From an optimization exercise on the open Yosys and OpenROAD flow, aimed at small area and a short achievable clock period; shortcuts taken in it are not production practice.
Where RTL was checked, it was by simulation tests only, not by an equivalence proof against the original.
Some runs may be left out. An edit can pass the tests and still lose a function that they never use.
Function not checked in runs 3 to 5, 8, 13 and 15: the RTL went through the layout flow alone.
The clock port is modelled as an ideal driver; clocking choices that lean on that would not hold on a real chip.

<file path="flow/config.mk">
export PLATFORM = sky130hd
export DESIGN_NAME = dsp_alu
export DESIGN_NICKNAME = dsp_alu
export VERILOG_FILES = /design/flow/design.v
export SDC_FILE = /design/flow/constraint.sdc
export NUM_CORES = 4
export LEC_CHECK = 0
export CAP_MARGIN = 20
export CORE_MARGIN = 2
export CORE_UTILIZATION = 40
export CTS_CLUSTER_DIAMETER = 60
export CTS_CLUSTER_SIZE = 12
export SLEW_MARGIN = 20
</file>
<file path="flow/constraint.sdc">
create_clock -name core_clock -period 70.0 [get_ports {clk}]
set_input_delay 14.0000 -clock core_clock [delete_from_list [all_inputs] [get_ports {clk}]]
set_output_delay 14.0000 -clock core_clock [all_outputs]
set_load 0.01 [all_outputs]
</file>
<file path="flow/design.v">
module alu
  (
   input [2:0]       ctrl,
   input [31:0]      src_a, src_b,
   output reg [31:0] result);
   always @(*) begin
      case (ctrl)
        0: result = src_a & src_b;
        1: result = src_a | src_b;
        2: result = src_a + src_b;
        3: result = src_a * src_b;
        4: result = (src_b == 0) ? 32'hFFFFFFFF : src_a / src_b;
        6: result = src_a - src_b;
        7: result = src_a < src_b;
        default: result = src_a + src_b;
      endcase  
   end  
endmodule  
module dsp_alu
  (
   input             clk,
   input [2:0]       ctrl,
   input [31:0]      src_a, src_b,
   output reg [31:0] result);
   reg [2:0]         ctrl_q;
   reg [31:0]        src_a_q, src_b_q;
   wire [31:0]       alu_result;
   alu u_alu(.ctrl(ctrl_q), .src_a(src_a_q), .src_b(src_b_q), .result(alu_result));
   always @(posedge clk) begin
      ctrl_q  <= ctrl;
      src_a_q <= src_a;
      src_b_q <= src_b;
      result  <= alu_result;
   end
endmodule
</file>
<file path="flow/run.sh">
#!/bin/bash
# synth_recipe.tcl (not shown) runs the flow's synth.tcl, then flattens the netlist and writes it again
# the make line also repeats each setting of config.mk as NAME=value (left out here)
make -C /OpenROAD-flow-scripts/flow DESIGN_CONFIG=/design/flow/config.mk WORK_HOME=/design/flow/orfs CLKGATE_MAP_FILE= SYNTH_SCRIPT=/design/flow/synth_recipe.tcl finish
</file>
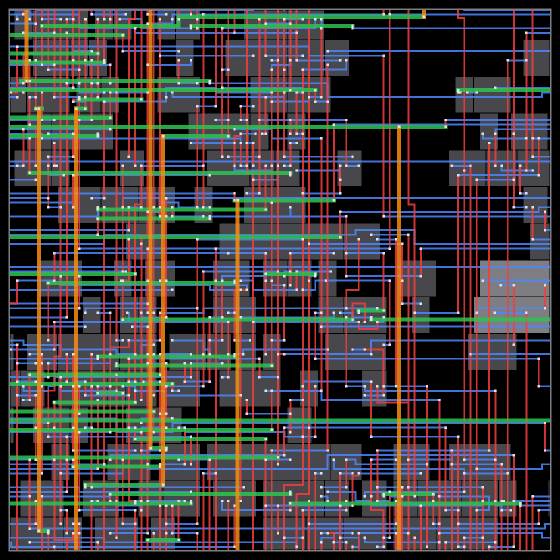
Run 1: close-up of the layout
Region (71, 71) to (111, 111) um. Cells in gray, sequential cells in the stronger gray; small squares are vias.
metal 2 -> red
metal 1 -> blue
metal 3 -> green
metal 4 -> orange
most frequent = buf_4 (13), nor2_1 (12)
netlist names of flops here include = src_b_q (2)
sequential cells in the window = 2
cells with their middle in the window = 121

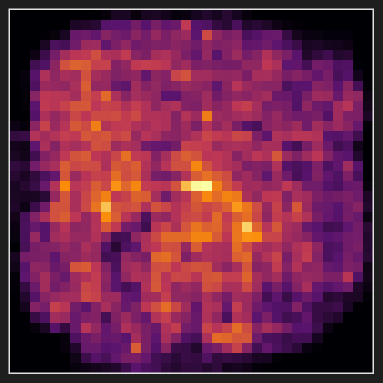
Run 1: wire density map
Scale: 1 px per um. The die is cut into 36 by 36 equal tiles; black is low, pale yellow is high, scaled to the fullest tile. Values are wire area over tile area, all layers added.
mean over tiles = 0.32
tiles over half the peak = 18%
fullest tile = 1.0
emptiest ninth of the die = lower right
nearly empty tiles = 12%

==> impl_metrics.yaml, run 1 <==
status:
  status: "complete, no violations"
synth:
  synth_top_area_share_pct: 18.2
  async_flop_share_pct: 0
  synthXorXnorAreaFrac_pct: 7.37
  synth_flop_cell: "dfxtp_1"
  synth_top_family_by_area: "adder cells"
  yosysWarningCount: 2
  syn_inst: 7016
  synth_compound_area_share_pct: 24.7
  synthAdderAreaFrac_pct: 34.2
  synth-seq-cells: 99
  synth_cell_type_count: 108
  synth_edf_count: 0
  yosysMostFrequentCell: "nand2_1"
  synthTopCellsByCount: "nand2_1, ha_1, inv_1"
  synthTopCellsByArea: "ha_1, fa_1, nand2_1"
  synth_top_area_cell: "ha_1"
  synth_area_per_cell_um2: 7.33
  syn-num-nets: 8244
  ys_seq_area_share_pct: 3.85
  synthMuxAreaShare_pct: 2.12
  synth_area_um2: 51400
  yosys.area_share.simple_pct: 20.5
placement:
  place.gp.congestion: 1.07
  dp_slack_ns: -2.51
  dp_hpwl_mm: 193
  placedCellCount: 8851
  placed_cell_area_um2: 56200
  numPortBuffers: 99
power_and_ir_drop:
  switchingPower_mw: 1.52
  clkPwrFrac_pct: 2.4
  vdd_drop_max_mv: 0.168
  p_seq_mw: 0.0793
  maxPowerGroup: "combinational cells"
  seqPwrFrac_pct: 3.1
  power_clock_mw: 0.0635
  comb-power_mw: 2.45
  pwr_density_cell_nw_per_um2: 44.6
  p_comb_share_pct: 94.5
  finalPower_mw: 2.60
  p_leak_nw: 27.5
  internal-power_mw: 1.08
  sw_frac_of_total_pct: 58.4
die:
  n_tap_cell: 1662
  dieWidth_um: 363
  die_area_um2: 131000
  num_io_pins: 100
  die_h_um: 363
  initial_core_util_pct: 40.3
global_routing:
  grt-ovfl-total: 0
  met1_usage_pct: 49.3
  antenna_found_initial: 18
  grtUsageMet3_pct: 7.39
  grt_pass1_vias: 53400
  grt-busiest-layer: "met2"
  grt_start_max_net_pins: 40
  grt_use_met2_pct: 54.3
  grt_pass1_wl_mm: 354
  track_usage_pct: 36.2
setup_path:
  cp.buffers_inverters: 31
  r2r_end: "result[0]"
  r2r_slack_ns: 2.73
  r2r-start: "src_b_q[31]"
  worstPathMaxFanout: 19
  crit_family: "compound AO/OA/AOI/OAI gates"
  rr_worst_depth: 304
  critPathSlowestCell: "or4_1"
  cp_slowest_stage_delay_ns: 0.53
  path_depth: 304
  start_kind: "register"
  critical-path-top-cell-by-count: "ha_1"
  worstSetupStartpoint: "src_b_q[31]"
  cp-endpoint: "result[0]"
  required_ns: 70.38
  crit_path_end_kind: "register"
  path_class: "register to register"
  cp.arrival_ns: 67.65
timing:
  tightest_slew_ns: 1.10
  slew_headroom_pct: 26.8
  fmax_mhz: 14.9
  setup_viol: 0
  finClkSkew_ns: 0.0451
  holdWs_ns: 1.03
  finalCritPeriodShare_pct: 96.1
  fin_ws_ns: 2.73
  period_minus_slack_ns: 67.27
  tns_ns: 0
  slew_viol_final: 0
  finalHoldViolCount: 0
cells_and_area:
  layout_commonest_cell: "nand2_1"
  seq_cells: 99
  seqCellArea_um2: 1990
  syn_to_final_growth_pct: 13.1
  clk_share_pct: 0.538
  multiInputGateArea_um2: 47100
  n_clock_buffer: 9
  largestClassByArea: "multi-input gates"
  n_antenna_cell: 3
  final_cells: 8925
  nFillCells: 13100
  fin_nets: 8483
  layout-drive-gt1-share_pct: 11.6
  most-common-layout-cells: "nand2_1, ha_1, inv_1"
  buffer_area_share_pct: 6.95
  num-nonclk-inverters: 713
  multi_input_gates: 5937
  multi_input_area_share_pct: 80.9
  top_regs: "result (32), src_a_q (32), src_b_q (32)"
  buffers_excl_clock: 495
cts:
  htree_levels: 3
  postCtsSetupBuffers: 5
  postCtsHoldBufs: 0
  clk_pin_slew_ns: 0.13
  cts_tree: "yes"
  clockBufferDepth: 2
  clk_latency_ns: 0.49
  root_buffer: "clkbuf_16"
  post_cts_resized: 42
  cts_inserted_buffers: 9
  clock_sinks: 99
worst_hold_path:
  min-delay-start: "ctrl_q[2]"
  hold_path_depth: 2
  hp-class: "register to register"
  hold-path-endpoint: "result[7]"
detailed_routing:
  wl_met2_mm: 102
  wl_met1_mm: 102
  drcViolationCount: 0
  avgRoutedWirePerCell_um: 27.5
  via_per_inst: 6.28
  dr.pass1.iters: 6
  highest_layer: "met5"
  vias: 56000
  ant_nets: 0
  wl_met3_mm: 26.5
  drt_wl_total_mm: 246
  drt_iter0_drc: 6764
flow_run:
  max_cap_viol_count: 0
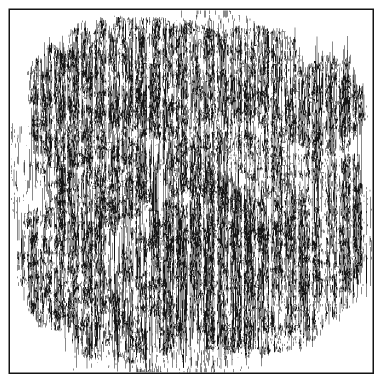
Run 1: metal 2
Scale: 1 px per um.
share of all routed wire = 42%
main direction = vertical
wire length on this layer = 102 mm
nets with wire on the layer = 7,154
longest straight run = 98.6 um

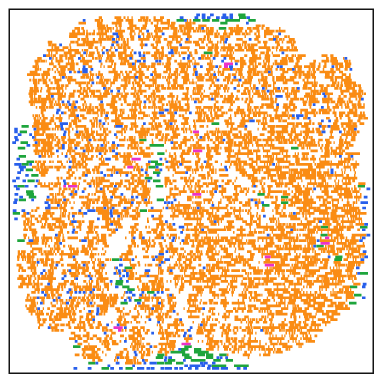
Run 1: placement by cell class
Scale: 1 px per um.
sequential cells -> green  # cells 99
combinational and other logic -> orange  # cells 6,650
clock drivers and dummy loads -> magenta  # cells 16
remaining buffers and delay cells -> blue  # cells 495
# rows: 131
Seq/total area: 3.42%
Core Footprint: 128,000 um2
post-layout util: 45.6%
Final Cell Area: 58,200 um2

Run 1, the clock tree on the layout:
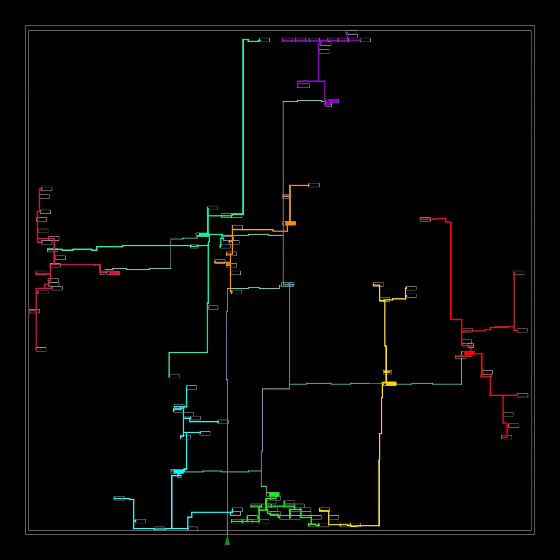

## Run 2: what changed since run 1
==> flow/design.v (replaced) <==
module mdrow #(parameter W = 32)
  (
   input [W-1:0]  r,
   input [W-1:0]  x,
   input          ci,
   input          m,
   input          dv,
   output [W-1:0] ro,
   output         q);
   reg [W-1:0] g, p, c;
   reg         co;
   integer     l, i;
   always @(*) begin
      g = r & x;
      p = r ^ x;
      g[0] = g[0] | (p[0] & ci);
      for (l = 0; (1 << l) < W; l = l + 1)
        for (i = (2 << l) - 1; i < W; i = i + (2 << l)) begin
           g[i] = g[i] | (p[i] & g[i - (1 << l)]);
           p[i] = p[i] & p[i - (1 << l)];
        end
      for (l = 8; l >= 0; l = l - 1)
        if ((2 << l) < W)
          for (i = 3 * (1 << l) - 1; i < W; i = i + (2 << l)) begin
             g[i] = g[i] | (p[i] & g[i - (1 << l)]);
             p[i] = p[i] & p[i - (1 << l)];
          end
      c[0] = ci;
      for (i = 1; i < W; i = i + 1)
        c[i] = g[i-1];
      co = g[W-1];
   end
   wire sel = m & (co | ~dv);
   assign q  = co & m;
   assign ro = sel ? (r ^ x ^ c) : r;
endmodule
module dsp_alu
  (
   input             clk,
   input [2:0]       ctrl,
   input [31:0]      src_a, src_b,
   output [31:0]     result);
   localparam K1 = 20, K2 = 7;
   wire [31:0] a = src_a, b = src_b;
   wire op_and = ctrl == 3'd0;
   wire op_or  = ctrl == 3'd1;
   wire op_mul = ctrl == 3'd3;
   wire op_div = ctrl == 3'd4;
   wire op_sub = ctrl == 3'd6;
   wire op_slt = ctrl == 3'd7;
   wire op_add = ctrl == 3'd2 || ctrl == 3'd5;
   wire [31:0] x0 = op_mul ? a : op_add ? b : op_slt ? ~a : ~b;
   wire [31:0] r0 = (op_div | op_add | op_sub) ? a :
                    op_slt ? b : op_and ? (a & b) : op_or ? (a | b) : 32'd0;
   reg [31:0] m0;
   integer    k;
   always @(*) begin
      m0[0] = op_div | op_mul & b[0] | op_add | op_sub | op_slt;
      for (k = 1; k < 32; k = k + 1)
        m0[k] = op_div ? ~|(b >> (32 - k)) : op_mul & b[k];
   end
   wire [31:0] rv [0:32];
   wire [31:0] xv [0:32];
   wire [31:0] mq [0:32];
   wire        dv [0:32];
   wire        sb [0:32];
   wire        qs [0:32];
   assign rv[32] = r0;
   assign xv[32] = x0;
   assign mq[32] = m0;
   assign dv[32] = op_div;
   assign sb[32] = op_sub;
   assign qs[32] = op_div | op_slt;
   genvar j;
   generate
      for (j = 31; j >= 0; j = j - 1) begin : row
         wire [31:0] ri, xi, mi;
         wire        di, si, qi;
         if (j == K1 - 1 || j == K2 - 1) begin : cut
            reg [31:0] r_q, x_q, m_q;
            reg        d_q, s_q, qs_q;
            always @(posedge clk) begin
               r_q <= rv[j+1]; x_q <= xv[j+1]; m_q <= mq[j+1];
               d_q <= dv[j+1]; s_q <= sb[j+1]; qs_q <= qs[j+1];
            end
            assign ri = r_q; assign xi = x_q; assign mi = m_q;
            assign di = d_q; assign si = s_q; assign qi = qs_q;
         end else begin : nocut
            assign ri = rv[j+1]; assign xi = xv[j+1]; assign mi = mq[j+1];
            assign di = dv[j+1]; assign si = sb[j+1]; assign qi = qs[j+1];
         end
         wire [31-j:0] ro;
         wire          q;
         mdrow #(.W(32 - j)) u_row
           (.r(ri[31:j]), .x(xi[31-j:0]), .ci(di | (j == 0 ? si : 1'b0)),
            .m(mi[j]), .dv(di), .ro(ro), .q(q));
         if (j == 0) begin : lsb
            assign rv[j] = ro;
         end else begin : rest
            assign rv[j] = {ro, ri[j-1:0]};
         end
         assign mq[j] = (mi & ~(32'd1 << j)) | ({31'd0, q} << j);
         assign xv[j] = xi;
         assign dv[j] = di;
         assign sb[j] = si;
         assign qs[j] = qi;
      end
   endgenerate
   generate
      if (K2 == 0) begin : outreg
         reg [31:0] res_q;
         always @(posedge clk) res_q <= qs[0] ? mq[0] : rv[0];
         assign result = res_q;
      end else begin : outcomb
         assign result = qs[0] ? mq[0] : rv[0];
      end
   endgenerate
endmodule
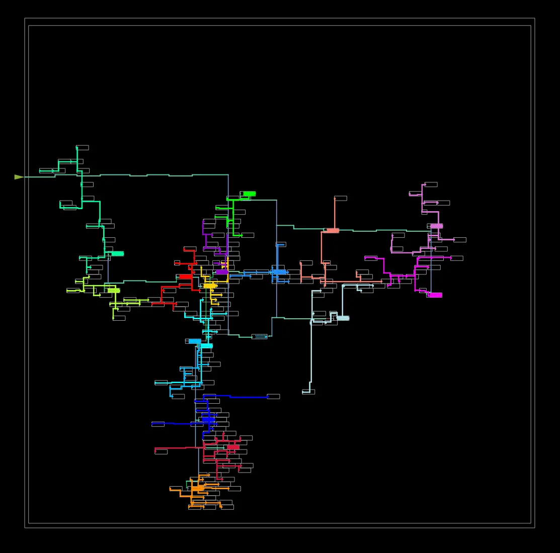
Run 2: the clock tree on the layout
H-tree depth: 4
TritonCTS sink count: 198
CTS buffer count: 17
sequential cells: 198
CTS root buffer: clkbuf_16

==> impl_metrics.yaml, run 2 <==
setup_path:
  rr_worst_depth: 172
  r2r-start: "row[19].cut.x_q[0]"
  crit_family: "compound AO/OA/AOI/OAI gates"
  cp.buffers_inverters: 5
  critPathSlowestCell: "o21ai_0"
  critical-path-top-cell-by-count: "a21o_1"
  cp_slowest_stage_delay_ns: 0.84
  path_class: "register to register"
  worstSetupStartpoint: "row[19].cut.x_q[0]"
  cp.arrival_ns: 47.21
  path_depth: 172
  r2r_slack_ns: 23.09
cts:
  cts_tree: "yes"
  clk_pin_slew_ns: 0.08
  clockBufferDepth: 2
  postCtsSetupBuffers: 0
  postCtsHoldBufs: 0
cells_and_area:
  top_regs: "row.cut.m_q (64), row.cut.r_q (64), row.cut.x_q (64)"
  seqCellArea_um2: 3970
  multi_input_area_share_pct: 77.7
  finish.utilization_pct: 43.8
  multiInputGateArea_um2: 29600
  largestClassByArea: "multi-input gates"
  finish.instance_area_um2: 38100
  multi_input_gates: 3672
  nFillCells: 8797
  num-nonclk-inverters: 245
  seq_share_pct: 10.4
timing:
  period_minus_slack_ns: 46.91
  fin_ws_ns: 23.09
  finalCritPeriodShare_pct: 67.0
  tightest_slew_ns: 1.34
  slew_headroom_pct: 9.37
  holdWs_ns: 0.328
  tns_ns: 0
synth:
  syn-num-nets: 5140
  yosysMostFrequentCell: "nand2_1"
  synthMuxAreaShare_pct: 4.41
  synth_top_area_share_pct: 17.2
  synth_cell_type_count: 83
  synthAdderAreaFrac_pct: 33.2
  synth_flop_cell: "dfxtp_1"
  synth_top_area_cell: "fa_1"
  synth-seq-cells: 198
  synthXorXnorAreaFrac_pct: 6.29
global_routing:
  grt_pass1_vias: 31100
  grtUsageMet3_pct: 4.08
  antenna_found_initial: 5
die:
  die_area_um2: 90500
  num_io_pins: 100
  n_tap_cell: 1155
  coreArea_um2: 87000
power_and_ir_drop:
  sw_frac_of_total_pct: 52.2
  vdd_drop_max_mv: 0.0177
  p_leak_nw: 17.4
  switchingPower_mw: 0.718
  p_comb_share_pct: 81.7
  p_seq_mw: 0.151
  clkPwrFrac_pct: 7.3
status:
  status: "complete, no violations"
detailed_routing:
  via_per_inst: 5.90
  wl_met2_mm: 52.2
  wl_met1_mm: 55.2
worst_hold_path:
  min-delay-start: "row[19].cut.x_q[31]"
placement:
  placedCellCount: 5449
  place.gp.congestion: 0.940
flow_run:
  max_cap_viol_count: 0
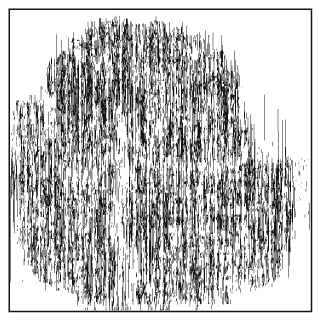
Run 2: metal 2
Scale: 1 px per um.
wire length on this layer = 52.2 mm
longest straight run = 106 um
wirelength, routed: 119 mm
met2 usage: 41.5%
detailed-route via count: 32,400

Run 2, wire density map:
Scale: 1 px per um. The die is cut into 30 by 30 equal tiles; black is low, pale yellow is high, scaled to the fullest tile. Values are wire area over tile area, all layers added.
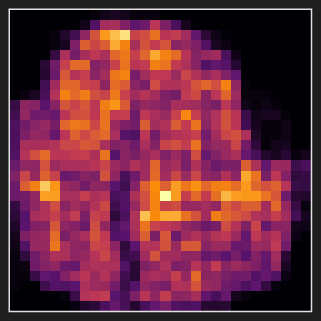

## Run 3: what changed since run 2
--- a/flow/design.v
+++ b/flow/design.v
@@ -1,3 +1,3 @@
-module mdrow #(parameter W = 32)
+module mdrow #(parameter W = 32, parameter LAST = 0)
   (
    input [W-1:0]  r,
@@ -8,21 +8,21 @@
    output [W-1:0] ro,
    output         q);
-   reg [W-1:0] g, p, c;
+   reg [W-1:0] g, t, c;
    reg         co;
    integer     l, i;
    always @(*) begin
       g = r & x;
-      p = r ^ x;
-      g[0] = g[0] | (p[0] & ci);
+      t = r | x;
+      g[0] = g[0] | (t[0] & ci);
       for (l = 0; (1 << l) < W; l = l + 1)
         for (i = (2 << l) - 1; i < W; i = i + (2 << l)) begin
-           g[i] = g[i] | (p[i] & g[i - (1 << l)]);
-           p[i] = p[i] & p[i - (1 << l)];
+           g[i] = g[i] | (t[i] & g[i - (1 << l)]);
+           t[i] = t[i] & t[i - (1 << l)];
         end
       for (l = 8; l >= 0; l = l - 1)
         if ((2 << l) < W)
           for (i = 3 * (1 << l) - 1; i < W; i = i + (2 << l)) begin
-             g[i] = g[i] | (p[i] & g[i - (1 << l)]);
-             p[i] = p[i] & p[i - (1 << l)];
+             g[i] = g[i] | (t[i] & g[i - (1 << l)]);
+             t[i] = t[i] & t[i - (1 << l)];
           end
       c[0] = ci;
@@ -31,7 +31,7 @@
       co = g[W-1];
    end
-   wire sel = m & (co | ~dv);
+   wire sel = LAST ? m : m & (co | ~dv);
    assign q  = co & m;
-   assign ro = sel ? (r ^ x ^ c) : r;
+   assign ro = r ^ ({W{sel}} & (x ^ c));
 endmodule
 module dsp_alu
@@ -41,5 +41,5 @@
    input [31:0]      src_a, src_b,
    output [31:0]     result);
-   localparam K1 = 20, K2 = 7;
+   localparam K1 = 21, K2 = 5;
    wire [31:0] a = src_a, b = src_b;
    wire op_and = ctrl == 3'd0;
@@ -92,5 +92,5 @@
          wire [31-j:0] ro;
          wire          q;
-         mdrow #(.W(32 - j)) u_row
+         mdrow #(.W(32 - j), .LAST(j == 0)) u_row
            (.r(ri[31:j]), .x(xi[31-j:0]), .ci(di | (j == 0 ? si : 1'b0)),
             .m(mi[j]), .dv(di), .ro(ro), .q(q));
--- a/flow/config.mk
+++ b/flow/config.mk
@@ -6,4 +6,5 @@
 export NUM_CORES = 4
 export LEC_CHECK = 0
+export ABC_AREA = 1
 export CAP_MARGIN = 20
 export CORE_MARGIN = 2
@@ -12,2 +13,3 @@
 export CTS_CLUSTER_SIZE = 12
 export SLEW_MARGIN = 20
+export SYNTH_HIERARCHICAL = 1
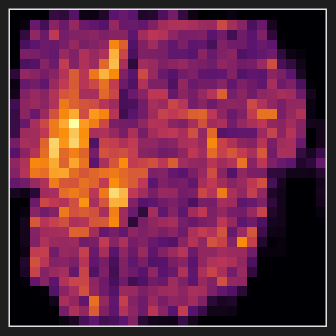
Run 3: wire density map
Scale: 1 px per um. The die is cut into 32 by 32 equal tiles; black is low, pale yellow is high, scaled to the fullest tile. Values are wire area over tile area, all layers added.
tiles over half the peak = 17%
nearly empty tiles = 17%
emptiest ninth of the die = lower right

==> impl_metrics.yaml, run 3 <==
flow_run:
  max_cap_viol_count: 0
global_routing:
  grt_pass1_wl_mm: 186
  grt_use_met2_pct: 38.9
  grt-ovfl-total: 0
  grtUsageMet3_pct: 2.00
  grt-busiest-layer: "met2"
  grt_pass1_vias: 35600
  grt_start_max_net_pins: 63
  met1_usage_pct: 31.8
  antenna_found_initial: 9
  track_usage_pct: 23.0
setup_path:
  path_depth: 210
  cp.buffers_inverters: 5
  critical-path-top-cell-by-count: "nand2_2"
  cp-endpoint: "row[4].cut.r_q[28]"
  r2r-start: "row[20].cut.x_q[7]"
  cp_slowest_stage_delay_ns: 0.94
  start_kind: "register"
  critPathSlowestCell: "dfxtp_2"
  r2r_slack_ns: 41.75
  crit_path_end_kind: "register"
  r2r_end: "row[4].cut.r_q[28]"
  rr_worst_depth: 210
  required_ns: 70.38
  crit_family: "simple AND/OR/NAND/NOR gates"
  worstSetupStartpoint: "row[20].cut.x_q[7]"
  worstPathMaxFanout: 46
  path_class: "register to register"
  cp.arrival_ns: 28.62
synth:
  synth_edf_count: 0
  async_flop_share_pct: 0
  synth_top_area_share_pct: 22.6
  synthAdderAreaFrac_pct: 0.470
  yosys.area_share.simple_pct: 49.9
  synth_area_per_cell_um2: 5.73
  ys_seq_area_share_pct: 10.2
  syn_inst: 6778
  synthMuxAreaShare_pct: 0.928
  synthTopCellsByCount: "nand2_1, inv_1, nor2_1"
  synth_flop_cell: "dfxtp_1"
  synthXorXnorAreaFrac_pct: 15.4
  yosysMostFrequentCell: "nand2_1"
  synthTopCellsByArea: "nand2_1, dfxtp_1, xor2_1"
  synth_top_family_by_area: "simple AND/OR/NAND/NOR gates"
  yosysWarningCount: 39
  synth-seq-cells: 198
  synth_compound_area_share_pct: 11.2
  synth_top_area_cell: "nand2_1"
  synth_area_um2: 38800
  synth_cell_type_count: 69
  syn-num-nets: 6846
power_and_ir_drop:
  comb-power_mw: 2.00
  power_clock_mw: 0.104
  switchingPower_mw: 1.37
  p_comb_share_pct: 88.1
  clkPwrFrac_pct: 4.6
  internal-power_mw: 0.891
  maxPowerGroup: "combinational cells"
  finalPower_mw: 2.26
  p_seq_mw: 0.165
  vdd_drop_max_mv: 0.0330
  p_leak_nw: 21.4
  sw_frac_of_total_pct: 60.6
  pwr_density_cell_nw_per_um2: 54.7
  seqPwrFrac_pct: 7.3
die:
  num_rows: 114
  die_h_um: 316
  coreArea_um2: 96400
  n_tap_cell: 1276
  dieWidth_um: 316
  num_io_pins: 100
  initial_core_util_pct: 40.3
  die_area_um2: 99600
placement:
  placed_cell_area_um2: 40800
  numPortBuffers: 99
  dp_hpwl_mm: 92.4
  dp_slack_ns: 41.96
  place.gp.congestion: 0.901
  placedCellCount: 8094
timing:
  tightest_slew_ns: 0.951
  finalHoldViolCount: 0
  tns_ns: 0
  finalCritPeriodShare_pct: 40.4
  fin_ws_ns: 41.75
  slew_headroom_pct: 36.5
  finClkSkew_ns: 0.0371
  period_minus_slack_ns: 28.25
  rsz0062_at_grt: "false"
  fmax_mhz: 35.4
  slew_viol_final: 0
  holdWs_ns: 0.322
  setup_viol: 0
cells_and_area:
  largestClassByArea: "multi-input gates"
  finish.utilization_pct: 42.9
  top_regs: "row.cut.m_q (64), row.cut.r_q (64), row.cut.x_q (64)"
  buffer_area_share_pct: 3.19
  multiInputGateArea_um2: 30300
  finish.instance_area_um2: 41400
  num-nonclk-inverters: 962
  layout-drive-gt1-share_pct: 13.4
  buffers_excl_clock: 143
  n_clock_buffer: 17
  most-common-layout-cells: "nand2_1, inv_1, nor2_1"
  nFillCells: 10600
  multi_input_gates: 5515
  clk_share_pct: 1.47
  seq_cells: 198
  final_cells: 8127
  n_antenna_cell: 1
  multi_input_area_share_pct: 73.1
  seqCellArea_um2: 3990
  layout_commonest_cell: "nand2_1"
  seq_share_pct: 9.63
  fin_nets: 6905
detailed_routing:
  via_per_inst: 4.94
  dr.pass1.iters: 9
  wl_met2_mm: 52.8
  avgRoutedWirePerCell_um: 14.3
  drt_wl_total_mm: 116
  highest_layer: "met5"
  wl_met1_mm: 55.6
  drt_iter0_drc: 2833
  wl_met3_mm: 5.57
  ant_nets: 0
  drcViolationCount: 0
  vias: 40100
cts:
  htree_levels: 4
  post_cts_resized: 0
  clk_pin_slew_ns: 0.11
  clockBufferDepth: 2
  clk_latency_ns: 0.51
  clock_sinks: 198
  cts_tree: "yes"
  postCtsSetupBuffers: 0
  cts_inserted_buffers: 17
  root_buffer: "clkbuf_16"
  postCtsHoldBufs: 0
worst_hold_path:
  hold_path_depth: 0
  min-delay-start: "row[20].cut.r_q[4]"
  hp-class: "register to register"
  hold-path-endpoint: "row[4].cut.r_q[4]"
status:
  status: "complete, no violations"
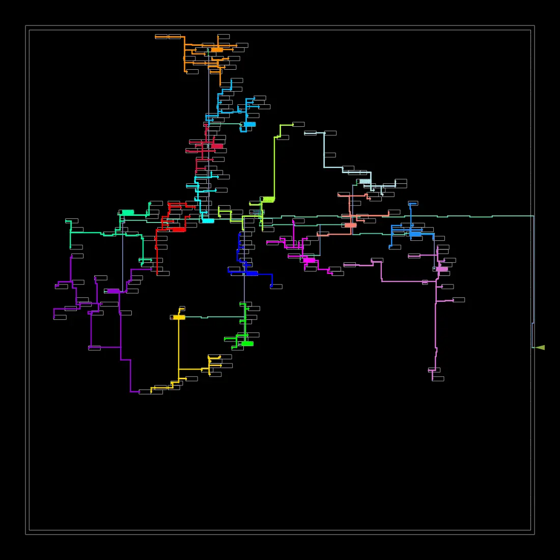
Run 3: the clock tree on the layout

Run 3, placement by cell class:
Scale: 1.5 px per um.
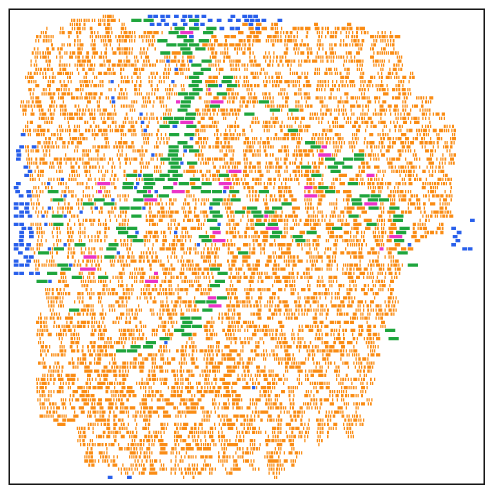

## Run 4: what changed since run 3
--- a/flow/config.mk
+++ b/flow/config.mk
@@ -12,4 +12,5 @@
 export CTS_CLUSTER_DIAMETER = 60
 export CTS_CLUSTER_SIZE = 12
+export PLACE_DENSITY = 0.85
 export SLEW_MARGIN = 20
 export SYNTH_HIERARCHICAL = 1
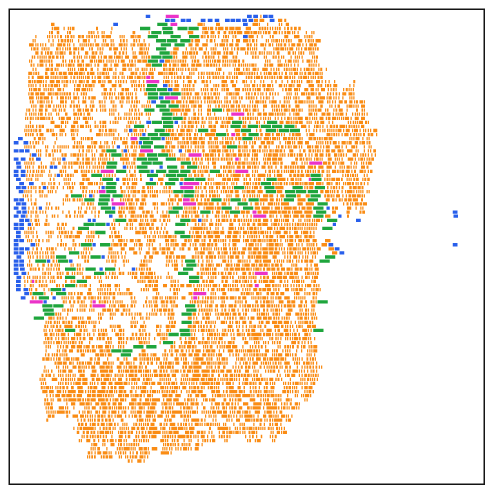
Run 4: placement by cell class
Scale: 1.5 px per um.
sequential cells -> green  # cells 198
clock drivers and dummy loads -> magenta  # cells 32
remaining buffers and delay cells -> blue  # cells 140
combinational and other logic -> orange  # cells 6,477

==> impl_metrics.yaml, run 4 <==
status:
  status: "complete, no violations"
cells_and_area:
  top_regs: "row.cut.m_q (64), row.cut.r_q (64), row.cut.x_q (64)"
  finish.utilization_pct: 42.9
  fin_nets: 6902
  nFillCells: 10000
  n_antenna_cell: 2
  multi_input_gates: 5515
  multi_input_area_share_pct: 73.2
  seqCellArea_um2: 3990
  n_clock_buffer: 24
  layout-drive-gt1-share_pct: 13.3
  clk_share_pct: 1.40
  buffer_area_share_pct: 3.14
  finish.instance_area_um2: 41300
  buffers_excl_clock: 140
  largestClassByArea: "multi-input gates"
  final_cells: 8125
  layout_commonest_cell: "nand2_1"
  num-nonclk-inverters: 962
power_and_ir_drop:
  comb-power_mw: 2.02
  p_comb_share_pct: 88.5
  vdd_drop_max_mv: 0.0308
  pwr_density_cell_nw_per_um2: 55.2
  p_leak_nw: 21.4
  internal-power_mw: 0.893
  maxPowerGroup: "combinational cells"
  power_clock_mw: 0.101
  finalPower_mw: 2.28
  switchingPower_mw: 1.39
  clkPwrFrac_pct: 4.4
  sw_frac_of_total_pct: 60.9
  seqPwrFrac_pct: 7.1
  p_seq_mw: 0.163
setup_path:
  worstSetupStartpoint: "row[20].cut.x_q[2]"
  r2r_slack_ns: 42.17
  path_class: "register to register"
  cp_slowest_stage_delay_ns: 0.52
  critPathSlowestCell: "nand2_2"
  cp.buffers_inverters: 4
  r2r-start: "row[20].cut.x_q[2]"
  crit_path_end_kind: "register"
  rr_worst_depth: 214
  cp.arrival_ns: 28.20
  path_depth: 214
  crit_family: "simple AND/OR/NAND/NOR gates"
  start_kind: "register"
  required_ns: 70.37
  cp-endpoint: "row[4].cut.r_q[9]"
  r2r_end: "row[4].cut.r_q[9]"
die:
  dieWidth_um: 316
  initial_core_util_pct: 40.3
  die_area_um2: 99600
  num_io_pins: 100
  die_h_um: 316
  n_tap_cell: 1276
global_routing:
  met1_usage_pct: 28.1
  grtUsageMet3_pct: 3.11
  grt_pass1_wl_mm: 184
  grt_use_met2_pct: 38.4
  grt-ovfl-total: 0
  track_usage_pct: 22.3
  grt_start_max_net_pins: 63
  antenna_found_initial: 7
detailed_routing:
  vias: 41900
  avgRoutedWirePerCell_um: 14.0
  drcViolationCount: 0
  wl_met2_mm: 52.7
  drt_wl_total_mm: 114
  wl_met3_mm: 7.74
  highest_layer: "met5"
  ant_nets: 0
  drt_iter0_drc: 3586
  via_per_inst: 5.16
  dr.pass1.iters: 9
  wl_met1_mm: 49.6
placement:
  dp_hpwl_mm: 88.7
  dp_slack_ns: 42.66
  numPortBuffers: 99
  place.gp.congestion: 0.967
  placedCellCount: 8091
  placed_cell_area_um2: 40800
synth:
  yosysMostFrequentCell: "nand2_1"
  yosys.area_share.simple_pct: 49.9
  synth_area_um2: 38800
  synthMuxAreaShare_pct: 0.928
  synth_top_family_by_area: "simple AND/OR/NAND/NOR gates"
  synthTopCellsByCount: "nand2_1, inv_1, nor2_1"
  synth_top_area_share_pct: 22.6
  yosysWarningCount: 39
  synth_compound_area_share_pct: 11.2
  async_flop_share_pct: 0
  ys_seq_area_share_pct: 10.2
  synth_area_per_cell_um2: 5.73
  synth-seq-cells: 198
  synth_edf_count: 0
  synth_flop_cell: "dfxtp_1"
  synth_cell_type_count: 69
  synth_top_area_cell: "nand2_1"
  synthTopCellsByArea: "nand2_1, dfxtp_1, xor2_1"
  syn-num-nets: 6846
cts:
  postCtsSetupBuffers: 0
  htree_levels: 4
  cts_inserted_buffers: 17
  cts_tree: "yes"
  clockBufferDepth: 2
  clk_pin_slew_ns: 0.07
  post_cts_resized: 0
  root_buffer: "clkbuf_16"
  clock_sinks: 198
timing:
  tns_ns: 0
  setup_viol: 0
  finalHoldViolCount: 0
  holdWs_ns: 0.322
  period_minus_slack_ns: 27.83
  finalCritPeriodShare_pct: 39.8
  slew_viol_final: 0
  finClkSkew_ns: 0.0190
  rsz0062_at_grt: "false"
  slew_headroom_pct: 25.9
worst_hold_path:
  hold_path_depth: 0
  hold-path-endpoint: "row[4].cut.r_q[4]"
  hp-class: "register to register"
  min-delay-start: "row[20].cut.r_q[4]"
flow_run:
  max_cap_viol_count: 0
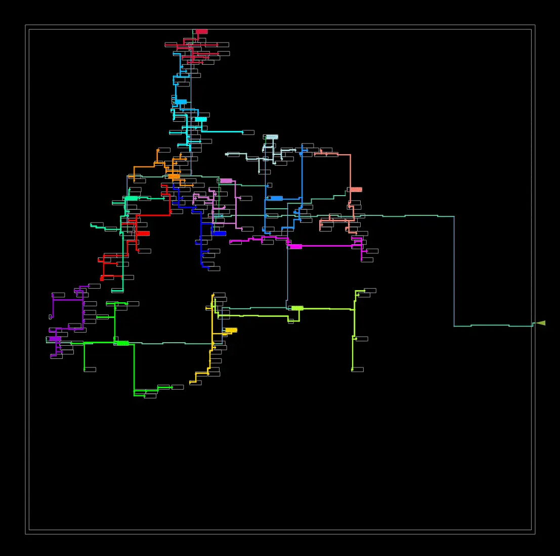
Run 4: the clock tree on the layout

Run 4, metal 2:
Scale: 1 px per um.
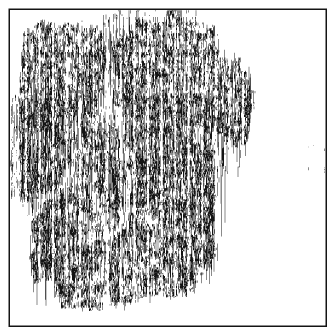

## Run 5: what changed since run 4
--- a/flow/config.mk
+++ b/flow/config.mk
@@ -9,5 +9,5 @@
 export CAP_MARGIN = 20
 export CORE_MARGIN = 2
-export CORE_UTILIZATION = 40
+export CORE_UTILIZATION = 65
 export CTS_CLUSTER_DIAMETER = 60
 export CTS_CLUSTER_SIZE = 12
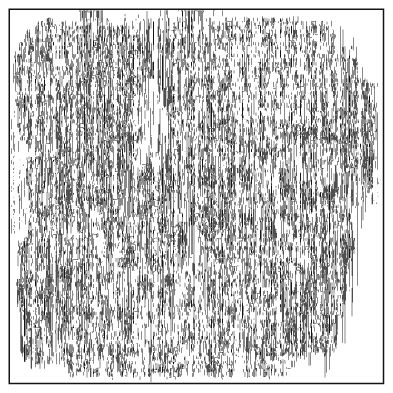
Run 5: metal 2
Scale: 1.5 px per um.
nets with wire on the layer = 5,322
share of all routed wire = 44%
wire length on this layer = 47.7 mm

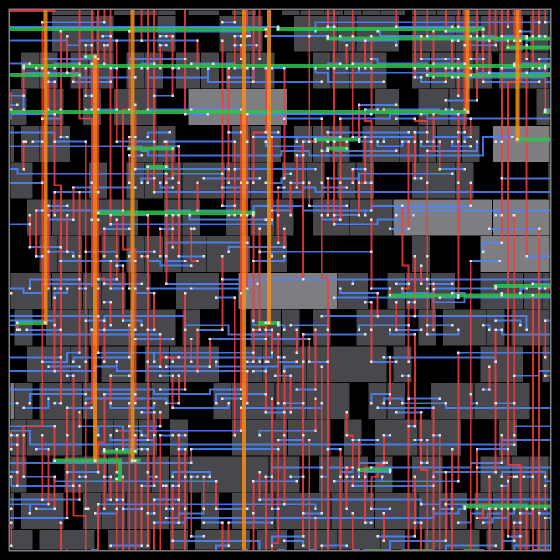
Run 5: close-up of the layout
Region (42, 42) to (82, 82) um. Cells in gray, sequential cells in the stronger gray; small squares are vias.
metal 2 -> red
metal 4 -> orange
metal 3 -> green
metal 1 -> blue
sequential cells in the window = 6
cells with their middle in the window = 196
most frequent = nand2_1 (66), xor2_1 (20), xnor2_1 (15)
netlist names of flops here include = row.cut.m_q (4), row.cut.r_q (2)

==> impl_metrics.yaml, run 5 <==
synth:
  synth_area_per_cell_um2: 5.73
  synth_edf_count: 0
  synth-seq-cells: 198
  synth_top_area_share_pct: 22.6
  syn_inst: 6778
  syn-num-nets: 6846
  synth_top_area_cell: "nand2_1"
  synthMuxAreaShare_pct: 0.928
  synthTopCellsByArea: "nand2_1, dfxtp_1, xor2_1"
  synthXorXnorAreaFrac_pct: 15.4
  yosys.area_share.simple_pct: 49.9
  yosysMostFrequentCell: "nand2_1"
  synth_compound_area_share_pct: 11.2
  synth_top_family_by_area: "simple AND/OR/NAND/NOR gates"
  ys_seq_area_share_pct: 10.2
  synth_flop_cell: "dfxtp_1"
  synth_cell_type_count: 69
  yosysWarningCount: 39
  async_flop_share_pct: 0
  synth_area_um2: 38800
global_routing:
  grt_pass1_wl_mm: 176
  grtUsageMet3_pct: 4.15
  grt_use_met2_pct: 55.5
  met1_usage_pct: 45.1
  grt-ovfl-total: 0
  grt_start_max_net_pins: 69
  antenna_found_initial: 5
  track_usage_pct: 33.9
  grt_pass1_vias: 36100
cells_and_area:
  multi_input_area_share_pct: 74.3
  clk_share_pct: 1.55
  n_clock_buffer: 17
  largestClassByArea: "multi-input gates"
  seq_share_pct: 9.78
  top_regs: "row.cut.m_q (64), row.cut.r_q (64), row.cut.x_q (64)"
  multi_input_gates: 5515
  most-common-layout-cells: "nand2_1, inv_1, nor2_1"
  finish.instance_area_um2: 40700
  n_antenna_cell: 3
  finish.utilization_pct: 69.0
  final_cells: 7618
  layout-drive-gt1-share_pct: 13.3
  fin_nets: 6897
  layout_commonest_cell: "nand2_1"
  nFillCells: 5337
  num-nonclk-inverters: 962
  seqCellArea_um2: 3990
  buffer_area_share_pct: 3.10
  buffers_excl_clock: 135
placement:
  place.gp.congestion: 1.02
  placedCellCount: 7583
  dp_hpwl_mm: 84.1
  placed_cell_area_um2: 40100
  dp_slack_ns: 42.48
  numPortBuffers: 99
worst_hold_path:
  hold_path_depth: 0
  min-delay-start: "row[20].cut.m_q[29]"
  hp-class: "register to register"
  hold-path-endpoint: "row[4].cut.m_q[29]"
die:
  n_tap_cell: 773
  die_h_um: 248
  die_area_um2: 61700
  coreArea_um2: 59000
  num_io_pins: 100
  dieWidth_um: 248
  initial_core_util_pct: 65.8
detailed_routing:
  highest_layer: "met5"
  vias: 41400
  wl_met3_mm: 8.16
  drt_wl_total_mm: 108
  wl_met1_mm: 48.2
  via_per_inst: 5.44
  dr.pass1.iters: 6
  wl_met2_mm: 47.7
  avgRoutedWirePerCell_um: 14.2
  ant_nets: 0
  drt_iter0_drc: 3520
setup_path:
  cp-endpoint: "row[4].cut.r_q[6]"
  path_depth: 216
  r2r_end: "row[4].cut.r_q[6]"
  critPathSlowestCell: "dfxtp_2"
  cp.arrival_ns: 28.37
  rr_worst_depth: 216
  required_ns: 70.34
  path_class: "register to register"
  cp_slowest_stage_delay_ns: 0.88
  cp.buffers_inverters: 5
  start_kind: "register"
  r2r_slack_ns: 41.97
  r2r-start: "row[20].cut.x_q[7]"
  crit_family: "simple AND/OR/NAND/NOR gates"
  crit_path_end_kind: "register"
power_and_ir_drop:
  switchingPower_mw: 1.38
  pwr_density_cell_nw_per_um2: 55.8
  p_comb_share_pct: 88.1
  p_seq_mw: 0.166
  sw_frac_of_total_pct: 60.8
  clkPwrFrac_pct: 4.6
  vdd_drop_max_mv: 0.0647
  power_clock_mw: 0.105
  internal-power_mw: 0.891
  comb-power_mw: 2.00
  maxPowerGroup: "combinational cells"
  finalPower_mw: 2.27
  seqPwrFrac_pct: 7.3
  p_leak_nw: 21.3
timing:
  fin_ws_ns: 41.97
  finClkSkew_ns: 0.0216
  setup_viol: 0
  finalCritPeriodShare_pct: 40.0
  slew_viol_final: 0
  slew_headroom_pct: 27.9
  holdWs_ns: 0.330
  rsz0062_at_grt: "false"
  period_minus_slack_ns: 28.03
  finalHoldViolCount: 0
  tns_ns: 0
status:
  status: "complete, no violations"
cts:
  clock_sinks: 198
  root_buffer: "clkbuf_16"
  htree_levels: 4
  post_cts_resized: 0
  clk_pin_slew_ns: 0.09
  postCtsSetupBuffers: 0
  clockBufferDepth: 2
  cts_tree: "yes"
  cts_inserted_buffers: 17
flow_run:
  max_cap_viol_count: 0
Run 5, placement by cell class:
Scale: 2 px per um.
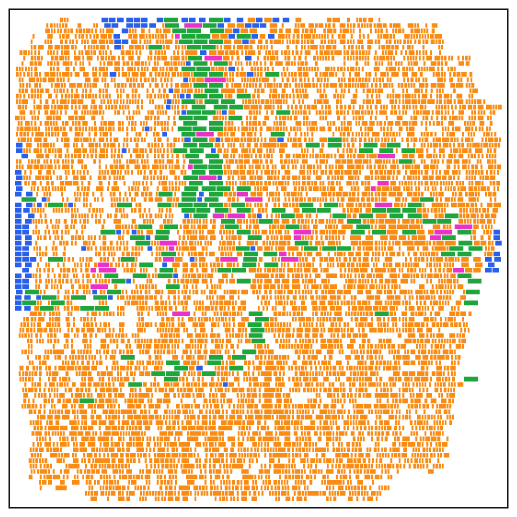

## Run 6: what changed since run 5
--- a/flow/design.v
+++ b/flow/design.v
@@ -41,5 +41,5 @@
    input [31:0]      src_a, src_b,
    output [31:0]     result);
-   localparam K1 = 21, K2 = 5;
+   localparam K1 = 20, K2 = 5;
    wire [31:0] a = src_a, b = src_b;
    wire op_and = ctrl == 3'd0;
--- a/flow/config.mk
+++ b/flow/config.mk
@@ -9,8 +9,7 @@
 export CAP_MARGIN = 20
 export CORE_MARGIN = 2
-export CORE_UTILIZATION = 65
+export CORE_UTILIZATION = 40
 export CTS_CLUSTER_DIAMETER = 60
 export CTS_CLUSTER_SIZE = 12
-export PLACE_DENSITY = 0.85
 export SLEW_MARGIN = 20
 export SYNTH_HIERARCHICAL = 1
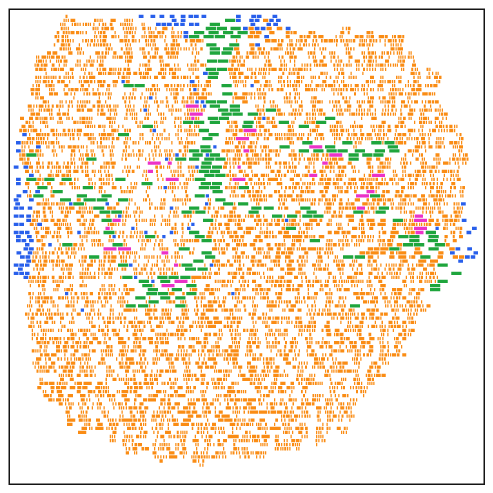
Run 6: placement by cell class
Scale: 1.5 px per um.
sequential cells -> green  # cells 198
combinational and other logic -> orange  # cells 6,477
clock drivers and dummy loads -> magenta  # cells 32
remaining buffers and delay cells -> blue  # cells 139

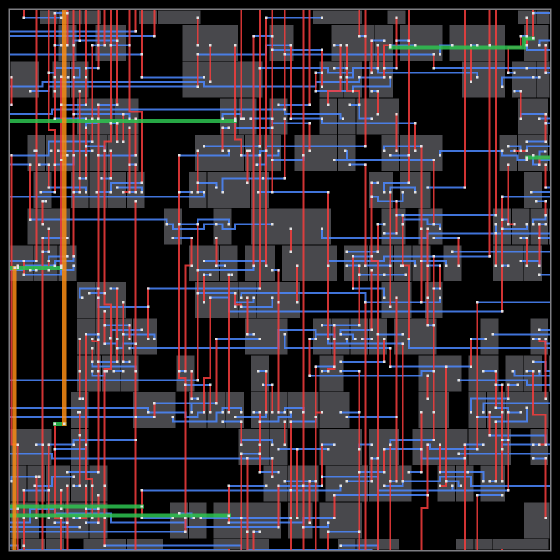
Run 6: close-up of the layout
Region (59, 59) to (99, 99) um. Cells in gray, sequential cells in the stronger gray; small squares are vias.
metal 2 -> red
metal 3 -> green
metal 1 -> blue
metal 4 -> orange
cells with their middle in the window = 147
most frequent = nand2_1 (38), inv_1 (22), nor2_1 (14)
sequential cells in the window = 0

==> impl_metrics.yaml, run 6 <==
die:
  n_tap_cell: 1276
  initial_core_util_pct: 40.3
  die_area_um2: 99600
  coreArea_um2: 96400
  dieWidth_um: 316
detailed_routing:
  via_per_inst: 4.90
  wl_met2_mm: 50.4
  wl_met3_mm: 4.96
  vias: 39800
  drt_iter0_drc: 2511
  dr.pass1.iters: 5
  ant_nets: 0
  wl_met1_mm: 53.3
  drt_wl_total_mm: 111
  highest_layer: "met4"
cells_and_area:
  multi_input_area_share_pct: 73.2
  layout_commonest_cell: "nand2_1"
  most-common-layout-cells: "nand2_1, inv_1, nor2_1"
  nFillCells: 10500
  buffer_area_share_pct: 3.12
  seq_share_pct: 9.64
  n_clock_buffer: 18
  finish.utilization_pct: 42.9
  layout-drive-gt1-share_pct: 13.4
  final_cells: 8124
  finish.instance_area_um2: 41400
  clk_share_pct: 1.48
  num-nonclk-inverters: 962
  buffers_excl_clock: 139
synth:
  synth_area_per_cell_um2: 5.73
  yosys.area_share.simple_pct: 49.9
  synth_top_family_by_area: "simple AND/OR/NAND/NOR gates"
  synth_edf_count: 0
  synth_flop_cell: "dfxtp_1"
  async_flop_share_pct: 0
  synth_cell_type_count: 69
  yosysMostFrequentCell: "nand2_1"
  syn_inst: 6778
  synth-seq-cells: 198
  synth_area_um2: 38800
  synth_top_area_share_pct: 22.6
  synth_compound_area_share_pct: 11.2
  ys_seq_area_share_pct: 10.2
  synth_top_area_cell: "nand2_1"
  synthTopCellsByArea: "nand2_1, dfxtp_1, xor2_1"
  syn-num-nets: 6846
  synthMuxAreaShare_pct: 0.928
worst_hold_path:
  hold-path-endpoint: "row[4].cut.m_q[0]"
  min-delay-start: "row[19].cut.m_q[0]"
  hp-class: "register to register"
  hold_path_depth: 0
power_and_ir_drop:
  pwr_density_cell_nw_per_um2: 53.1
  switchingPower_mw: 1.32
  p_leak_nw: 21.4
  clkPwrFrac_pct: 4.7
  internal-power_mw: 0.878
  power_clock_mw: 0.102
  sw_frac_of_total_pct: 60.1
  seqPwrFrac_pct: 7.6
  finalPower_mw: 2.20
timing:
  finalCritPeriodShare_pct: 39.2
  period_minus_slack_ns: 27.46
  rsz0062_at_grt: "false"
  setup_viol: 0
  holdWs_ns: 0.326
  fin_ws_ns: 42.54
  finClkSkew_ns: 0.0157
global_routing:
  track_usage_pct: 22.0
  grt_pass1_wl_mm: 180
  antenna_found_initial: 6
  grt_pass1_vias: 35200
  grtUsageMet3_pct: 2.08
  grt-ovfl-total: 0
  met1_usage_pct: 30.2
setup_path:
  crit_family: "simple AND/OR/NAND/NOR gates"
  r2r_end: "row[4].cut.r_q[28]"
  required_ns: 70.37
  path_depth: 117
  rr_worst_depth: 195
  cp.buffers_inverters: 2
  r2r-start: "row[19].cut.x_q[6]"
  path_class: "primary input to register"
cts:
  clk_pin_slew_ns: 0.09
  cts_tree: "yes"
  clock_sinks: 198
  htree_levels: 4
  clockBufferDepth: 2
  root_buffer: "clkbuf_16"
status:
  status: "complete, no violations"
placement:
  placed_cell_area_um2: 40700
  dp_hpwl_mm: 89.5
  place.gp.congestion: 0.938
  dp_slack_ns: 42.15
flow_run:
  max_cap_viol_count: 0
Run 6, metal 2:
Scale: 1 px per um.
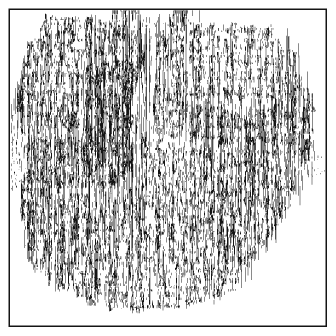

## Run 7: what changed since run 6
==> flow/flow/run.sh (new file) <==
#!/bin/bash
# The standard layout, with the port buffers made from buf_2 cells.
set -euo pipefail
bash standard.sh finish "BUFFER_PORTS_ARGS=-buffer_cell sky130_fd_sc_hd__buf_2" > standard.log 2>&1
==> flow/standard.sh (new file) <==
#!/bin/bash
# synth_recipe.tcl (not shown) runs the flow's synth.tcl, then flattens the netlist and writes it again
# the make line also repeats each setting of config.mk as NAME=value (left out here)
make -C /OpenROAD-flow-scripts/flow DESIGN_CONFIG=/design/flow/config.mk WORK_HOME=/design/flow/orfs CLKGATE_MAP_FILE= SYNTH_SCRIPT=/design/flow/synth_recipe.tcl "${@:-finish}"
removed: flow/run.sh
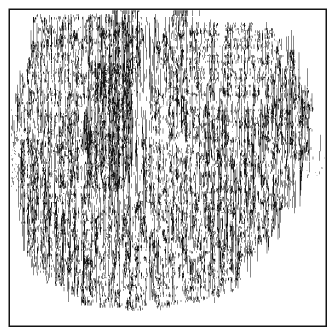
Run 7: metal 2
Scale: 1 px per um.
main direction = vertical
nets with wire on the layer = 5,102
longest straight run = 85.7 um
wire length on this layer = 49.3 mm
detailed-route via count: 39,900
wirelength, routed: 111 mm
met2 usage: 36.3%

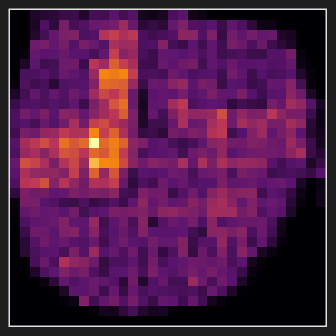
Run 7: wire density map
Scale: 1 px per um. The die is cut into 32 by 32 equal tiles; black is low, pale yellow is high, scaled to the fullest tile. Values are wire area over tile area, all layers added.
mean over tiles = 0.18
densest ninth of the die = middle left
fullest tile = 0.76
tiles over half the peak = 4.9%
emptiest ninth of the die = lower right

==> impl_metrics.yaml, run 7 <==
placement:
  dp_slack_ns: 42.85
  numPortBuffers: 99
  dp_hpwl_mm: 89.3
  placed_cell_area_um2: 40300
  placedCellCount: 8091
  place.gp.congestion: 0.911
power_and_ir_drop:
  internal-power_mw: 0.856
  comb-power_mw: 1.91
  vdd_drop_max_mv: 0.0216
  maxPowerGroup: "combinational cells"
  pwr_density_cell_nw_per_um2: 53.2
  switchingPower_mw: 1.32
  power_clock_mw: 0.104
  p_comb_share_pct: 87.6
  finalPower_mw: 2.17
  p_seq_mw: 0.165
  p_leak_nw: 21.4
  clkPwrFrac_pct: 4.8
  seqPwrFrac_pct: 7.6
  sw_frac_of_total_pct: 60.6
setup_path:
  required_ns: 70.39
  critical-path-top-cell-by-count: "nand2_1"
  path_depth: 117
  r2r_slack_ns: 43.52
  cp.buffers_inverters: 3
  worstPathMaxFanout: 36
  cp.arrival_ns: 27.13
  crit_path_end_kind: "register"
  cp-endpoint: "row[19].cut.r_q[25]"
  worstSetupStartpoint: "ctrl[1]"
  critPathSlowestCell: "nand2_2"
  crit_family: "simple AND/OR/NAND/NOR gates"
  r2r-start: "row[19].cut.x_q[5]"
  path_class: "primary input to register"
  r2r_end: "row[4].cut.r_q[28]"
  cp_slowest_stage_delay_ns: 0.74
  start_kind: "primary input"
  rr_worst_depth: 202
cts:
  clk_pin_slew_ns: 0.09
  clk_latency_ns: 0.49
  clockBufferDepth: 2
  post_cts_resized: 0
  cts_tree: "yes"
  root_buffer: "clkbuf_16"
  cts_inserted_buffers: 17
  postCtsHoldBufs: 0
  clock_sinks: 198
  postCtsSetupBuffers: 0
  htree_levels: 4
synth:
  synth_flop_cell: "dfxtp_1"
  synth_top_area_share_pct: 22.6
  yosysMostFrequentCell: "nand2_1"
  synth_area_um2: 38800
  synthAdderAreaFrac_pct: 0.470
  synth_edf_count: 0
  yosysWarningCount: 39
  yosys.area_share.simple_pct: 49.9
  syn_inst: 6778
  synthMuxAreaShare_pct: 0.928
  async_flop_share_pct: 0
  synth_area_per_cell_um2: 5.73
  synth_top_area_cell: "nand2_1"
  synthTopCellsByArea: "nand2_1, dfxtp_1, xor2_1"
  synthXorXnorAreaFrac_pct: 15.4
  synth_top_family_by_area: "simple AND/OR/NAND/NOR gates"
  synth-seq-cells: 198
  syn-num-nets: 6846
  synth_compound_area_share_pct: 11.2
  synthTopCellsByCount: "nand2_1, inv_1, nor2_1"
  synth_cell_type_count: 69
  ys_seq_area_share_pct: 10.2
global_routing:
  track_usage_pct: 22.1
  grt_pass1_vias: 35300
  grt_start_max_net_pins: 63
  grt_pass1_wl_mm: 180
  grt-ovfl-total: 0
  antenna_found_initial: 9
  grt-busiest-layer: "met2"
  grtUsageMet3_pct: 2.38
  met1_usage_pct: 30.7
cells_and_area:
  buffers_excl_clock: 140
  buffer_area_share_pct: 1.96
  layout_commonest_cell: "nand2_1"
  seq_share_pct: 9.75
  n_antenna_cell: 5
  final_cells: 8128
  layout-drive-gt1-share_pct: 14.8
  largestClassByArea: "multi-input gates"
  most-common-layout-cells: "nand2_1, inv_1, nor2_1"
  multi_input_area_share_pct: 74.0
  num-nonclk-inverters: 962
  top_regs: "row.cut.m_q (64), row.cut.r_q (64), row.cut.x_q (64)"
  multi_input_gates: 5515
  finish.utilization_pct: 42.4
  seq_cells: 198
  clk_share_pct: 1.52
  syn_to_final_growth_pct: 5.29
  seqCellArea_um2: 3990
  nFillCells: 10600
  multiInputGateArea_um2: 30300
  n_clock_buffer: 19
  finish.instance_area_um2: 40900
  fin_nets: 6902
timing:
  finalHoldViolCount: 0
  fmax_mhz: 37.4
  finClkSkew_ns: 0.0213
  setup_viol: 0
  slew_viol_final: 0
  slew_headroom_pct: 32.5
  holdWs_ns: 0.327
  tightest_slew_ns: 1.01
  rsz0062_at_grt: "false"
  fin_ws_ns: 43.26
  finalCritPeriodShare_pct: 38.2
  period_minus_slack_ns: 26.74
  tns_ns: 0
detailed_routing:
  drt_iter0_drc: 2660
  wl_met1_mm: 54.4
  highest_layer: "met4"
  wl_met3_mm: 4.68
  wl_met2_mm: 49.3
  avgRoutedWirePerCell_um: 13.6
  ant_nets: 0
  dr.pass1.iters: 6
  drcViolationCount: 0
  via_per_inst: 4.91
flow_run:
  max_cap_viol_count: 0
worst_hold_path:
  hp-class: "register to register"
  hold_path_depth: 0
  hold-path-endpoint: "row[4].cut.m_q[1]"
  min-delay-start: "row[19].cut.m_q[1]"
die:
  die_h_um: 316
  initial_core_util_pct: 40.3
  dieWidth_um: 316
  die_area_um2: 99600
  coreArea_um2: 96400
  num_rows: 114
  n_tap_cell: 1276
  num_io_pins: 100
status:
  status: "complete, no violations"
Run 7, placement by cell class:
Scale: 1.5 px per um.
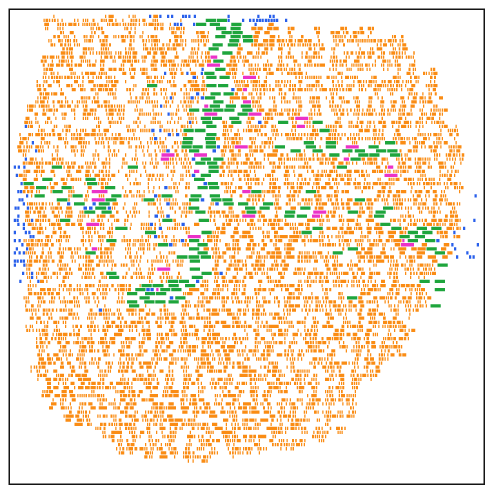

## Run 8: what changed since run 7
--- a/flow/design.v
+++ b/flow/design.v
@@ -41,5 +41,5 @@
    input [31:0]      src_a, src_b,
    output [31:0]     result);
-   localparam K1 = 20, K2 = 5;
+   localparam K1 = 21, K2 = 5;
    wire [31:0] a = src_a, b = src_b;
    wire op_and = ctrl == 3'd0;
==> flow/flow/run.sh (replaced) <==
#!/bin/bash
# Standard layout, with the timing repair steps asked to leave a setup
# margin so that they also work on paths that already meet the clock.
set -euo pipefail
bash standard.sh finish SETUP_SLACK_MARGIN=44 > standard.log 2>&1
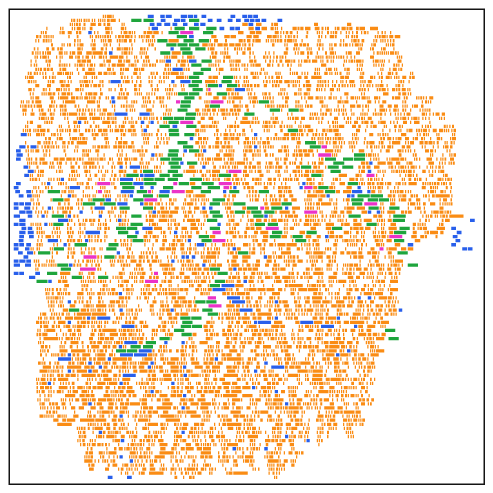
Run 8: placement by cell class
Scale: 1.5 px per um.
clock drivers and dummy loads -> magenta  # cells 32
sequential cells -> green  # cells 198
remaining buffers and delay cells -> blue  # cells 265
combinational and other logic -> orange  # cells 6,518
Seq/total area: 8.89%
Core Footprint: 96,400 um2
post-layout util: 47.6%
Final Cell Area: 45,900 um2

==> impl_metrics.yaml, run 8 <==
timing:
  finClkSkew_ns: 0.0309
  tightest_slew_ns: 1.09
  tns_ns: 0
  setup_viol: 0
  fmax_mhz: 39.6
  period_minus_slack_ns: 25.25
power_and_ir_drop:
  finalPower_mw: 2.45
  maxPowerGroup: "combinational cells"
  pwr_density_cell_nw_per_um2: 53.5
  sw_frac_of_total_pct: 60.0
  seqPwrFrac_pct: 6.7
  p_leak_nw: 23.5
flow_run:
  max_cap_viol_count: 0
cts:
  postCtsHoldBufs: 0
  root_buffer: "clkbuf_16"
  post_cts_resized: 67
  clock_sinks: 198
  clk_pin_slew_ns: 0.08
  postCtsSetupBuffers: 4
  cts_tree: "yes"
die:
  die_area_um2: 99600
  num_io_pins: 100
  die_h_um: 316
cells_and_area:
  num-nonclk-inverters: 964
  seq_cells: 198
  largestClassByArea: "multi-input gates"
  buffer_area_share_pct: 6.31
  fin_nets: 7068
  most-common-layout-cells: "nand2_1, inv_1, nor2_1"
  syn_to_final_growth_pct: 18.1
  buffers_excl_clock: 265
  nFillCells: 10100
  multiInputGateArea_um2: 33100
  n_clock_buffer: 17
detailed_routing:
  drt_iter0_drc: 3331
  highest_layer: "met5"
  avgRoutedWirePerCell_um: 15.4
worst_hold_path:
  hold-path-endpoint: "row[4].cut.r_q[4]"
  hp-class: "register to register"
setup_path:
  cp_slowest_stage_delay_ns: 0.56
  r2r_slack_ns: 45.52
  r2r-start: "row[20].cut.x_q[11]"
  cp.buffers_inverters: 3
  rr_worst_depth: 214
  crit_family: "simple AND/OR/NAND/NOR gates"
  r2r_end: "row[4].cut.r_q[15]"
  critical-path-top-cell-by-count: "nand2_4"
  worstSetupStartpoint: "row[4].cut.x_q[5]"
  path_depth: 83
synth:
  yosysMostFrequentCell: "nand2_1"
  synth_top_family_by_area: "simple AND/OR/NAND/NOR gates"
  syn-num-nets: 6846
  synth-seq-cells: 198
  synth_area_per_cell_um2: 5.73
  synthXorXnorAreaFrac_pct: 15.4
  synth_edf_count: 0
  synthTopCellsByCount: "nand2_1, inv_1, nor2_1"
  synth_flop_cell: "dfxtp_1"
  synthTopCellsByArea: "nand2_1, dfxtp_1, xor2_1"
global_routing:
  grt_use_met2_pct: 39.3
  grt_pass1_vias: 35800
placement:
  placed_cell_area_um2: 40800
  place.gp.congestion: 0.901
status:
  status: "complete, no violations"
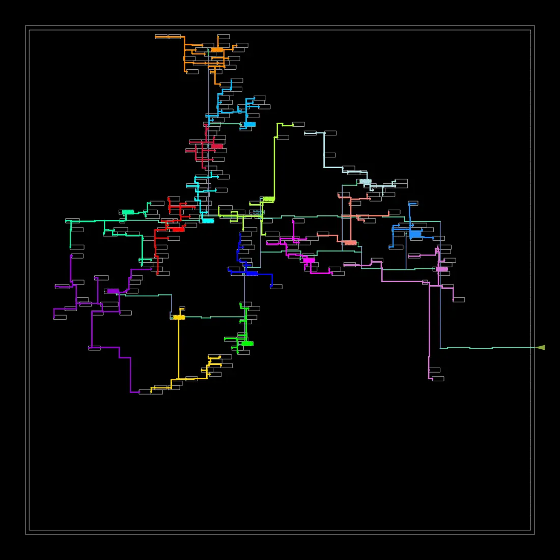
Run 8: the clock tree on the layout

Run 8, close-up of the layout:
Region (59, 59) to (99, 99) um. Cells in gray, sequential cells in the stronger gray; small squares are vias.
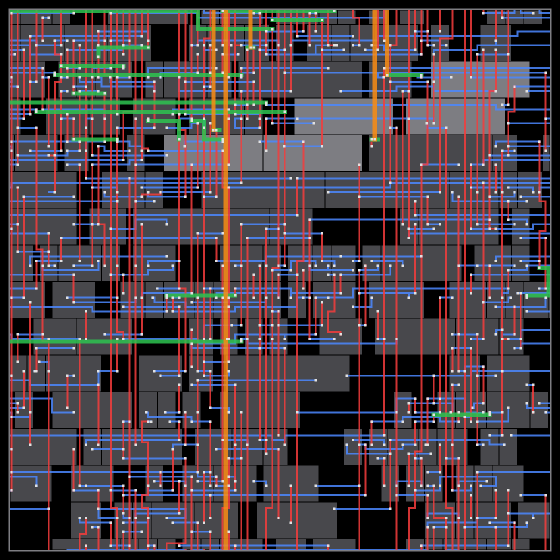

## Run 9: what changed since run 8
--- a/flow/design.v
+++ b/flow/design.v
@@ -41,5 +41,5 @@
    input [31:0]      src_a, src_b,
    output [31:0]     result);
-   localparam K1 = 21, K2 = 5;
+   localparam K1 = 20, K2 = 5;
    wire [31:0] a = src_a, b = src_b;
    wire op_and = ctrl == 3'd0;
==> flow/flow/run.sh (replaced) <==
#!/bin/bash
# The standard layout, with the port buffers made from buf_2 cells, and the
# timing repair after clock tree synthesis and after global routing asked
# to upsize gates (no buffering or cloning) until 44.5 ns of setup slack
# at the 70 ns clock.
set -euo pipefail
bash standard.sh finish "BUFFER_PORTS_ARGS=-buffer_cell sky130_fd_sc_hd__buf_2" \
  SETUP_SLACK_MARGIN=44.5 SETUP_MOVE_SEQUENCE=sizeup,swap SKIP_LAST_GASP=1 > standard.log 2>&1
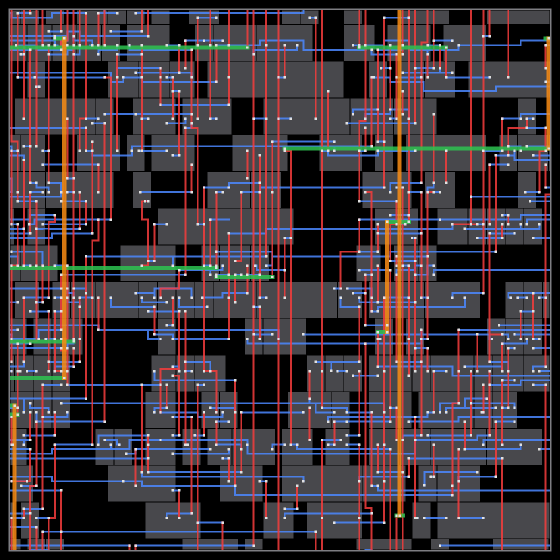
Run 9: close-up of the layout
Region (59, 59) to (99, 99) um. Cells in gray, sequential cells in the stronger gray; small squares are vias.
metal 1 -> blue
metal 2 -> red
metal 3 -> green
metal 4 -> orange
most frequent = nand2_1 (30), inv_1 (20)
cells with their middle in the window = 146
sequential cells in the window = 0

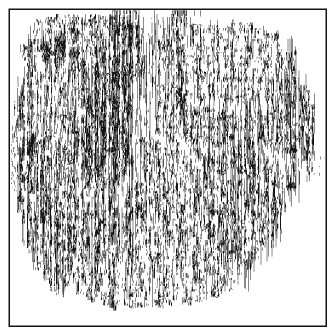
Run 9: metal 2
Scale: 1 px per um.
main direction = vertical
longest straight run = 73.4 um
wire length on this layer = 53.0 mm
nets with wire on the layer = 5,317
share of all routed wire = 46%

==> impl_metrics.yaml, run 9 <==
status:
  status: "complete, no violations"
setup_path:
  required_ns: 70.39
  crit_family: "simple AND/OR/NAND/NOR gates"
  r2r-start: "row[19].cut.d_q"
  worstPathMaxFanout: 37
  cp.arrival_ns: 26.49
  critical-path-top-cell-by-count: "nand2_2"
  crit_path_end_kind: "register"
  r2r_end: "row[4].cut.r_q[28]"
  cp_slowest_stage_delay_ns: 0.44
  r2r_slack_ns: 45.44
  cp.buffers_inverters: 4
  rr_worst_depth: 209
  cp-endpoint: "row[19].cut.r_q[25]"
  path_depth: 119
  worstSetupStartpoint: "ctrl[2]"
synth:
  synth_area_um2: 38800
  synth_top_family_by_area: "simple AND/OR/NAND/NOR gates"
  synth_compound_area_share_pct: 11.2
  synthAdderAreaFrac_pct: 0.470
  syn-num-nets: 6846
  yosysWarningCount: 39
  synth_edf_count: 0
  synthXorXnorAreaFrac_pct: 15.4
  synth_top_area_cell: "nand2_1"
  synth_flop_cell: "dfxtp_1"
  synth-seq-cells: 198
  yosysMostFrequentCell: "nand2_1"
  synthTopCellsByCount: "nand2_1, inv_1, nor2_1"
  synth_area_per_cell_um2: 5.73
  synthTopCellsByArea: "nand2_1, dfxtp_1, xor2_1"
power_and_ir_drop:
  seqPwrFrac_pct: 7.0
  finalPower_mw: 2.36
  pwr_density_cell_nw_per_um2: 52.3
  p_leak_nw: 22.8
  maxPowerGroup: "combinational cells"
  power_clock_mw: 0.105
  clkPwrFrac_pct: 4.4
  sw_frac_of_total_pct: 60.6
detailed_routing:
  vias: 40600
  avgRoutedWirePerCell_um: 14.0
  drt_iter0_drc: 2275
  highest_layer: "met4"
  drcViolationCount: 0
  drt_wl_total_mm: 114
  wl_met2_mm: 53.0
global_routing:
  antenna_found_initial: 9
  grt_use_met2_pct: 37.5
  met1_usage_pct: 30.7
  grtUsageMet3_pct: 1.86
  grt_pass1_vias: 36100
  track_usage_pct: 22.3
cells_and_area:
  nFillCells: 10200
  num-nonclk-inverters: 962
  n_clock_buffer: 17
  multi_input_gates: 5515
  seq_share_pct: 8.99
  buffer_area_share_pct: 1.89
  most-common-layout-cells: "nand2_1, inv_1, nor2_1"
  fin_nets: 6899
  seq_cells: 198
  seqCellArea_um2: 4060
  finish.instance_area_um2: 45200
  largestClassByArea: "multi-input gates"
  final_cells: 8125
  layout-drive-gt1-share_pct: 23.7
  finish.utilization_pct: 46.9
  syn_to_final_growth_pct: 16.3
  n_antenna_cell: 5
  multi_input_area_share_pct: 76.1
  clk_share_pct: 1.39
  multiInputGateArea_um2: 34400
  buffers_excl_clock: 137
timing:
  setup_viol: 0
  period_minus_slack_ns: 26.10
  finalCritPeriodShare_pct: 37.3
  finClkSkew_ns: 0.0205
  rsz0062_at_grt: "true"
  fmax_mhz: 38.3
  tns_ns: 0
  slew_viol_final: 0
  finalHoldViolCount: 0
  fin_ws_ns: 43.90
  tightest_slew_ns: 1.07
placement:
  place.gp.congestion: 0.925
  placed_cell_area_um2: 40300
  numPortBuffers: 99
  dp_hpwl_mm: 88.8
cts:
  postCtsHoldBufs: 0
  cts_inserted_buffers: 17
  cts_tree: "yes"
  clock_sinks: 198
  postCtsSetupBuffers: 0
  post_cts_resized: 185
  htree_levels: 4
  clk_pin_slew_ns: 0.09
  root_buffer: "clkbuf_16"
die:
  die_area_um2: 99600
  num_rows: 114
  die_h_um: 316
  num_io_pins: 100
  n_tap_cell: 1276
  coreArea_um2: 96400
flow_run:
  max_cap_viol_count: 0
worst_hold_path:
  hold-path-endpoint: "row[4].cut.qs_q"
  hp-class: "register to register"
Run 9, wire density map:
Scale: 1 px per um. The die is cut into 32 by 32 equal tiles; black is low, pale yellow is high, scaled to the fullest tile. Values are wire area over tile area, all layers added.
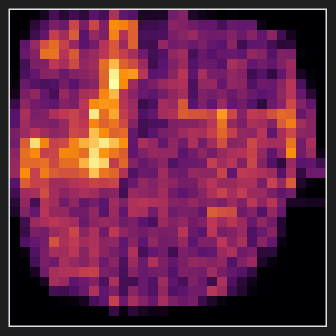

## Run 10: what changed since run 9
==> flow/flow/run.sh (replaced) <==
#!/bin/bash
# The standard layout, with the port buffers made from buf_2 cells, and an
# extra gate-sizing pass after clock tree synthesis (flow/post_cts.tcl).
set -euo pipefail
export POST_CTS_TCL="$PWD/flow/post_cts.tcl"
bash standard.sh finish "BUFFER_PORTS_ARGS=-buffer_cell sky130_fd_sc_hd__buf_2" > standard.log 2>&1
==> flow/flow/post_cts.tcl (new file) <==
# Upsize gates on the slowest register-to-register and port paths (no
# buffering or cloning), aiming for 44.5 ns of setup slack at the 70 ns
# clock, then legalize the placement again.
repair_timing -setup -setup_margin 44.5 -sequence "sizeup,swap" -skip_last_gasp -verbose
detailed_placement
check_placement -verbose
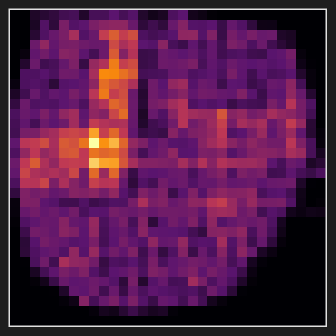
Run 10: wire density map
Scale: 1 px per um. The die is cut into 32 by 32 equal tiles; black is low, pale yellow is high, scaled to the fullest tile. Values are wire area over tile area, all layers added.
tiles over half the peak = 6.5%
nearly empty tiles = 19%
fullest tile = 0.73
emptiest ninth of the die = lower right
densest ninth of the die = middle left

==> impl_metrics.yaml, run 10 <==
status:
  status: "complete, no violations"
die:
  die_area_um2: 99600
  num_io_pins: 100
  die_h_um: 316
  n_tap_cell: 1276
  dieWidth_um: 316
  num_rows: 114
power_and_ir_drop:
  finalPower_mw: 2.18
  clkPwrFrac_pct: 4.8
  seqPwrFrac_pct: 7.6
  p_leak_nw: 21.5
  maxPowerGroup: "combinational cells"
  power_clock_mw: 0.104
  sw_frac_of_total_pct: 60.6
  pwr_density_cell_nw_per_um2: 52.8
synth:
  synth_compound_area_share_pct: 11.2
  yosysWarningCount: 39
  synthTopCellsByCount: "nand2_1, inv_1, nor2_1"
  synth_top_family_by_area: "simple AND/OR/NAND/NOR gates"
  synth_area_um2: 38800
  synth-seq-cells: 198
  syn-num-nets: 6846
  synth_area_per_cell_um2: 5.73
  synth_edf_count: 0
  synthAdderAreaFrac_pct: 0.470
  yosysMostFrequentCell: "nand2_1"
  synth_flop_cell: "dfxtp_1"
  synthXorXnorAreaFrac_pct: 15.4
  synthTopCellsByArea: "nand2_1, dfxtp_1, xor2_1"
  synth_top_area_cell: "nand2_1"
setup_path:
  crit_family: "simple AND/OR/NAND/NOR gates"
  cp_slowest_stage_delay_ns: 0.41
  r2r_slack_ns: 44.65
  cp.arrival_ns: 26.11
  r2r-start: "row[19].cut.d_q"
  crit_path_end_kind: "register"
  worstPathMaxFanout: 36
  cp-endpoint: "row[19].cut.r_q[25]"
  r2r_end: "row[4].cut.r_q[29]"
  cp.buffers_inverters: 4
  critical-path-top-cell-by-count: "nand2_2"
  path_depth: 116
  required_ns: 70.39
cts:
  clk_pin_slew_ns: 0.09
  clock_sinks: 198
timing:
  fin_ws_ns: 44.29
  setup_viol: 0
  finClkSkew_ns: 0.0227
  tightest_slew_ns: 1.02
  rsz0062_at_grt: "false"
  finalCritPeriodShare_pct: 36.7
  finalHoldViolCount: 0
  period_minus_slack_ns: 25.71
  tns_ns: 0
  fmax_mhz: 38.9
  slew_viol_final: 0
cells_and_area:
  seq_cells: 198
  clk_share_pct: 1.50
  buffer_area_share_pct: 2.14
  fin_nets: 6902
  n_antenna_cell: 5
  multi_input_gates: 5515
  finish.utilization_pct: 42.9
  buffers_excl_clock: 140
  most-common-layout-cells: "nand2_1, inv_1, nor2_1"
  finish.instance_area_um2: 41300
  num-nonclk-inverters: 962
  layout-drive-gt1-share_pct: 15.7
  syn_to_final_growth_pct: 6.41
  seqCellArea_um2: 3990
  final_cells: 8128
  nFillCells: 10500
  layout_commonest_cell: "nand2_1"
detailed_routing:
  drt_wl_total_mm: 111
  drt_iter0_drc: 2663
  drcViolationCount: 0
  avgRoutedWirePerCell_um: 13.6
  wl_met2_mm: 49.3
placement:
  numPortBuffers: 99
  placed_cell_area_um2: 40300
global_routing:
  grt_use_met2_pct: 36.7
  track_usage_pct: 22.2
  antenna_found_initial: 9
  grt-busiest-layer: "met2"
  met1_usage_pct: 30.8
  grt_pass1_vias: 35500
  grtUsageMet3_pct: 2.47
worst_hold_path:
  hold-path-endpoint: "row[4].cut.m_q[1]"
flow_run:
  max_cap_viol_count: 0
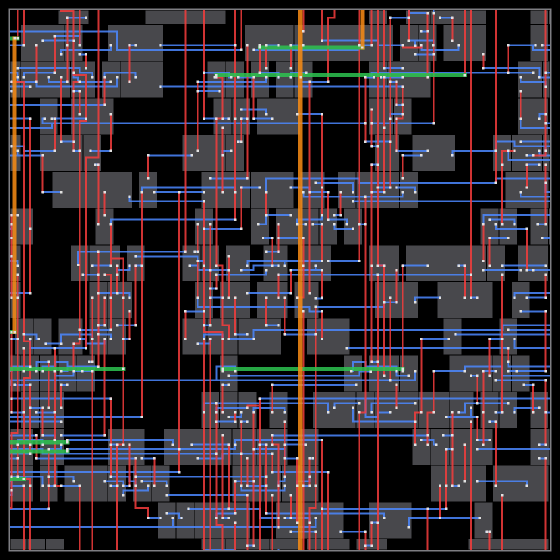
Run 10: close-up of the layout
Region (59, 59) to (99, 99) um. Cells in gray, sequential cells in the stronger gray; small squares are vias.
metal 3 -> green
metal 2 -> red
metal 4 -> orange
metal 1 -> blue
cells with their middle in the window = 147
sequential cells in the window = 0
most frequent = nand2_1 (41), inv_1 (23), nor2_1 (13)

Run 10, placement by cell class:
Scale: 1.5 px per um.
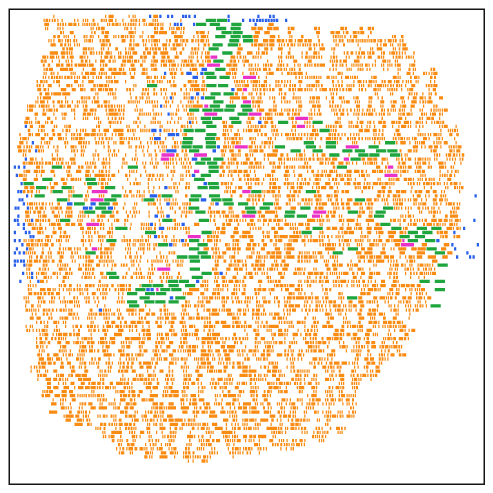

## Run 11: what changed since run 10
--- a/flow/design.v
+++ b/flow/design.v
@@ -1,3 +1,3 @@
-module mdrow #(parameter W = 32, parameter LAST = 0)
+module mdrow #(parameter W = 32, parameter ARCH = 1)
   (
    input [W-1:0]  r,
@@ -15,15 +15,34 @@
       t = r | x;
       g[0] = g[0] | (t[0] & ci);
-      for (l = 0; (1 << l) < W; l = l + 1)
-        for (i = (2 << l) - 1; i < W; i = i + (2 << l)) begin
-           g[i] = g[i] | (t[i] & g[i - (1 << l)]);
-           t[i] = t[i] & t[i - (1 << l)];
-        end
-      for (l = 8; l >= 0; l = l - 1)
-        if ((2 << l) < W)
-          for (i = 3 * (1 << l) - 1; i < W; i = i + (2 << l)) begin
-             g[i] = g[i] | (t[i] & g[i - (1 << l)]);
-             t[i] = t[i] & t[i - (1 << l)];
-          end
+      if (ARCH == 0) begin
+         for (i = 1; i < W; i = i + 1) begin
+            g[i] = g[i] | (t[i] & g[i-1]);
+         end
+      end else if (ARCH == 1) begin
+         for (l = 0; (1 << l) < W; l = l + 1)
+           for (i = (2 << l) - 1; i < W; i = i + (2 << l)) begin
+              g[i] = g[i] | (t[i] & g[i - (1 << l)]);
+              t[i] = t[i] & t[i - (1 << l)];
+           end
+         for (l = 8; l >= 0; l = l - 1)
+           if ((2 << l) < W)
+             for (i = 3 * (1 << l) - 1; i < W; i = i + (2 << l)) begin
+                g[i] = g[i] | (t[i] & g[i - (1 << l)]);
+                t[i] = t[i] & t[i - (1 << l)];
+             end
+      end else if (ARCH == 2) begin
+         for (l = 0; (1 << l) < W; l = l + 1)
+           for (i = W - 1; i >= 0; i = i - 1)
+             if ((i >> l) & 1) begin
+                g[i] = g[i] | (t[i] & g[((i >> l) << l) - 1]);
+                t[i] = t[i] & t[((i >> l) << l) - 1];
+             end
+      end else begin
+         for (l = 0; (1 << l) < W; l = l + 1)
+           for (i = W - 1; i >= (1 << l); i = i - 1) begin
+              g[i] = g[i] | (t[i] & g[i - (1 << l)]);
+              t[i] = t[i] & t[i - (1 << l)];
+           end
+      end
       c[0] = ci;
       for (i = 1; i < W; i = i + 1)
@@ -31,5 +50,5 @@
       co = g[W-1];
    end
-   wire sel = LAST ? m : m & (co | ~dv);
+   wire sel = m & (co | ~dv);
    assign q  = co & m;
    assign ro = r ^ ({W{sel}} & (x ^ c));
@@ -41,5 +60,5 @@
    input [31:0]      src_a, src_b,
    output [31:0]     result);
-   localparam K1 = 20, K2 = 5;
+   localparam K1 = 23, K2 = 6;
    wire [31:0] a = src_a, b = src_b;
    wire op_and = ctrl == 3'd0;
@@ -92,5 +111,5 @@
          wire [31-j:0] ro;
          wire          q;
-         mdrow #(.W(32 - j), .LAST(j == 0)) u_row
+         mdrow #(.W(32 - j)) u_row
            (.r(ri[31:j]), .x(xi[31-j:0]), .ci(di | (j == 0 ? si : 1'b0)),
             .m(mi[j]), .dv(di), .ro(ro), .q(q));
==> flow/run.sh (new file) <==
#!/bin/bash
# synth_recipe.tcl (not shown) runs the flow's synth.tcl, then flattens the netlist and writes it again
# the make line also repeats each setting of config.mk as NAME=value (left out here)
make -C /OpenROAD-flow-scripts/flow DESIGN_CONFIG=/design/flow/config.mk WORK_HOME=/design/flow/orfs CLKGATE_MAP_FILE= SYNTH_SCRIPT=/design/flow/synth_recipe.tcl finish
--- a/flow/config.mk
+++ b/flow/config.mk
@@ -9,5 +9,5 @@
 export CAP_MARGIN = 20
 export CORE_MARGIN = 2
-export CORE_UTILIZATION = 40
+export CORE_UTILIZATION = 60
 export CTS_CLUSTER_DIAMETER = 60
 export CTS_CLUSTER_SIZE = 12
removed: flow/flow/run.sh
removed: flow/flow/post_cts.tcl
removed: flow/standard.sh
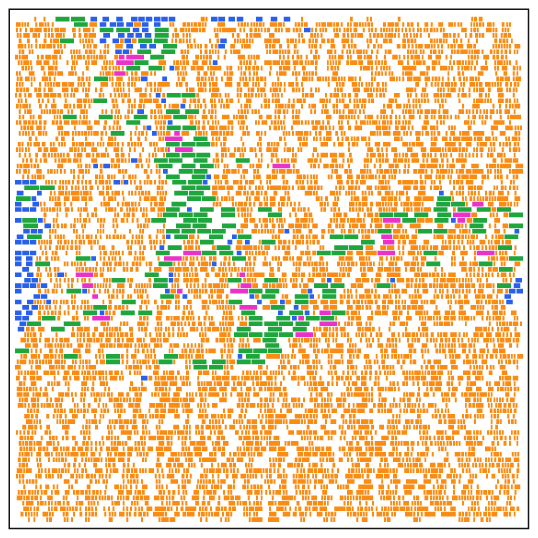
Run 11: placement by cell class
Scale: 2 px per um.
remaining buffers and delay cells -> blue  # cells 149
sequential cells -> green  # cells 198
clock drivers and dummy loads -> magenta  # cells 32
combinational and other logic -> orange  # cells 6,514
# rows: 93
Core Footprint: 64,300 um2
Final Cell Area: 41,000 um2
Seq/total area: 9.72%
post-layout util: 63.7%

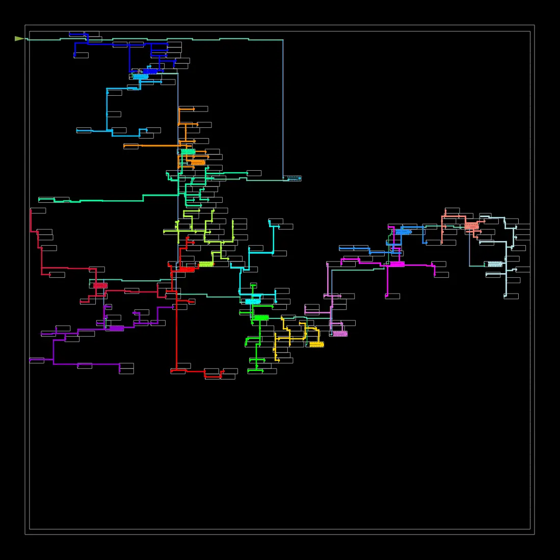
Run 11: the clock tree on the layout

==> impl_metrics.yaml, run 11 <==
status:
  status: "complete, no violations"
timing:
  setup_viol: 0
  rsz0062_at_grt: "false"
  finalHoldViolCount: 0
  finClkSkew_ns: 0.0173
  slew_viol_final: 0
  period_minus_slack_ns: 29.21
  tightest_slew_ns: 1.16
  fin_ws_ns: 40.79
  finalCritPeriodShare_pct: 41.7
  fmax_mhz: 34.2
  tns_ns: 0
global_routing:
  track_usage_pct: 34.0
  grt-ovfl-total: 0
  grt_pass1_vias: 36600
  met1_usage_pct: 46.0
  grt_use_met2_pct: 56.1
  grt-busiest-layer: "met2"
  antenna_found_initial: 8
  grt_pass1_wl_mm: 186
  grtUsageMet3_pct: 3.95
cells_and_area:
  layout_commonest_cell: "nand2_1"
  buffer_area_share_pct: 3.33
  most-common-layout-cells: "nand2_1, inv_1, nor2_1"
  nFillCells: 6465
  final_cells: 7749
  num-nonclk-inverters: 978
  clk_share_pct: 1.48
  buffers_excl_clock: 149
  seq_cells: 198
  multi_input_gates: 5536
  n_antenna_cell: 1
  fin_nets: 6948
  seqCellArea_um2: 3990
  multiInputGateArea_um2: 30300
  layout-drive-gt1-share_pct: 13.2
  syn_to_final_growth_pct: 5.19
placement:
  placed_cell_area_um2: 40400
  numPortBuffers: 99
synth:
  synth_compound_area_share_pct: 10.7
  synth_flop_cell: "dfxtp_1"
  synth_top_area_cell: "nand2_1"
  ys_seq_area_share_pct: 10.2
  synthAdderAreaFrac_pct: 0.494
  synth_area_per_cell_um2: 5.72
  syn-num-nets: 6883
  synth_area_um2: 39000
  synthTopCellsByArea: "nand2_1, dfxtp_1, xor2_1"
  synthTopCellsByCount: "nand2_1, inv_1, nor2_1"
  yosysWarningCount: 39
  synth-seq-cells: 198
  synth_edf_count: 0
  synth_top_family_by_area: "simple AND/OR/NAND/NOR gates"
  synthXorXnorAreaFrac_pct: 15.6
  yosysMostFrequentCell: "nand2_1"
die:
  n_tap_cell: 855
  die_h_um: 259
  die_area_um2: 67000
  num_io_pins: 100
  dieWidth_um: 259
detailed_routing:
  ant_nets: 0
  drt_iter0_drc: 3552
  avgRoutedWirePerCell_um: 14.9
  wl_met2_mm: 51.8
  drcViolationCount: 0
  drt_wl_total_mm: 115
  wl_met3_mm: 8.14
setup_path:
  crit_family: "simple AND/OR/NAND/NOR gates"
  required_ns: 56.00
  cp.arrival_ns: 15.21
  r2r-start: "row[22].cut.d_q"
  crit_path_end_kind: "output pin"
  r2r_end: "row[5].cut.r_q[23]"
  start_kind: "register"
  critical-path-top-cell-by-count: "nand2_4"
  cp_slowest_stage_delay_ns: 1.09
  worstPathMaxFanout: 62
  cp.buffers_inverters: 4
  path_depth: 99
  r2r_slack_ns: 41.40
  cp-endpoint: "result[17]"
cts:
  clk_pin_slew_ns: 0.08
  root_buffer: "clkbuf_16"
  clock_sinks: 198
worst_hold_path:
  min-delay-start: "row[22].cut.x_q[29]"
  hold-path-endpoint: "row[5].cut.x_q[29]"
power_and_ir_drop:
  maxPowerGroup: "combinational cells"
  seqPwrFrac_pct: 7.0
  pwr_density_cell_nw_per_um2: 55.6
  finalPower_mw: 2.28
  sw_frac_of_total_pct: 60.5
  clkPwrFrac_pct: 4.4
  power_clock_mw: 0.101
  p_leak_nw: 21.6
flow_run:
  max_cap_viol_count: 0
Run 11, wire density map:
Scale: 1.5 px per um. The die is cut into 26 by 26 equal tiles; black is low, pale yellow is high, scaled to the fullest tile. Values are wire area over tile area, all layers added.
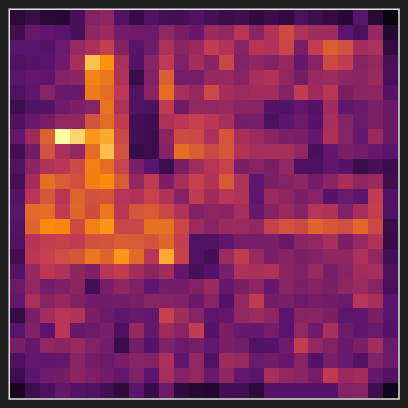

## Run 12: what changed since run 11
--- a/flow/config.mk
+++ b/flow/config.mk
@@ -9,5 +9,5 @@
 export CAP_MARGIN = 20
 export CORE_MARGIN = 2
-export CORE_UTILIZATION = 60
+export CORE_UTILIZATION = 40
 export CTS_CLUSTER_DIAMETER = 60
 export CTS_CLUSTER_SIZE = 12
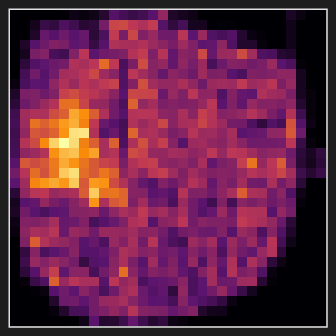
Run 12: wire density map
Scale: 1 px per um. The die is cut into 32 by 32 equal tiles; black is low, pale yellow is high, scaled to the fullest tile. Values are wire area over tile area, all layers added.
fullest tile = 0.64
nearly empty tiles = 17%
tiles over half the peak = 11%

==> impl_metrics.yaml, run 12 <==
cells_and_area:
  buffer_area_share_pct: 3.38
  nFillCells: 10400
  layout_commonest_cell: "nand2_1"
  multi_input_gates: 5536
  seq_cells: 198
  final_cells: 8175
  multiInputGateArea_um2: 30300
  layout-drive-gt1-share_pct: 13.3
  syn_to_final_growth_pct: 6.62
  clk_share_pct: 1.44
  most-common-layout-cells: "nand2_1, inv_1, nor2_1"
  num-nonclk-inverters: 978
timing:
  tns_ns: 0
  period_minus_slack_ns: 29.09
  finalCritPeriodShare_pct: 41.6
  finalHoldViolCount: 0
  fin_ws_ns: 40.91
  setup_viol: 0
  fmax_mhz: 34.4
  rsz0062_at_grt: "false"
  tightest_slew_ns: 1.18
  finClkSkew_ns: 0.0240
synth:
  syn-num-nets: 6883
  synth_area_um2: 39000
  synth_edf_count: 0
  synthTopCellsByArea: "nand2_1, dfxtp_1, xor2_1"
  synth_top_area_cell: "nand2_1"
  synth_area_per_cell_um2: 5.72
  synthAdderAreaFrac_pct: 0.494
  synth_top_family_by_area: "simple AND/OR/NAND/NOR gates"
  synthXorXnorAreaFrac_pct: 15.6
  synth_compound_area_share_pct: 10.7
  async_flop_share_pct: 0
  ys_seq_area_share_pct: 10.2
  synthTopCellsByCount: "nand2_1, inv_1, nor2_1"
flow_run:
  max_cap_viol_count: 0
setup_path:
  worstPathMaxFanout: 62
  cp.arrival_ns: 15.09
  crit_family: "simple AND/OR/NAND/NOR gates"
  cp-endpoint: "result[5]"
  start_kind: "register"
  r2r-start: "row[22].cut.x_q[4]"
  cp.buffers_inverters: 5
  path_depth: 93
  required_ns: 56.00
  r2r_end: "row[5].cut.r_q[22]"
  r2r_slack_ns: 42.01
global_routing:
  track_usage_pct: 24.0
  grt_pass1_wl_mm: 193
  grtUsageMet3_pct: 2.50
  grt_pass1_vias: 36400
  grt_use_met2_pct: 40.0
die:
  die_area_um2: 100000
  num_io_pins: 100
  dieWidth_um: 316
  n_tap_cell: 1276
  die_h_um: 316
cts:
  clk_pin_slew_ns: 0.08
  root_buffer: "clkbuf_16"
  clock_sinks: 198
detailed_routing:
  drcViolationCount: 0
  drt_iter0_drc: 3019
  wl_met2_mm: 54.6
  avgRoutedWirePerCell_um: 14.9
  wl_met3_mm: 6.01
  drt_wl_total_mm: 121
placement:
  placed_cell_area_um2: 41000
power_and_ir_drop:
  p_leak_nw: 21.6
  power_clock_mw: 0.102
  pwr_density_cell_nw_per_um2: 54.7
  seqPwrFrac_pct: 7.0
worst_hold_path:
  hold-path-endpoint: "row[5].cut.x_q[30]"
  min-delay-start: "row[22].cut.x_q[30]"
status:
  status: "complete, no violations"
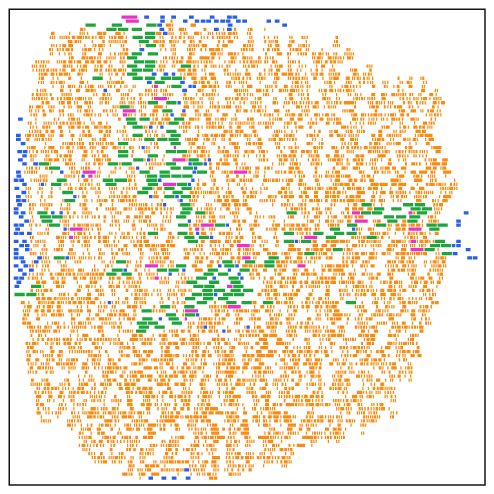
Run 12: placement by cell class
Scale: 1.5 px per um.
remaining buffers and delay cells -> blue  # cells 154
sequential cells -> green  # cells 198
clock drivers and dummy loads -> magenta  # cells 32
combinational and other logic -> orange  # cells 6,514
post-layout util: 43.0%
Core Footprint: 96,600 um2
Final Cell Area: 41,600 um2
# rows: 114
Seq/total area: 9.60%

Run 12, the clock tree on the layout:
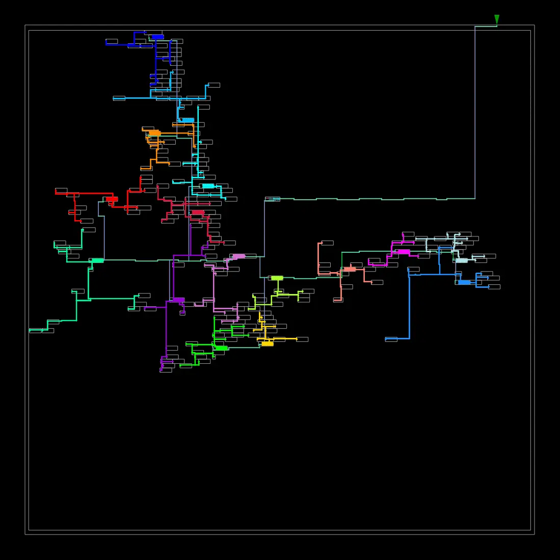

## Run 13: what changed since run 12
--- a/flow/design.v
+++ b/flow/design.v
@@ -60,5 +60,5 @@
    input [31:0]      src_a, src_b,
    output [31:0]     result);
-   localparam K1 = 23, K2 = 6;
+   localparam K1 = 20, K2 = 5;
    wire [31:0] a = src_a, b = src_b;
    wire op_and = ctrl == 3'd0;
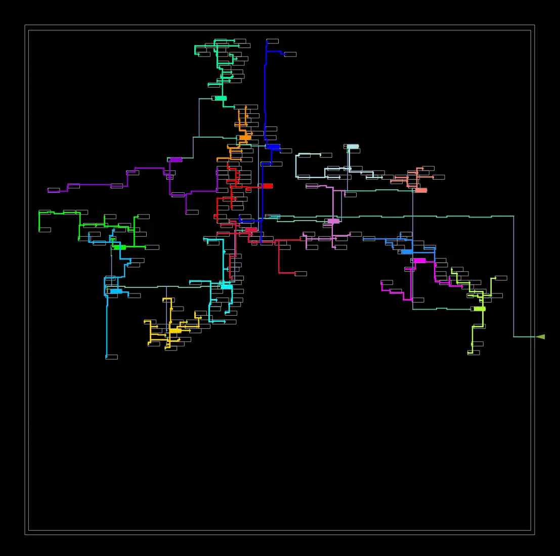
Run 13: the clock tree on the layout

==> impl_metrics.yaml, run 13 <==
status:
  status: "complete, no violations"
cells_and_area:
  seq_share_pct: 9.63
  nFillCells: 10500
  finish.utilization_pct: 42.9
  layout-drive-gt1-share_pct: 13.1
  most-common-layout-cells: "nand2_1, inv_1, nor2_1"
  syn_to_final_growth_pct: 6.35
  clk_share_pct: 1.52
  final_cells: 8158
  multi_input_gates: 5536
  multiInputGateArea_um2: 30300
  seq_cells: 198
  buffer_area_share_pct: 3.04
  finish.instance_area_um2: 41400
  num-nonclk-inverters: 978
  layout_commonest_cell: "nand2_1"
  fin_nets: 6934
timing:
  tightest_slew_ns: 1.09
  finalCritPeriodShare_pct: 39.7
  rsz0062_at_grt: "false"
  setup_viol: 0
  period_minus_slack_ns: 27.79
  finClkSkew_ns: 0.0204
  fin_ws_ns: 42.21
  finalHoldViolCount: 0
  tns_ns: 0
  fmax_mhz: 36.0
worst_hold_path:
  hold-path-endpoint: "row[4].cut.qs_q"
detailed_routing:
  drt_iter0_drc: 2493
  drcViolationCount: 0
  drt_wl_total_mm: 112
  wl_met3_mm: 5.83
  avgRoutedWirePerCell_um: 13.7
  wl_met2_mm: 50.2
setup_path:
  start_kind: "primary input"
  cp-endpoint: "row[19].cut.r_q[25]"
  required_ns: 70.39
  cp.buffers_inverters: 5
  r2r_end: "row[4].cut.r_q[9]"
  r2r-start: "row[19].cut.x_q[5]"
  path_depth: 120
  rr_worst_depth: 201
  worstPathMaxFanout: 37
  cp.arrival_ns: 28.18
  path_class: "primary input to register"
  r2r_slack_ns: 42.54
  crit_family: "simple AND/OR/NAND/NOR gates"
global_routing:
  grt_pass1_vias: 35400
  grt_start_max_net_pins: 63
  grt_use_met2_pct: 37.0
  grt_pass1_wl_mm: 181
  track_usage_pct: 22.2
  grt-busiest-layer: "met2"
  grtUsageMet3_pct: 3.02
die:
  num_io_pins: 100
  dieWidth_um: 316
  n_tap_cell: 1276
  coreArea_um2: 96600
  die_area_um2: 100000
  num_rows: 114
  initial_core_util_pct: 40.4
synth:
  ys_seq_area_share_pct: 10.2
  synth_area_um2: 39000
  synth_top_area_cell: "nand2_1"
  synthXorXnorAreaFrac_pct: 15.6
  synth_edf_count: 0
  async_flop_share_pct: 0
  synthTopCellsByCount: "nand2_1, inv_1, nor2_1"
  synthAdderAreaFrac_pct: 0.494
  syn-num-nets: 6883
  yosysMostFrequentCell: "nand2_1"
  synthTopCellsByArea: "nand2_1, dfxtp_1, xor2_1"
  synth_compound_area_share_pct: 10.7
  synth_top_family_by_area: "simple AND/OR/NAND/NOR gates"
flow_run:
  max_cap_viol_count: 0
power_and_ir_drop:
  power_clock_mw: 0.106
  seqPwrFrac_pct: 7.5
  p_leak_nw: 21.5
  sw_frac_of_total_pct: 59.9
cts:
  clk_pin_slew_ns: 0.08
  post_cts_resized: 0
  clock_sinks: 198
  root_buffer: "clkbuf_16"
placement:
  placedCellCount: 8123
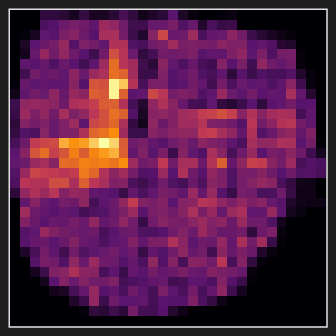
Run 13: wire density map
Scale: 1 px per um. The die is cut into 32 by 32 equal tiles; black is low, pale yellow is high, scaled to the fullest tile. Values are wire area over tile area, all layers added.
nearly empty tiles = 19%
emptiest ninth of the die = lower right
fullest tile = 0.70
densest ninth of the die = middle left

Run 13, metal 2:
Scale: 1 px per um.
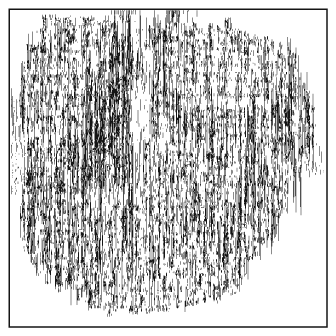

## Run 14: what changed since run 13
--- a/flow/design.v
+++ b/flow/design.v
@@ -60,5 +60,5 @@
    input [31:0]      src_a, src_b,
    output [31:0]     result);
-   localparam K1 = 20, K2 = 5;
+   localparam K1 = 21, K2 = 5;
    wire [31:0] a = src_a, b = src_b;
    wire op_and = ctrl == 3'd0;
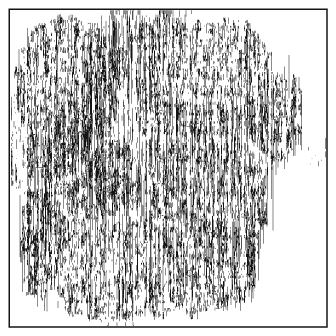
Run 14: metal 2
Scale: 1 px per um.
share of all routed wire = 44%
nets with wire on the layer = 5,135
longest straight run = 83.5 um
wire length on this layer = 52.9 mm

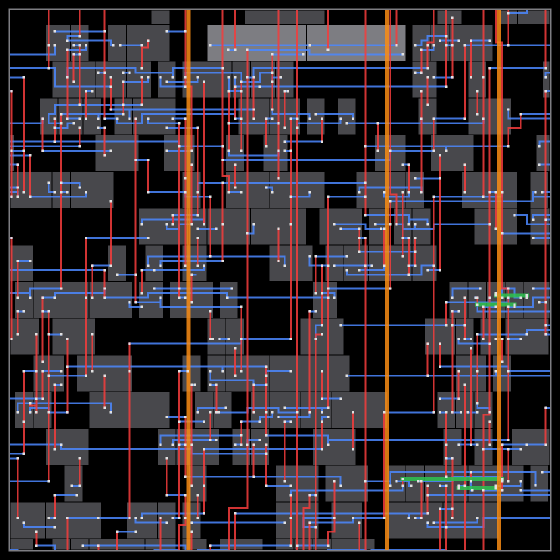
Run 14: close-up of the layout
Region (59, 59) to (99, 99) um. Cells in gray, sequential cells in the stronger gray; small squares are vias.
metal 4 -> orange
metal 3 -> green
metal 1 -> blue
metal 2 -> red
most frequent = nand2_1 (36), xor2_1 (16), inv_1 (13)
cells with their middle in the window = 135
sequential cells in the window = 2
netlist names of flops here include = row.cut.m_q (1), row.cut.r_q (1)

==> impl_metrics.yaml, run 14 <==
status:
  status: "complete, no violations"
setup_path:
  r2r-start: "row[20].cut.d_q"
  path_depth: 86
  crit_family: "simple AND/OR/NAND/NOR gates"
  required_ns: 56.00
  start_kind: "register"
  path_class: "register to output pin"
  r2r_slack_ns: 42.20
  r2r_end: "row[4].cut.r_q[7]"
  rr_worst_depth: 216
  cp.arrival_ns: 14.12
synth:
  yosysMostFrequentCell: "nand2_1"
  syn-num-nets: 6883
  synth_top_area_cell: "nand2_1"
  synthAdderAreaFrac_pct: 0.494
  synthXorXnorAreaFrac_pct: 15.6
  synth_compound_area_share_pct: 10.7
  synth_area_um2: 39000
  ys_seq_area_share_pct: 10.2
  async_flop_share_pct: 0
  synth_top_family_by_area: "simple AND/OR/NAND/NOR gates"
placement:
  placedCellCount: 8134
detailed_routing:
  drcViolationCount: 0
  drt_wl_total_mm: 119
  drt_iter0_drc: 3251
  avgRoutedWirePerCell_um: 14.6
flow_run:
  max_cap_viol_count: 0
global_routing:
  grt_pass1_vias: 36200
  grtUsageMet3_pct: 2.20
  track_usage_pct: 23.6
  grt_pass1_wl_mm: 190
  grt-busiest-layer: "met2"
  grt_start_max_net_pins: 63
cells_and_area:
  multi_input_gates: 5536
  fin_nets: 6945
  layout_commonest_cell: "nand2_1"
  num-nonclk-inverters: 978
  buffer_area_share_pct: 3.24
  syn_to_final_growth_pct: 6.49
  seq_share_pct: 9.60
  finish.utilization_pct: 43.0
  most-common-layout-cells: "nand2_1, inv_1, nor2_1"
  multiInputGateArea_um2: 30300
  final_cells: 8170
  layout-drive-gt1-share_pct: 13.2
power_and_ir_drop:
  power_clock_mw: 0.103
  p_leak_nw: 21.6
  sw_frac_of_total_pct: 60.8
cts:
  clk_pin_slew_ns: 0.08
  clock_sinks: 198
  root_buffer: "clkbuf_16"
  post_cts_resized: 0
timing:
  period_minus_slack_ns: 28.12
  tns_ns: 0
  fin_ws_ns: 41.88
  rsz0062_at_grt: "false"
  finalHoldViolCount: 0
  tightest_slew_ns: 1.10
  fmax_mhz: 35.6
  finalCritPeriodShare_pct: 40.2
  finClkSkew_ns: 0.0173
die:
  n_tap_cell: 1276
  coreArea_um2: 96600
  initial_core_util_pct: 40.4
  num_rows: 114
  die_area_um2: 100000
Run 14, wire density map:
Scale: 1 px per um. The die is cut into 32 by 32 equal tiles; black is low, pale yellow is high, scaled to the fullest tile. Values are wire area over tile area, all layers added.
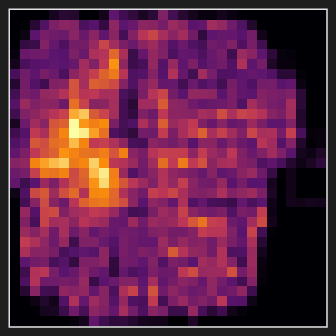

## Run 15: what changed since run 14
==> flow/design.v (replaced) <==
module mdrow #(parameter W = 32)
  (
   input [W-1:0]  r,
   input [W-1:0]  x,
   input          ci,
   input          en,
   input          dv,
   input          mul,
   output [W-1:0] ro,
   output         q);
   reg [W-1:0] ra, g, t, c;
   reg         co;
   integer     l, i;
   always @(*) begin
      ra = r;
      ra[0] = r[0] & ~mul;
      g = ra & x;
      t = ra | x;
      g[0] = g[0] | (t[0] & ci);
      for (l = 0; (1 << l) < W; l = l + 1)
        for (i = (2 << l) - 1; i < W; i = i + (2 << l)) begin
           g[i] = g[i] | (t[i] & g[i - (1 << l)]);
           t[i] = t[i] & t[i - (1 << l)];
        end
      for (l = 8; l >= 0; l = l - 1)
        if ((2 << l) < W)
          for (i = 3 * (1 << l) - 1; i < W; i = i + (2 << l)) begin
             g[i] = g[i] | (t[i] & g[i - (1 << l)]);
             t[i] = t[i] & t[i - (1 << l)];
          end
      c[0] = ci;
      for (i = 1; i < W; i = i + 1)
        c[i] = g[i-1];
      co = g[W-1];
   end
   wire sel = mul ? r[0] : en & (co | ~dv);
   assign q  = co & en;
   assign ro = ra ^ ({W{sel}} & (x ^ c));
endmodule
module dsp_alu
  (
   input             clk,
   input [2:0]       ctrl,
   input [31:0]      src_a, src_b,
   output [31:0]     result);
   localparam K1 = 23, K2 = 6;
   function [31:0] top_and(input [31:0] x);
      integer l, i;
      reg [31:0] p;
      begin
         for (i = 0; i < 32; i = i + 1)
           p[i] = x[31 - i];
         for (l = 0; l < 5; l = l + 1)
           for (i = 31; i >= 0; i = i - 1)
             if ((i >> l) & 1)
               p[i] = p[i] & p[((i >> l) << l) - 1];
         top_and = p;
      end
   endfunction
   wire [31:0] a = src_a, b = src_b;
   wire op_slt = ctrl == 3'd7;
   wire [31:0] r0 = op_slt ? b : ctrl == 3'd0 ? (a & b) : ctrl == 3'd1 ? (a | b) : a;
   wire [31:0] x0 = (op_slt ? a : b) ^ {32{ctrl == 3'd4 || ctrl == 3'd6 || op_slt}};
   wire [31:0] rv [0:32];
   wire [31:0] xv [0:32];
   wire [31:0] qv [0:32];
   wire [2:0]  cv [0:32];
   wire        dvv [0:32];
   wire        mlv [0:32];
   assign rv[32] = r0;
   assign xv[32] = x0;
   assign qv[32] = 32'd0;
   assign cv[32] = ctrl;
   assign dvv[32] = ctrl == 3'd4;
   assign mlv[32] = ctrl == 3'd3;
   genvar j;
   generate
      for (j = 31; j >= 0; j = j - 1) begin : row
         wire [31:0] ri, xi, qi;
         wire [2:0]  ci;
         wire        dv, mul;
         if (j == K1 - 1 || j == K2 - 1) begin : cut
            reg [31:0]  r_q, x_q;
            reg [31:j+1] q_q;
            reg [2:0]   c_q;
            reg         dv_q, mul_q;
            always @(posedge clk) begin
               dv_q <= dvv[j+1];
               mul_q <= mlv[j+1];
               r_q <= rv[j+1];
               x_q <= xv[j+1];
               q_q <= qv[j+1][31:j+1];
               c_q <= cv[j+1];
            end
            assign ri = r_q; assign xi = x_q; assign ci = c_q;
            assign dv = dv_q; assign mul = mul_q;
            assign qi = {q_q, {(j+1){1'b0}}};
         end else begin : nocut
            assign ri = rv[j+1]; assign xi = xv[j+1]; assign qi = qv[j+1];
            assign ci = cv[j+1];
            assign dv = dvv[j+1]; assign mul = mlv[j+1];
         end
         wire [31:0] ta = top_and(xi);
         wire en;
         if (j == 0) begin : r0en
            assign en = dv | ci == 3'd2 | ci == 3'd5 | ci == 3'd6 | ci == 3'd7;
         end else begin : rnen
            assign en = dv & ta[j-1];
         end
         wire [31-j:0] ro;
         wire          q;
         mdrow #(.W(32 - j)) u_row
           (.r(ri[31:j]), .x(xi[31-j:0]),
            .ci(j == 0 ? (dv | ci == 3'd6) : dv),
            .en(en), .dv(dv), .mul(mul), .ro(ro), .q(q));
         if (j == 0) begin : lsb
            assign rv[j] = ro;
         end else begin : rest
            assign rv[j] = {ro, ri[j-1:0]};
         end
         assign qv[j] = qi | ({31'd0, q} << j);
         assign xv[j] = xi;
         assign cv[j] = ci;
         assign dvv[j] = dv;
         assign mlv[j] = mul;
      end
   endgenerate
   wire [31:0] res = (cv[0] == 3'd4 || cv[0] == 3'd7) ? qv[0] : rv[0];
   generate
      if (K2 == 0) begin : outreg
         reg [31:0] res_q;
         always @(posedge clk) res_q <= res;
         assign result = res_q;
      end else begin : outcomb
         assign result = res;
      end
   endgenerate
endmodule
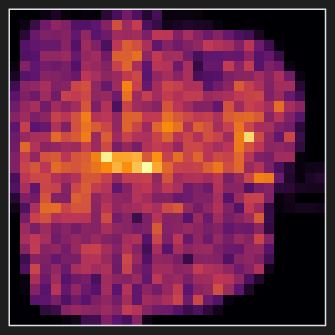
Run 15: wire density map
Scale: 1 px per um. The die is cut into 31 by 31 equal tiles; black is low, pale yellow is high, scaled to the fullest tile. Values are wire area over tile area, all layers added.
emptiest ninth of the die = lower right
mean over tiles = 0.18
fullest tile = 0.57
nearly empty tiles = 18%
tiles over half the peak = 19%
GRT Total Usage: 22.7%
wire per inst: 13.6 um

==> impl_metrics.yaml, run 15 <==
status:
  status: "complete, no violations"
placement:
  numPortBuffers: 99
  placedCellCount: 8353
  place.gp.congestion: 0.904
setup_path:
  r2r_end: "row[5].cut.r_q[9]"
  path_depth: 246
  r2r_slack_ns: 39.37
  cp.arrival_ns: 31.03
  cp-endpoint: "row[5].cut.r_q[9]"
  r2r-start: "row[22].cut.x_q[6]"
  crit_family: "simple AND/OR/NAND/NOR gates"
  start_kind: "register"
  rr_worst_depth: 246
  cp.buffers_inverters: 3
  path_class: "register to register"
  required_ns: 70.39
cts:
  clk_pin_slew_ns: 0.08
  htree_levels: 4
  post_cts_resized: 0
  postCtsSetupBuffers: 0
  root_buffer: "clkbuf_16"
  clock_sinks: 173
power_and_ir_drop:
  clkPwrFrac_pct: 7.0
  pwr_density_cell_nw_per_um2: 33.6
  p_leak_nw: 21.7
  seqPwrFrac_pct: 10.2
  sw_frac_of_total_pct: 59.8
  finalPower_mw: 1.38
  power_clock_mw: 0.0960
cells_and_area:
  fin_nets: 7175
  num-nonclk-inverters: 1234
  buffer_area_share_pct: 3.30
  most-common-layout-cells: "nand2_1, inv_1, nor2_1"
  layout_commonest_cell: "nand2_1"
  syn_to_final_growth_pct: 6.17
  layout-drive-gt1-share_pct: 11.6
  multi_input_gates: 5534
  seq_cells: 173
  finish.utilization_pct: 43.0
  seqCellArea_um2: 3480
  multiInputGateArea_um2: 29400
  seq_share_pct: 8.50
die:
  coreArea_um2: 95300
  num_rows: 113
  n_tap_cell: 1265
  initial_core_util_pct: 40.5
  die_area_um2: 99000
  dieWidth_um: 315
flow_run:
  max_cap_viol_count: 0
synth:
  yosysMostFrequentCell: "nand2_1"
  async_flop_share_pct: 0
  synth_top_area_cell: "nand2_1"
  synth_top_family_by_area: "simple AND/OR/NAND/NOR gates"
  synthAdderAreaFrac_pct: 0.415
  synth_flop_cell: "dfxtp_1"
  synth_compound_area_share_pct: 10.4
  synthXorXnorAreaFrac_pct: 13.7
  ys_seq_area_share_pct: 8.97
  syn-num-nets: 7113
timing:
  rsz0062_at_grt: "false"
  finalHoldViolCount: 0
  fmax_mhz: 32.6
  finClkSkew_ns: 0.0139
  tns_ns: 0
  tightest_slew_ns: 1.20
  period_minus_slack_ns: 30.63
  fin_ws_ns: 39.37
  finalCritPeriodShare_pct: 43.8
detailed_routing:
  drcViolationCount: 0
  drt_iter0_drc: 2838
  drt_wl_total_mm: 114
global_routing:
  grt-busiest-layer: "met2"
  grt_pass1_vias: 35500
  grtUsageMet3_pct: 3.15
  grt_start_max_net_pins: 63
  grt_pass1_wl_mm: 183
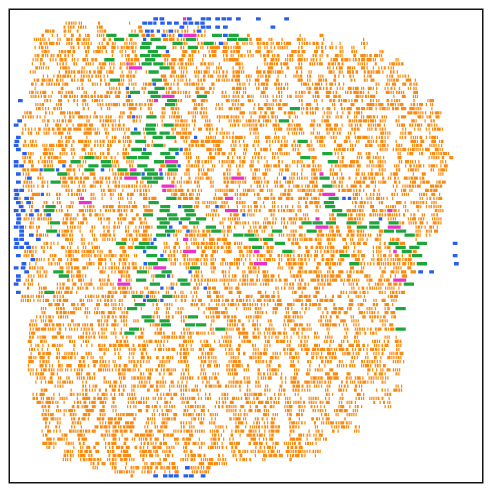
Run 15: placement by cell class
Scale: 1.5 px per um.
clock drivers and dummy loads -> magenta  # cells 32
remaining buffers and delay cells -> blue  # cells 147
sequential cells -> green  # cells 173
combinational and other logic -> orange  # cells 6,768

Run 15, metal 2:
Scale: 1 px per um.
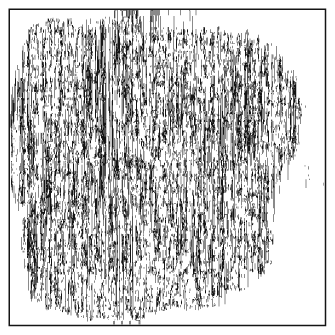

## Run 16: large edit since run 15, in outline
flow/design.v: 138 -> 145 lines; modules unchanged: 0
  mdgrp: new, 56 lines
  dsp_alu: edited, 99 -> 89 lines
  removed: mdrow
==> module mdgrp as of run 16 <==
module mdgrp #(parameter HI = 31, parameter N = 1)
  (
   input [31:HI-N+1]   r,
   input [32-HI+N-2:0] x,
   input [HI:HI-N+1]   m,
   input               dv,
   input               ci0,
   output [31:HI-N+1]  ro,
   output [HI:HI-N+1]  q);
   localparam LO = HI - N + 1;
   wire [31:LO] rs [0:N];
   assign rs[0] = r;
   genvar n;
   generate
      for (n = 0; n < N; n = n + 1) begin : row
         localparam K = HI - n;
         localparam W = 32 - K;
         wire [W-1:0] rr = rs[n][31:K];
         wire [W-1:0] xx = x[W-1:0];
         wire         ci = (K == 0) ? ci0 : dv;
         reg [W-1:0]  g, t, c;
         reg          co;
         integer      l, i;
         always @(*) begin
            g = rr & xx;
            t = rr | xx;
            g[0] = g[0] | (t[0] & ci);
            for (l = 0; (1 << l) < W; l = l + 1)
              for (i = (2 << l) - 1; i < W; i = i + (2 << l)) begin
                 g[i] = g[i] | (t[i] & g[i - (1 << l)]);
                 t[i] = t[i] & t[i - (1 << l)];
              end
            for (l = 8; l >= 0; l = l - 1)
              if ((2 << l) < W)
                for (i = 3 * (1 << l) - 1; i < W; i = i + (2 << l)) begin
                   g[i] = g[i] | (t[i] & g[i - (1 << l)]);
                   t[i] = t[i] & t[i - (1 << l)];
                end
            c[0] = ci;
            for (i = 1; i < W; i = i + 1)
              c[i] = g[i-1];
            co = g[W-1];
         end
         wire          mk  = m[K];
         wire          sel = (K == 0) ? mk : mk & (co | ~dv);
         assign q[K] = co & mk;
         wire [W-1:0]  sum = rr ^ ({W{sel}} & (xx ^ c));
         if (K == LO) begin : lsb
            assign rs[n+1] = sum;
         end else begin : rest
            assign rs[n+1] = {sum, rs[n][K-1:LO]};
         end
      end
   endgenerate
   assign ro = rs[N];
endmodule
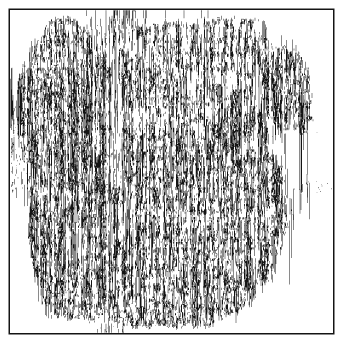
Run 16: metal 2
Scale: 1 px per um.
share of all routed wire = 45%
nets with wire on the layer = 5,936
main direction = vertical
wirelength, routed: 139 mm
met2 usage: 44.7%

==> impl_metrics.yaml, run 16 <==
status:
  status: "complete, no violations"
die:
  die_area_um2: 104000
  num_io_pins: 100
  n_tap_cell: 1357
  dieWidth_um: 323
  initial_core_util_pct: 40.5
  die_h_um: 323
cells_and_area:
  fin_nets: 7739
  layout_commonest_cell: "nand2_1"
  multi_input_gates: 6165
  largestClassByArea: "multi-input gates"
  n_antenna_cell: 1
  clk_share_pct: 1.55
  layout-drive-gt1-share_pct: 9.16
  nFillCells: 11300
  multi_input_area_share_pct: 71.9
  multiInputGateArea_um2: 30700
  seqCellArea_um2: 3970
  num-nonclk-inverters: 1135
  buffers_excl_clock: 154
  most-common-layout-cells: "nand2_1, nand3_1, inv_1"
  syn_to_final_growth_pct: 4.88
  n_clock_buffer: 17
  top_regs: "grp.g.cut.m_q (64), grp.g.cut.r_q (64), grp.g.cut.x_q (64)"
  final_cells: 9042
  seq_cells: 198
  buffer_area_share_pct: 3.29
timing:
  fmax_mhz: 35.3
  slew_viol_final: 0
  holdWs_ns: 0.329
  finalCritPeriodShare_pct: 40.5
  tns_ns: 0
  tightest_slew_ns: 1.22
  slew_headroom_pct: 18.2
  fin_ws_ns: 41.64
  setup_viol: 0
  finalHoldViolCount: 0
  period_minus_slack_ns: 28.36
  rsz0062_at_grt: "false"
  finClkSkew_ns: 0.0201
global_routing:
  grtUsageMet3_pct: 2.15
  grt-busiest-layer: "met2"
  grt-ovfl-total: 0
  antenna_found_initial: 3
  track_usage_pct: 26.4
  grt_start_max_net_pins: 54
  met1_usage_pct: 34.9
  grt_pass1_wl_mm: 222
  grt_pass1_vias: 41900
cts:
  clk_latency_ns: 0.50
  postCtsSetupBuffers: 0
  clk_pin_slew_ns: 0.09
  cts_tree: "yes"
  cts_inserted_buffers: 17
  htree_levels: 4
  postCtsHoldBufs: 0
  post_cts_resized: 0
  root_buffer: "clkbuf_16"
  clock_sinks: 198
  clockBufferDepth: 2
setup_path:
  worstPathMaxFanout: 53
  path_class: "register to register"
  crit_family: "simple AND/OR/NAND/NOR gates"
  crit_path_end_kind: "register"
  r2r-start: "grp[20].g.cut.x_q[5]"
  start_kind: "register"
  critPathSlowestCell: "nand2_2"
  critical-path-top-cell-by-count: "nand2_1"
  path_depth: 208
  cp-endpoint: "grp[3].g.cut.r_q[18]"
  cp_slowest_stage_delay_ns: 0.52
  rr_worst_depth: 208
  worstSetupStartpoint: "grp[20].g.cut.x_q[5]"
  cp.arrival_ns: 28.77
  r2r_slack_ns: 41.64
  r2r_end: "grp[3].g.cut.r_q[18]"
  required_ns: 70.41
  cp.buffers_inverters: 19
detailed_routing:
  avgRoutedWirePerCell_um: 15.4
  via_per_inst: 5.17
  drcViolationCount: 0
  vias: 46800
  drt_iter0_drc: 3799
  wl_met3_mm: 8.02
  wl_met2_mm: 63.0
  ant_nets: 0
  dr.pass1.iters: 8
  highest_layer: "met4"
  wl_met1_mm: 63.3
synth:
  syn-num-nets: 7826
  syn_inst: 7758
  synth_area_per_cell_um2: 5.24
  yosysWarningCount: 13
  synth_area_um2: 40700
power_and_ir_drop:
  switchingPower_mw: 1.08
  internal-power_mw: 0.669
  comb-power_mw: 1.49
  p_leak_nw: 23.9
  clkPwrFrac_pct: 6.3
  p_seq_mw: 0.156
  sw_frac_of_total_pct: 61.8
  seqPwrFrac_pct: 8.9
  p_comb_share_pct: 84.7
  maxPowerGroup: "combinational cells"
  pwr_density_cell_nw_per_um2: 41.1
  vdd_drop_max_mv: 0.0286
  power_clock_mw: 0.111
  finalPower_mw: 1.75
placement:
  placed_cell_area_um2: 42000
  dp_hpwl_mm: 113
  placedCellCount: 9009
  numPortBuffers: 99
  place.gp.congestion: 0.962
  dp_slack_ns: 42.17
flow_run:
  max_cap_viol_count: 0
worst_hold_path:
  hp-class: "register to register"
  hold_path_depth: 0
  hold-path-endpoint: "grp[3].g.cut.r_q[2]"
  min-delay-start: "grp[20].g.cut.r_q[2]"
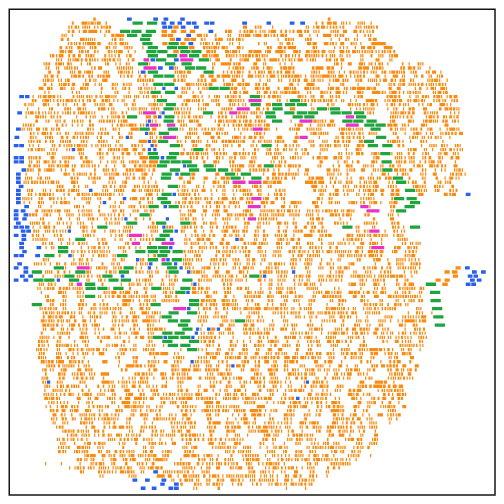
Run 16: placement by cell class
Scale: 1.5 px per um.
sequential cells -> green  # cells 198
remaining buffers and delay cells -> blue  # cells 154
combinational and other logic -> orange  # cells 7,300
clock drivers and dummy loads -> magenta  # cells 32
Final Cell Area: 42,700 um2
# rows: 116
Seq/total area: 9.30%
Core Footprint: 100,000 um2
post-layout util: 42.5%


==> gallery <==
Placement by cell class.
Scale: 1.5 px per um.
Plate I
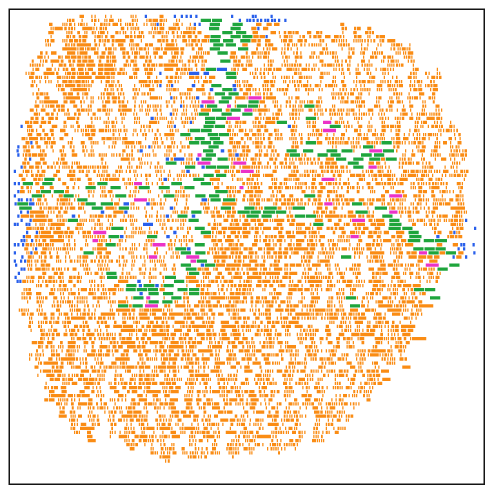
Plate II
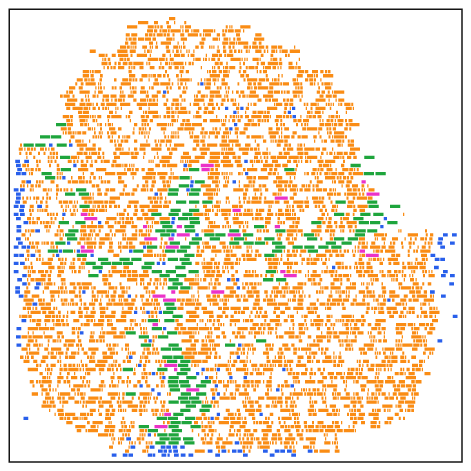
Plate III
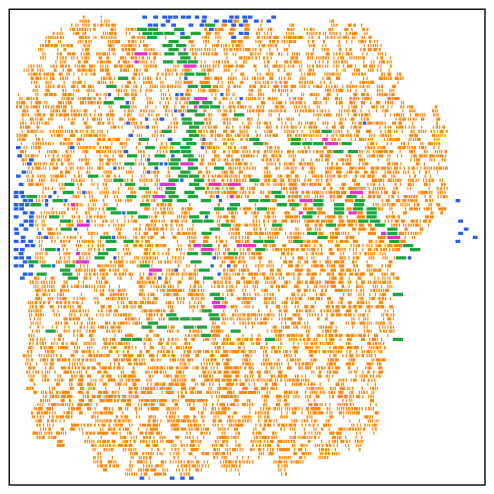
run 14: Plate III
run 2: Plate II
run 9: Plate I
The one with the fewest cells is Plate II.


==> layout pictures side by side <==
Wire density map.
shot_01.png
Scale: 1.5 px per um. The die is cut into 25 by 25 equal tiles; black is low, pale yellow is high, scaled to the fullest tile. Values are wire area over tile area, all layers added.
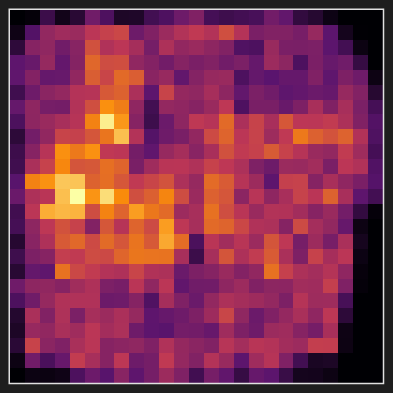
shot_02.png
Scale: 1 px per um. The die is cut into 32 by 32 equal tiles; black is low, pale yellow is high, scaled to the fullest tile. Values are wire area over tile area, all layers added.
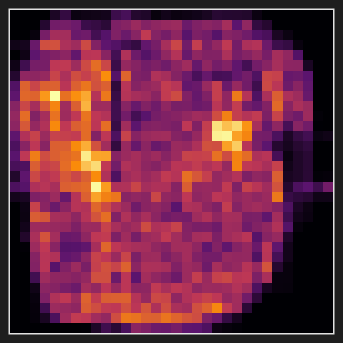
shot_03.png
Scale: 1 px per um. The die is cut into 32 by 32 equal tiles; black is low, pale yellow is high, scaled to the fullest tile. Values are wire area over tile area, all layers added.
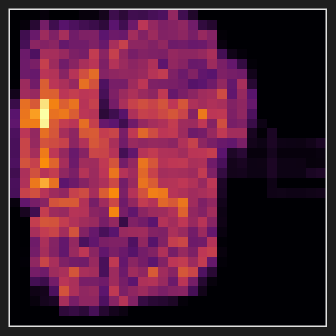
shot_04.png
Scale: 1 px per um. The die is cut into 32 by 32 equal tiles; black is low, pale yellow is high, scaled to the fullest tile. Values are wire area over tile area, all layers added.
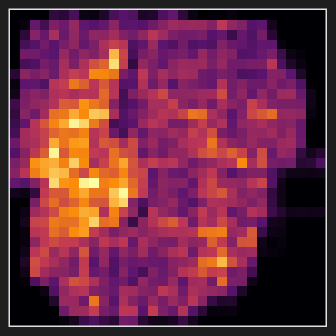
shot_05.png
Scale: 1 px per um. The die is cut into 32 by 32 equal tiles; black is low, pale yellow is high, scaled to the fullest tile. Values are wire area over tile area, all layers added.
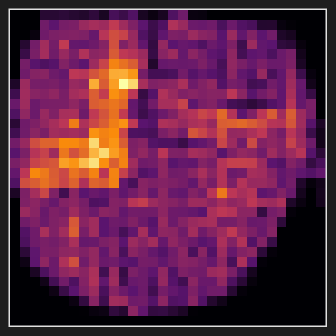
shot_01.png: run 5
shot_05.png: run 6
shot_03.png: run 4
shot_02.png: run 16
shot_04.png: run 8

Key to shot_03.png:
emptiest ninth of the die = lower right
fullest tile = 0.77
tiles over half the peak = 14%
mean over tiles = 0.19

afterwards: timing with drivers on the ports:
The flow's constraints put no driver on any port. The routed layouts listed below were extracted and timed again, unchanged, in two steps. Step 1 (the two cells are an assumption about what drives the block):
set clk [get_ports {clk}]
set_driving_cell -lib_cell sky130_fd_sc_hd__clkbuf_16 $clk
set_driving_cell -lib_cell sky130_fd_sc_hd__buf_2 [delete_from_list [all_inputs] $clk]
Step 2 also shifts input and output timing later by t, the mid clock arrival at the registers, as if the neighbouring blocks saw the same clock. a / b / c = ideal / step 1 / step 2; a / b = the first two.
| run | shift t [ns] | slack for setup (ns) | worst register clock-pin slew, ns |
|---|---|---|---|
| run 1 | 0.530 | 2.729 / 2.729 / 2.729 | 0.13 / 0.13 |
| run 2 | 0.540 | 23.095 / 23.095 / 23.095 | 0.08 / 0.08 |
| run 3 | 0.554 | 41.755 / 41.755 / 41.755 | 0.11 / 0.11 |
| run 4 | 0.546 | 42.174 / 42.174 / 42.174 | 0.08 / 0.08 |
| run 5 | 0.522 | 41.969 / 41.969 / 41.969 | 0.09 / 0.09 |
| run 6 | 0.526 | 42.535 / 42.548 / 42.022 | 0.09 / 0.09 |
| run 7 | 0.542 | 43.257 / 43.268 / 42.725 | 0.09 / 0.09 |
| run 8 | 0.562 | 44.746 / 44.679 / 44.605 | 0.10 / 0.10 |
| run 9 | 0.552 | 43.899 / 43.877 / 43.326 | 0.09 / 0.09 |
| run 10 | 0.552 | 44.287 / 44.288 / 43.736 | 0.09 / 0.09 |
| run 11 | 0.534 | 40.786 / 40.726 / 41.260 | 0.09 / 0.09 |
| run 12 | 0.556 | 40.913 / 40.847 / 41.403 | 0.09 / 0.09 |
| run 13 | 0.550 | 42.206 / 42.223 / 41.673 | 0.09 / 0.09 |
| run 14 | 0.548 | 41.877 / 41.811 / 42.197 | 0.09 / 0.09 |
| run 15 | 0.543 | 39.368 / 39.368 / 39.368 | 0.08 / 0.08 |
| run 16 | 0.554 | 41.638 / 41.638 / 41.638 | 0.10 / 0.10 |
After both steps setup and hold are still met in every run listed. The setup slack of run 9, which loses most, moves by -0.022 ns with the drivers and by -0.573 ns with both steps.
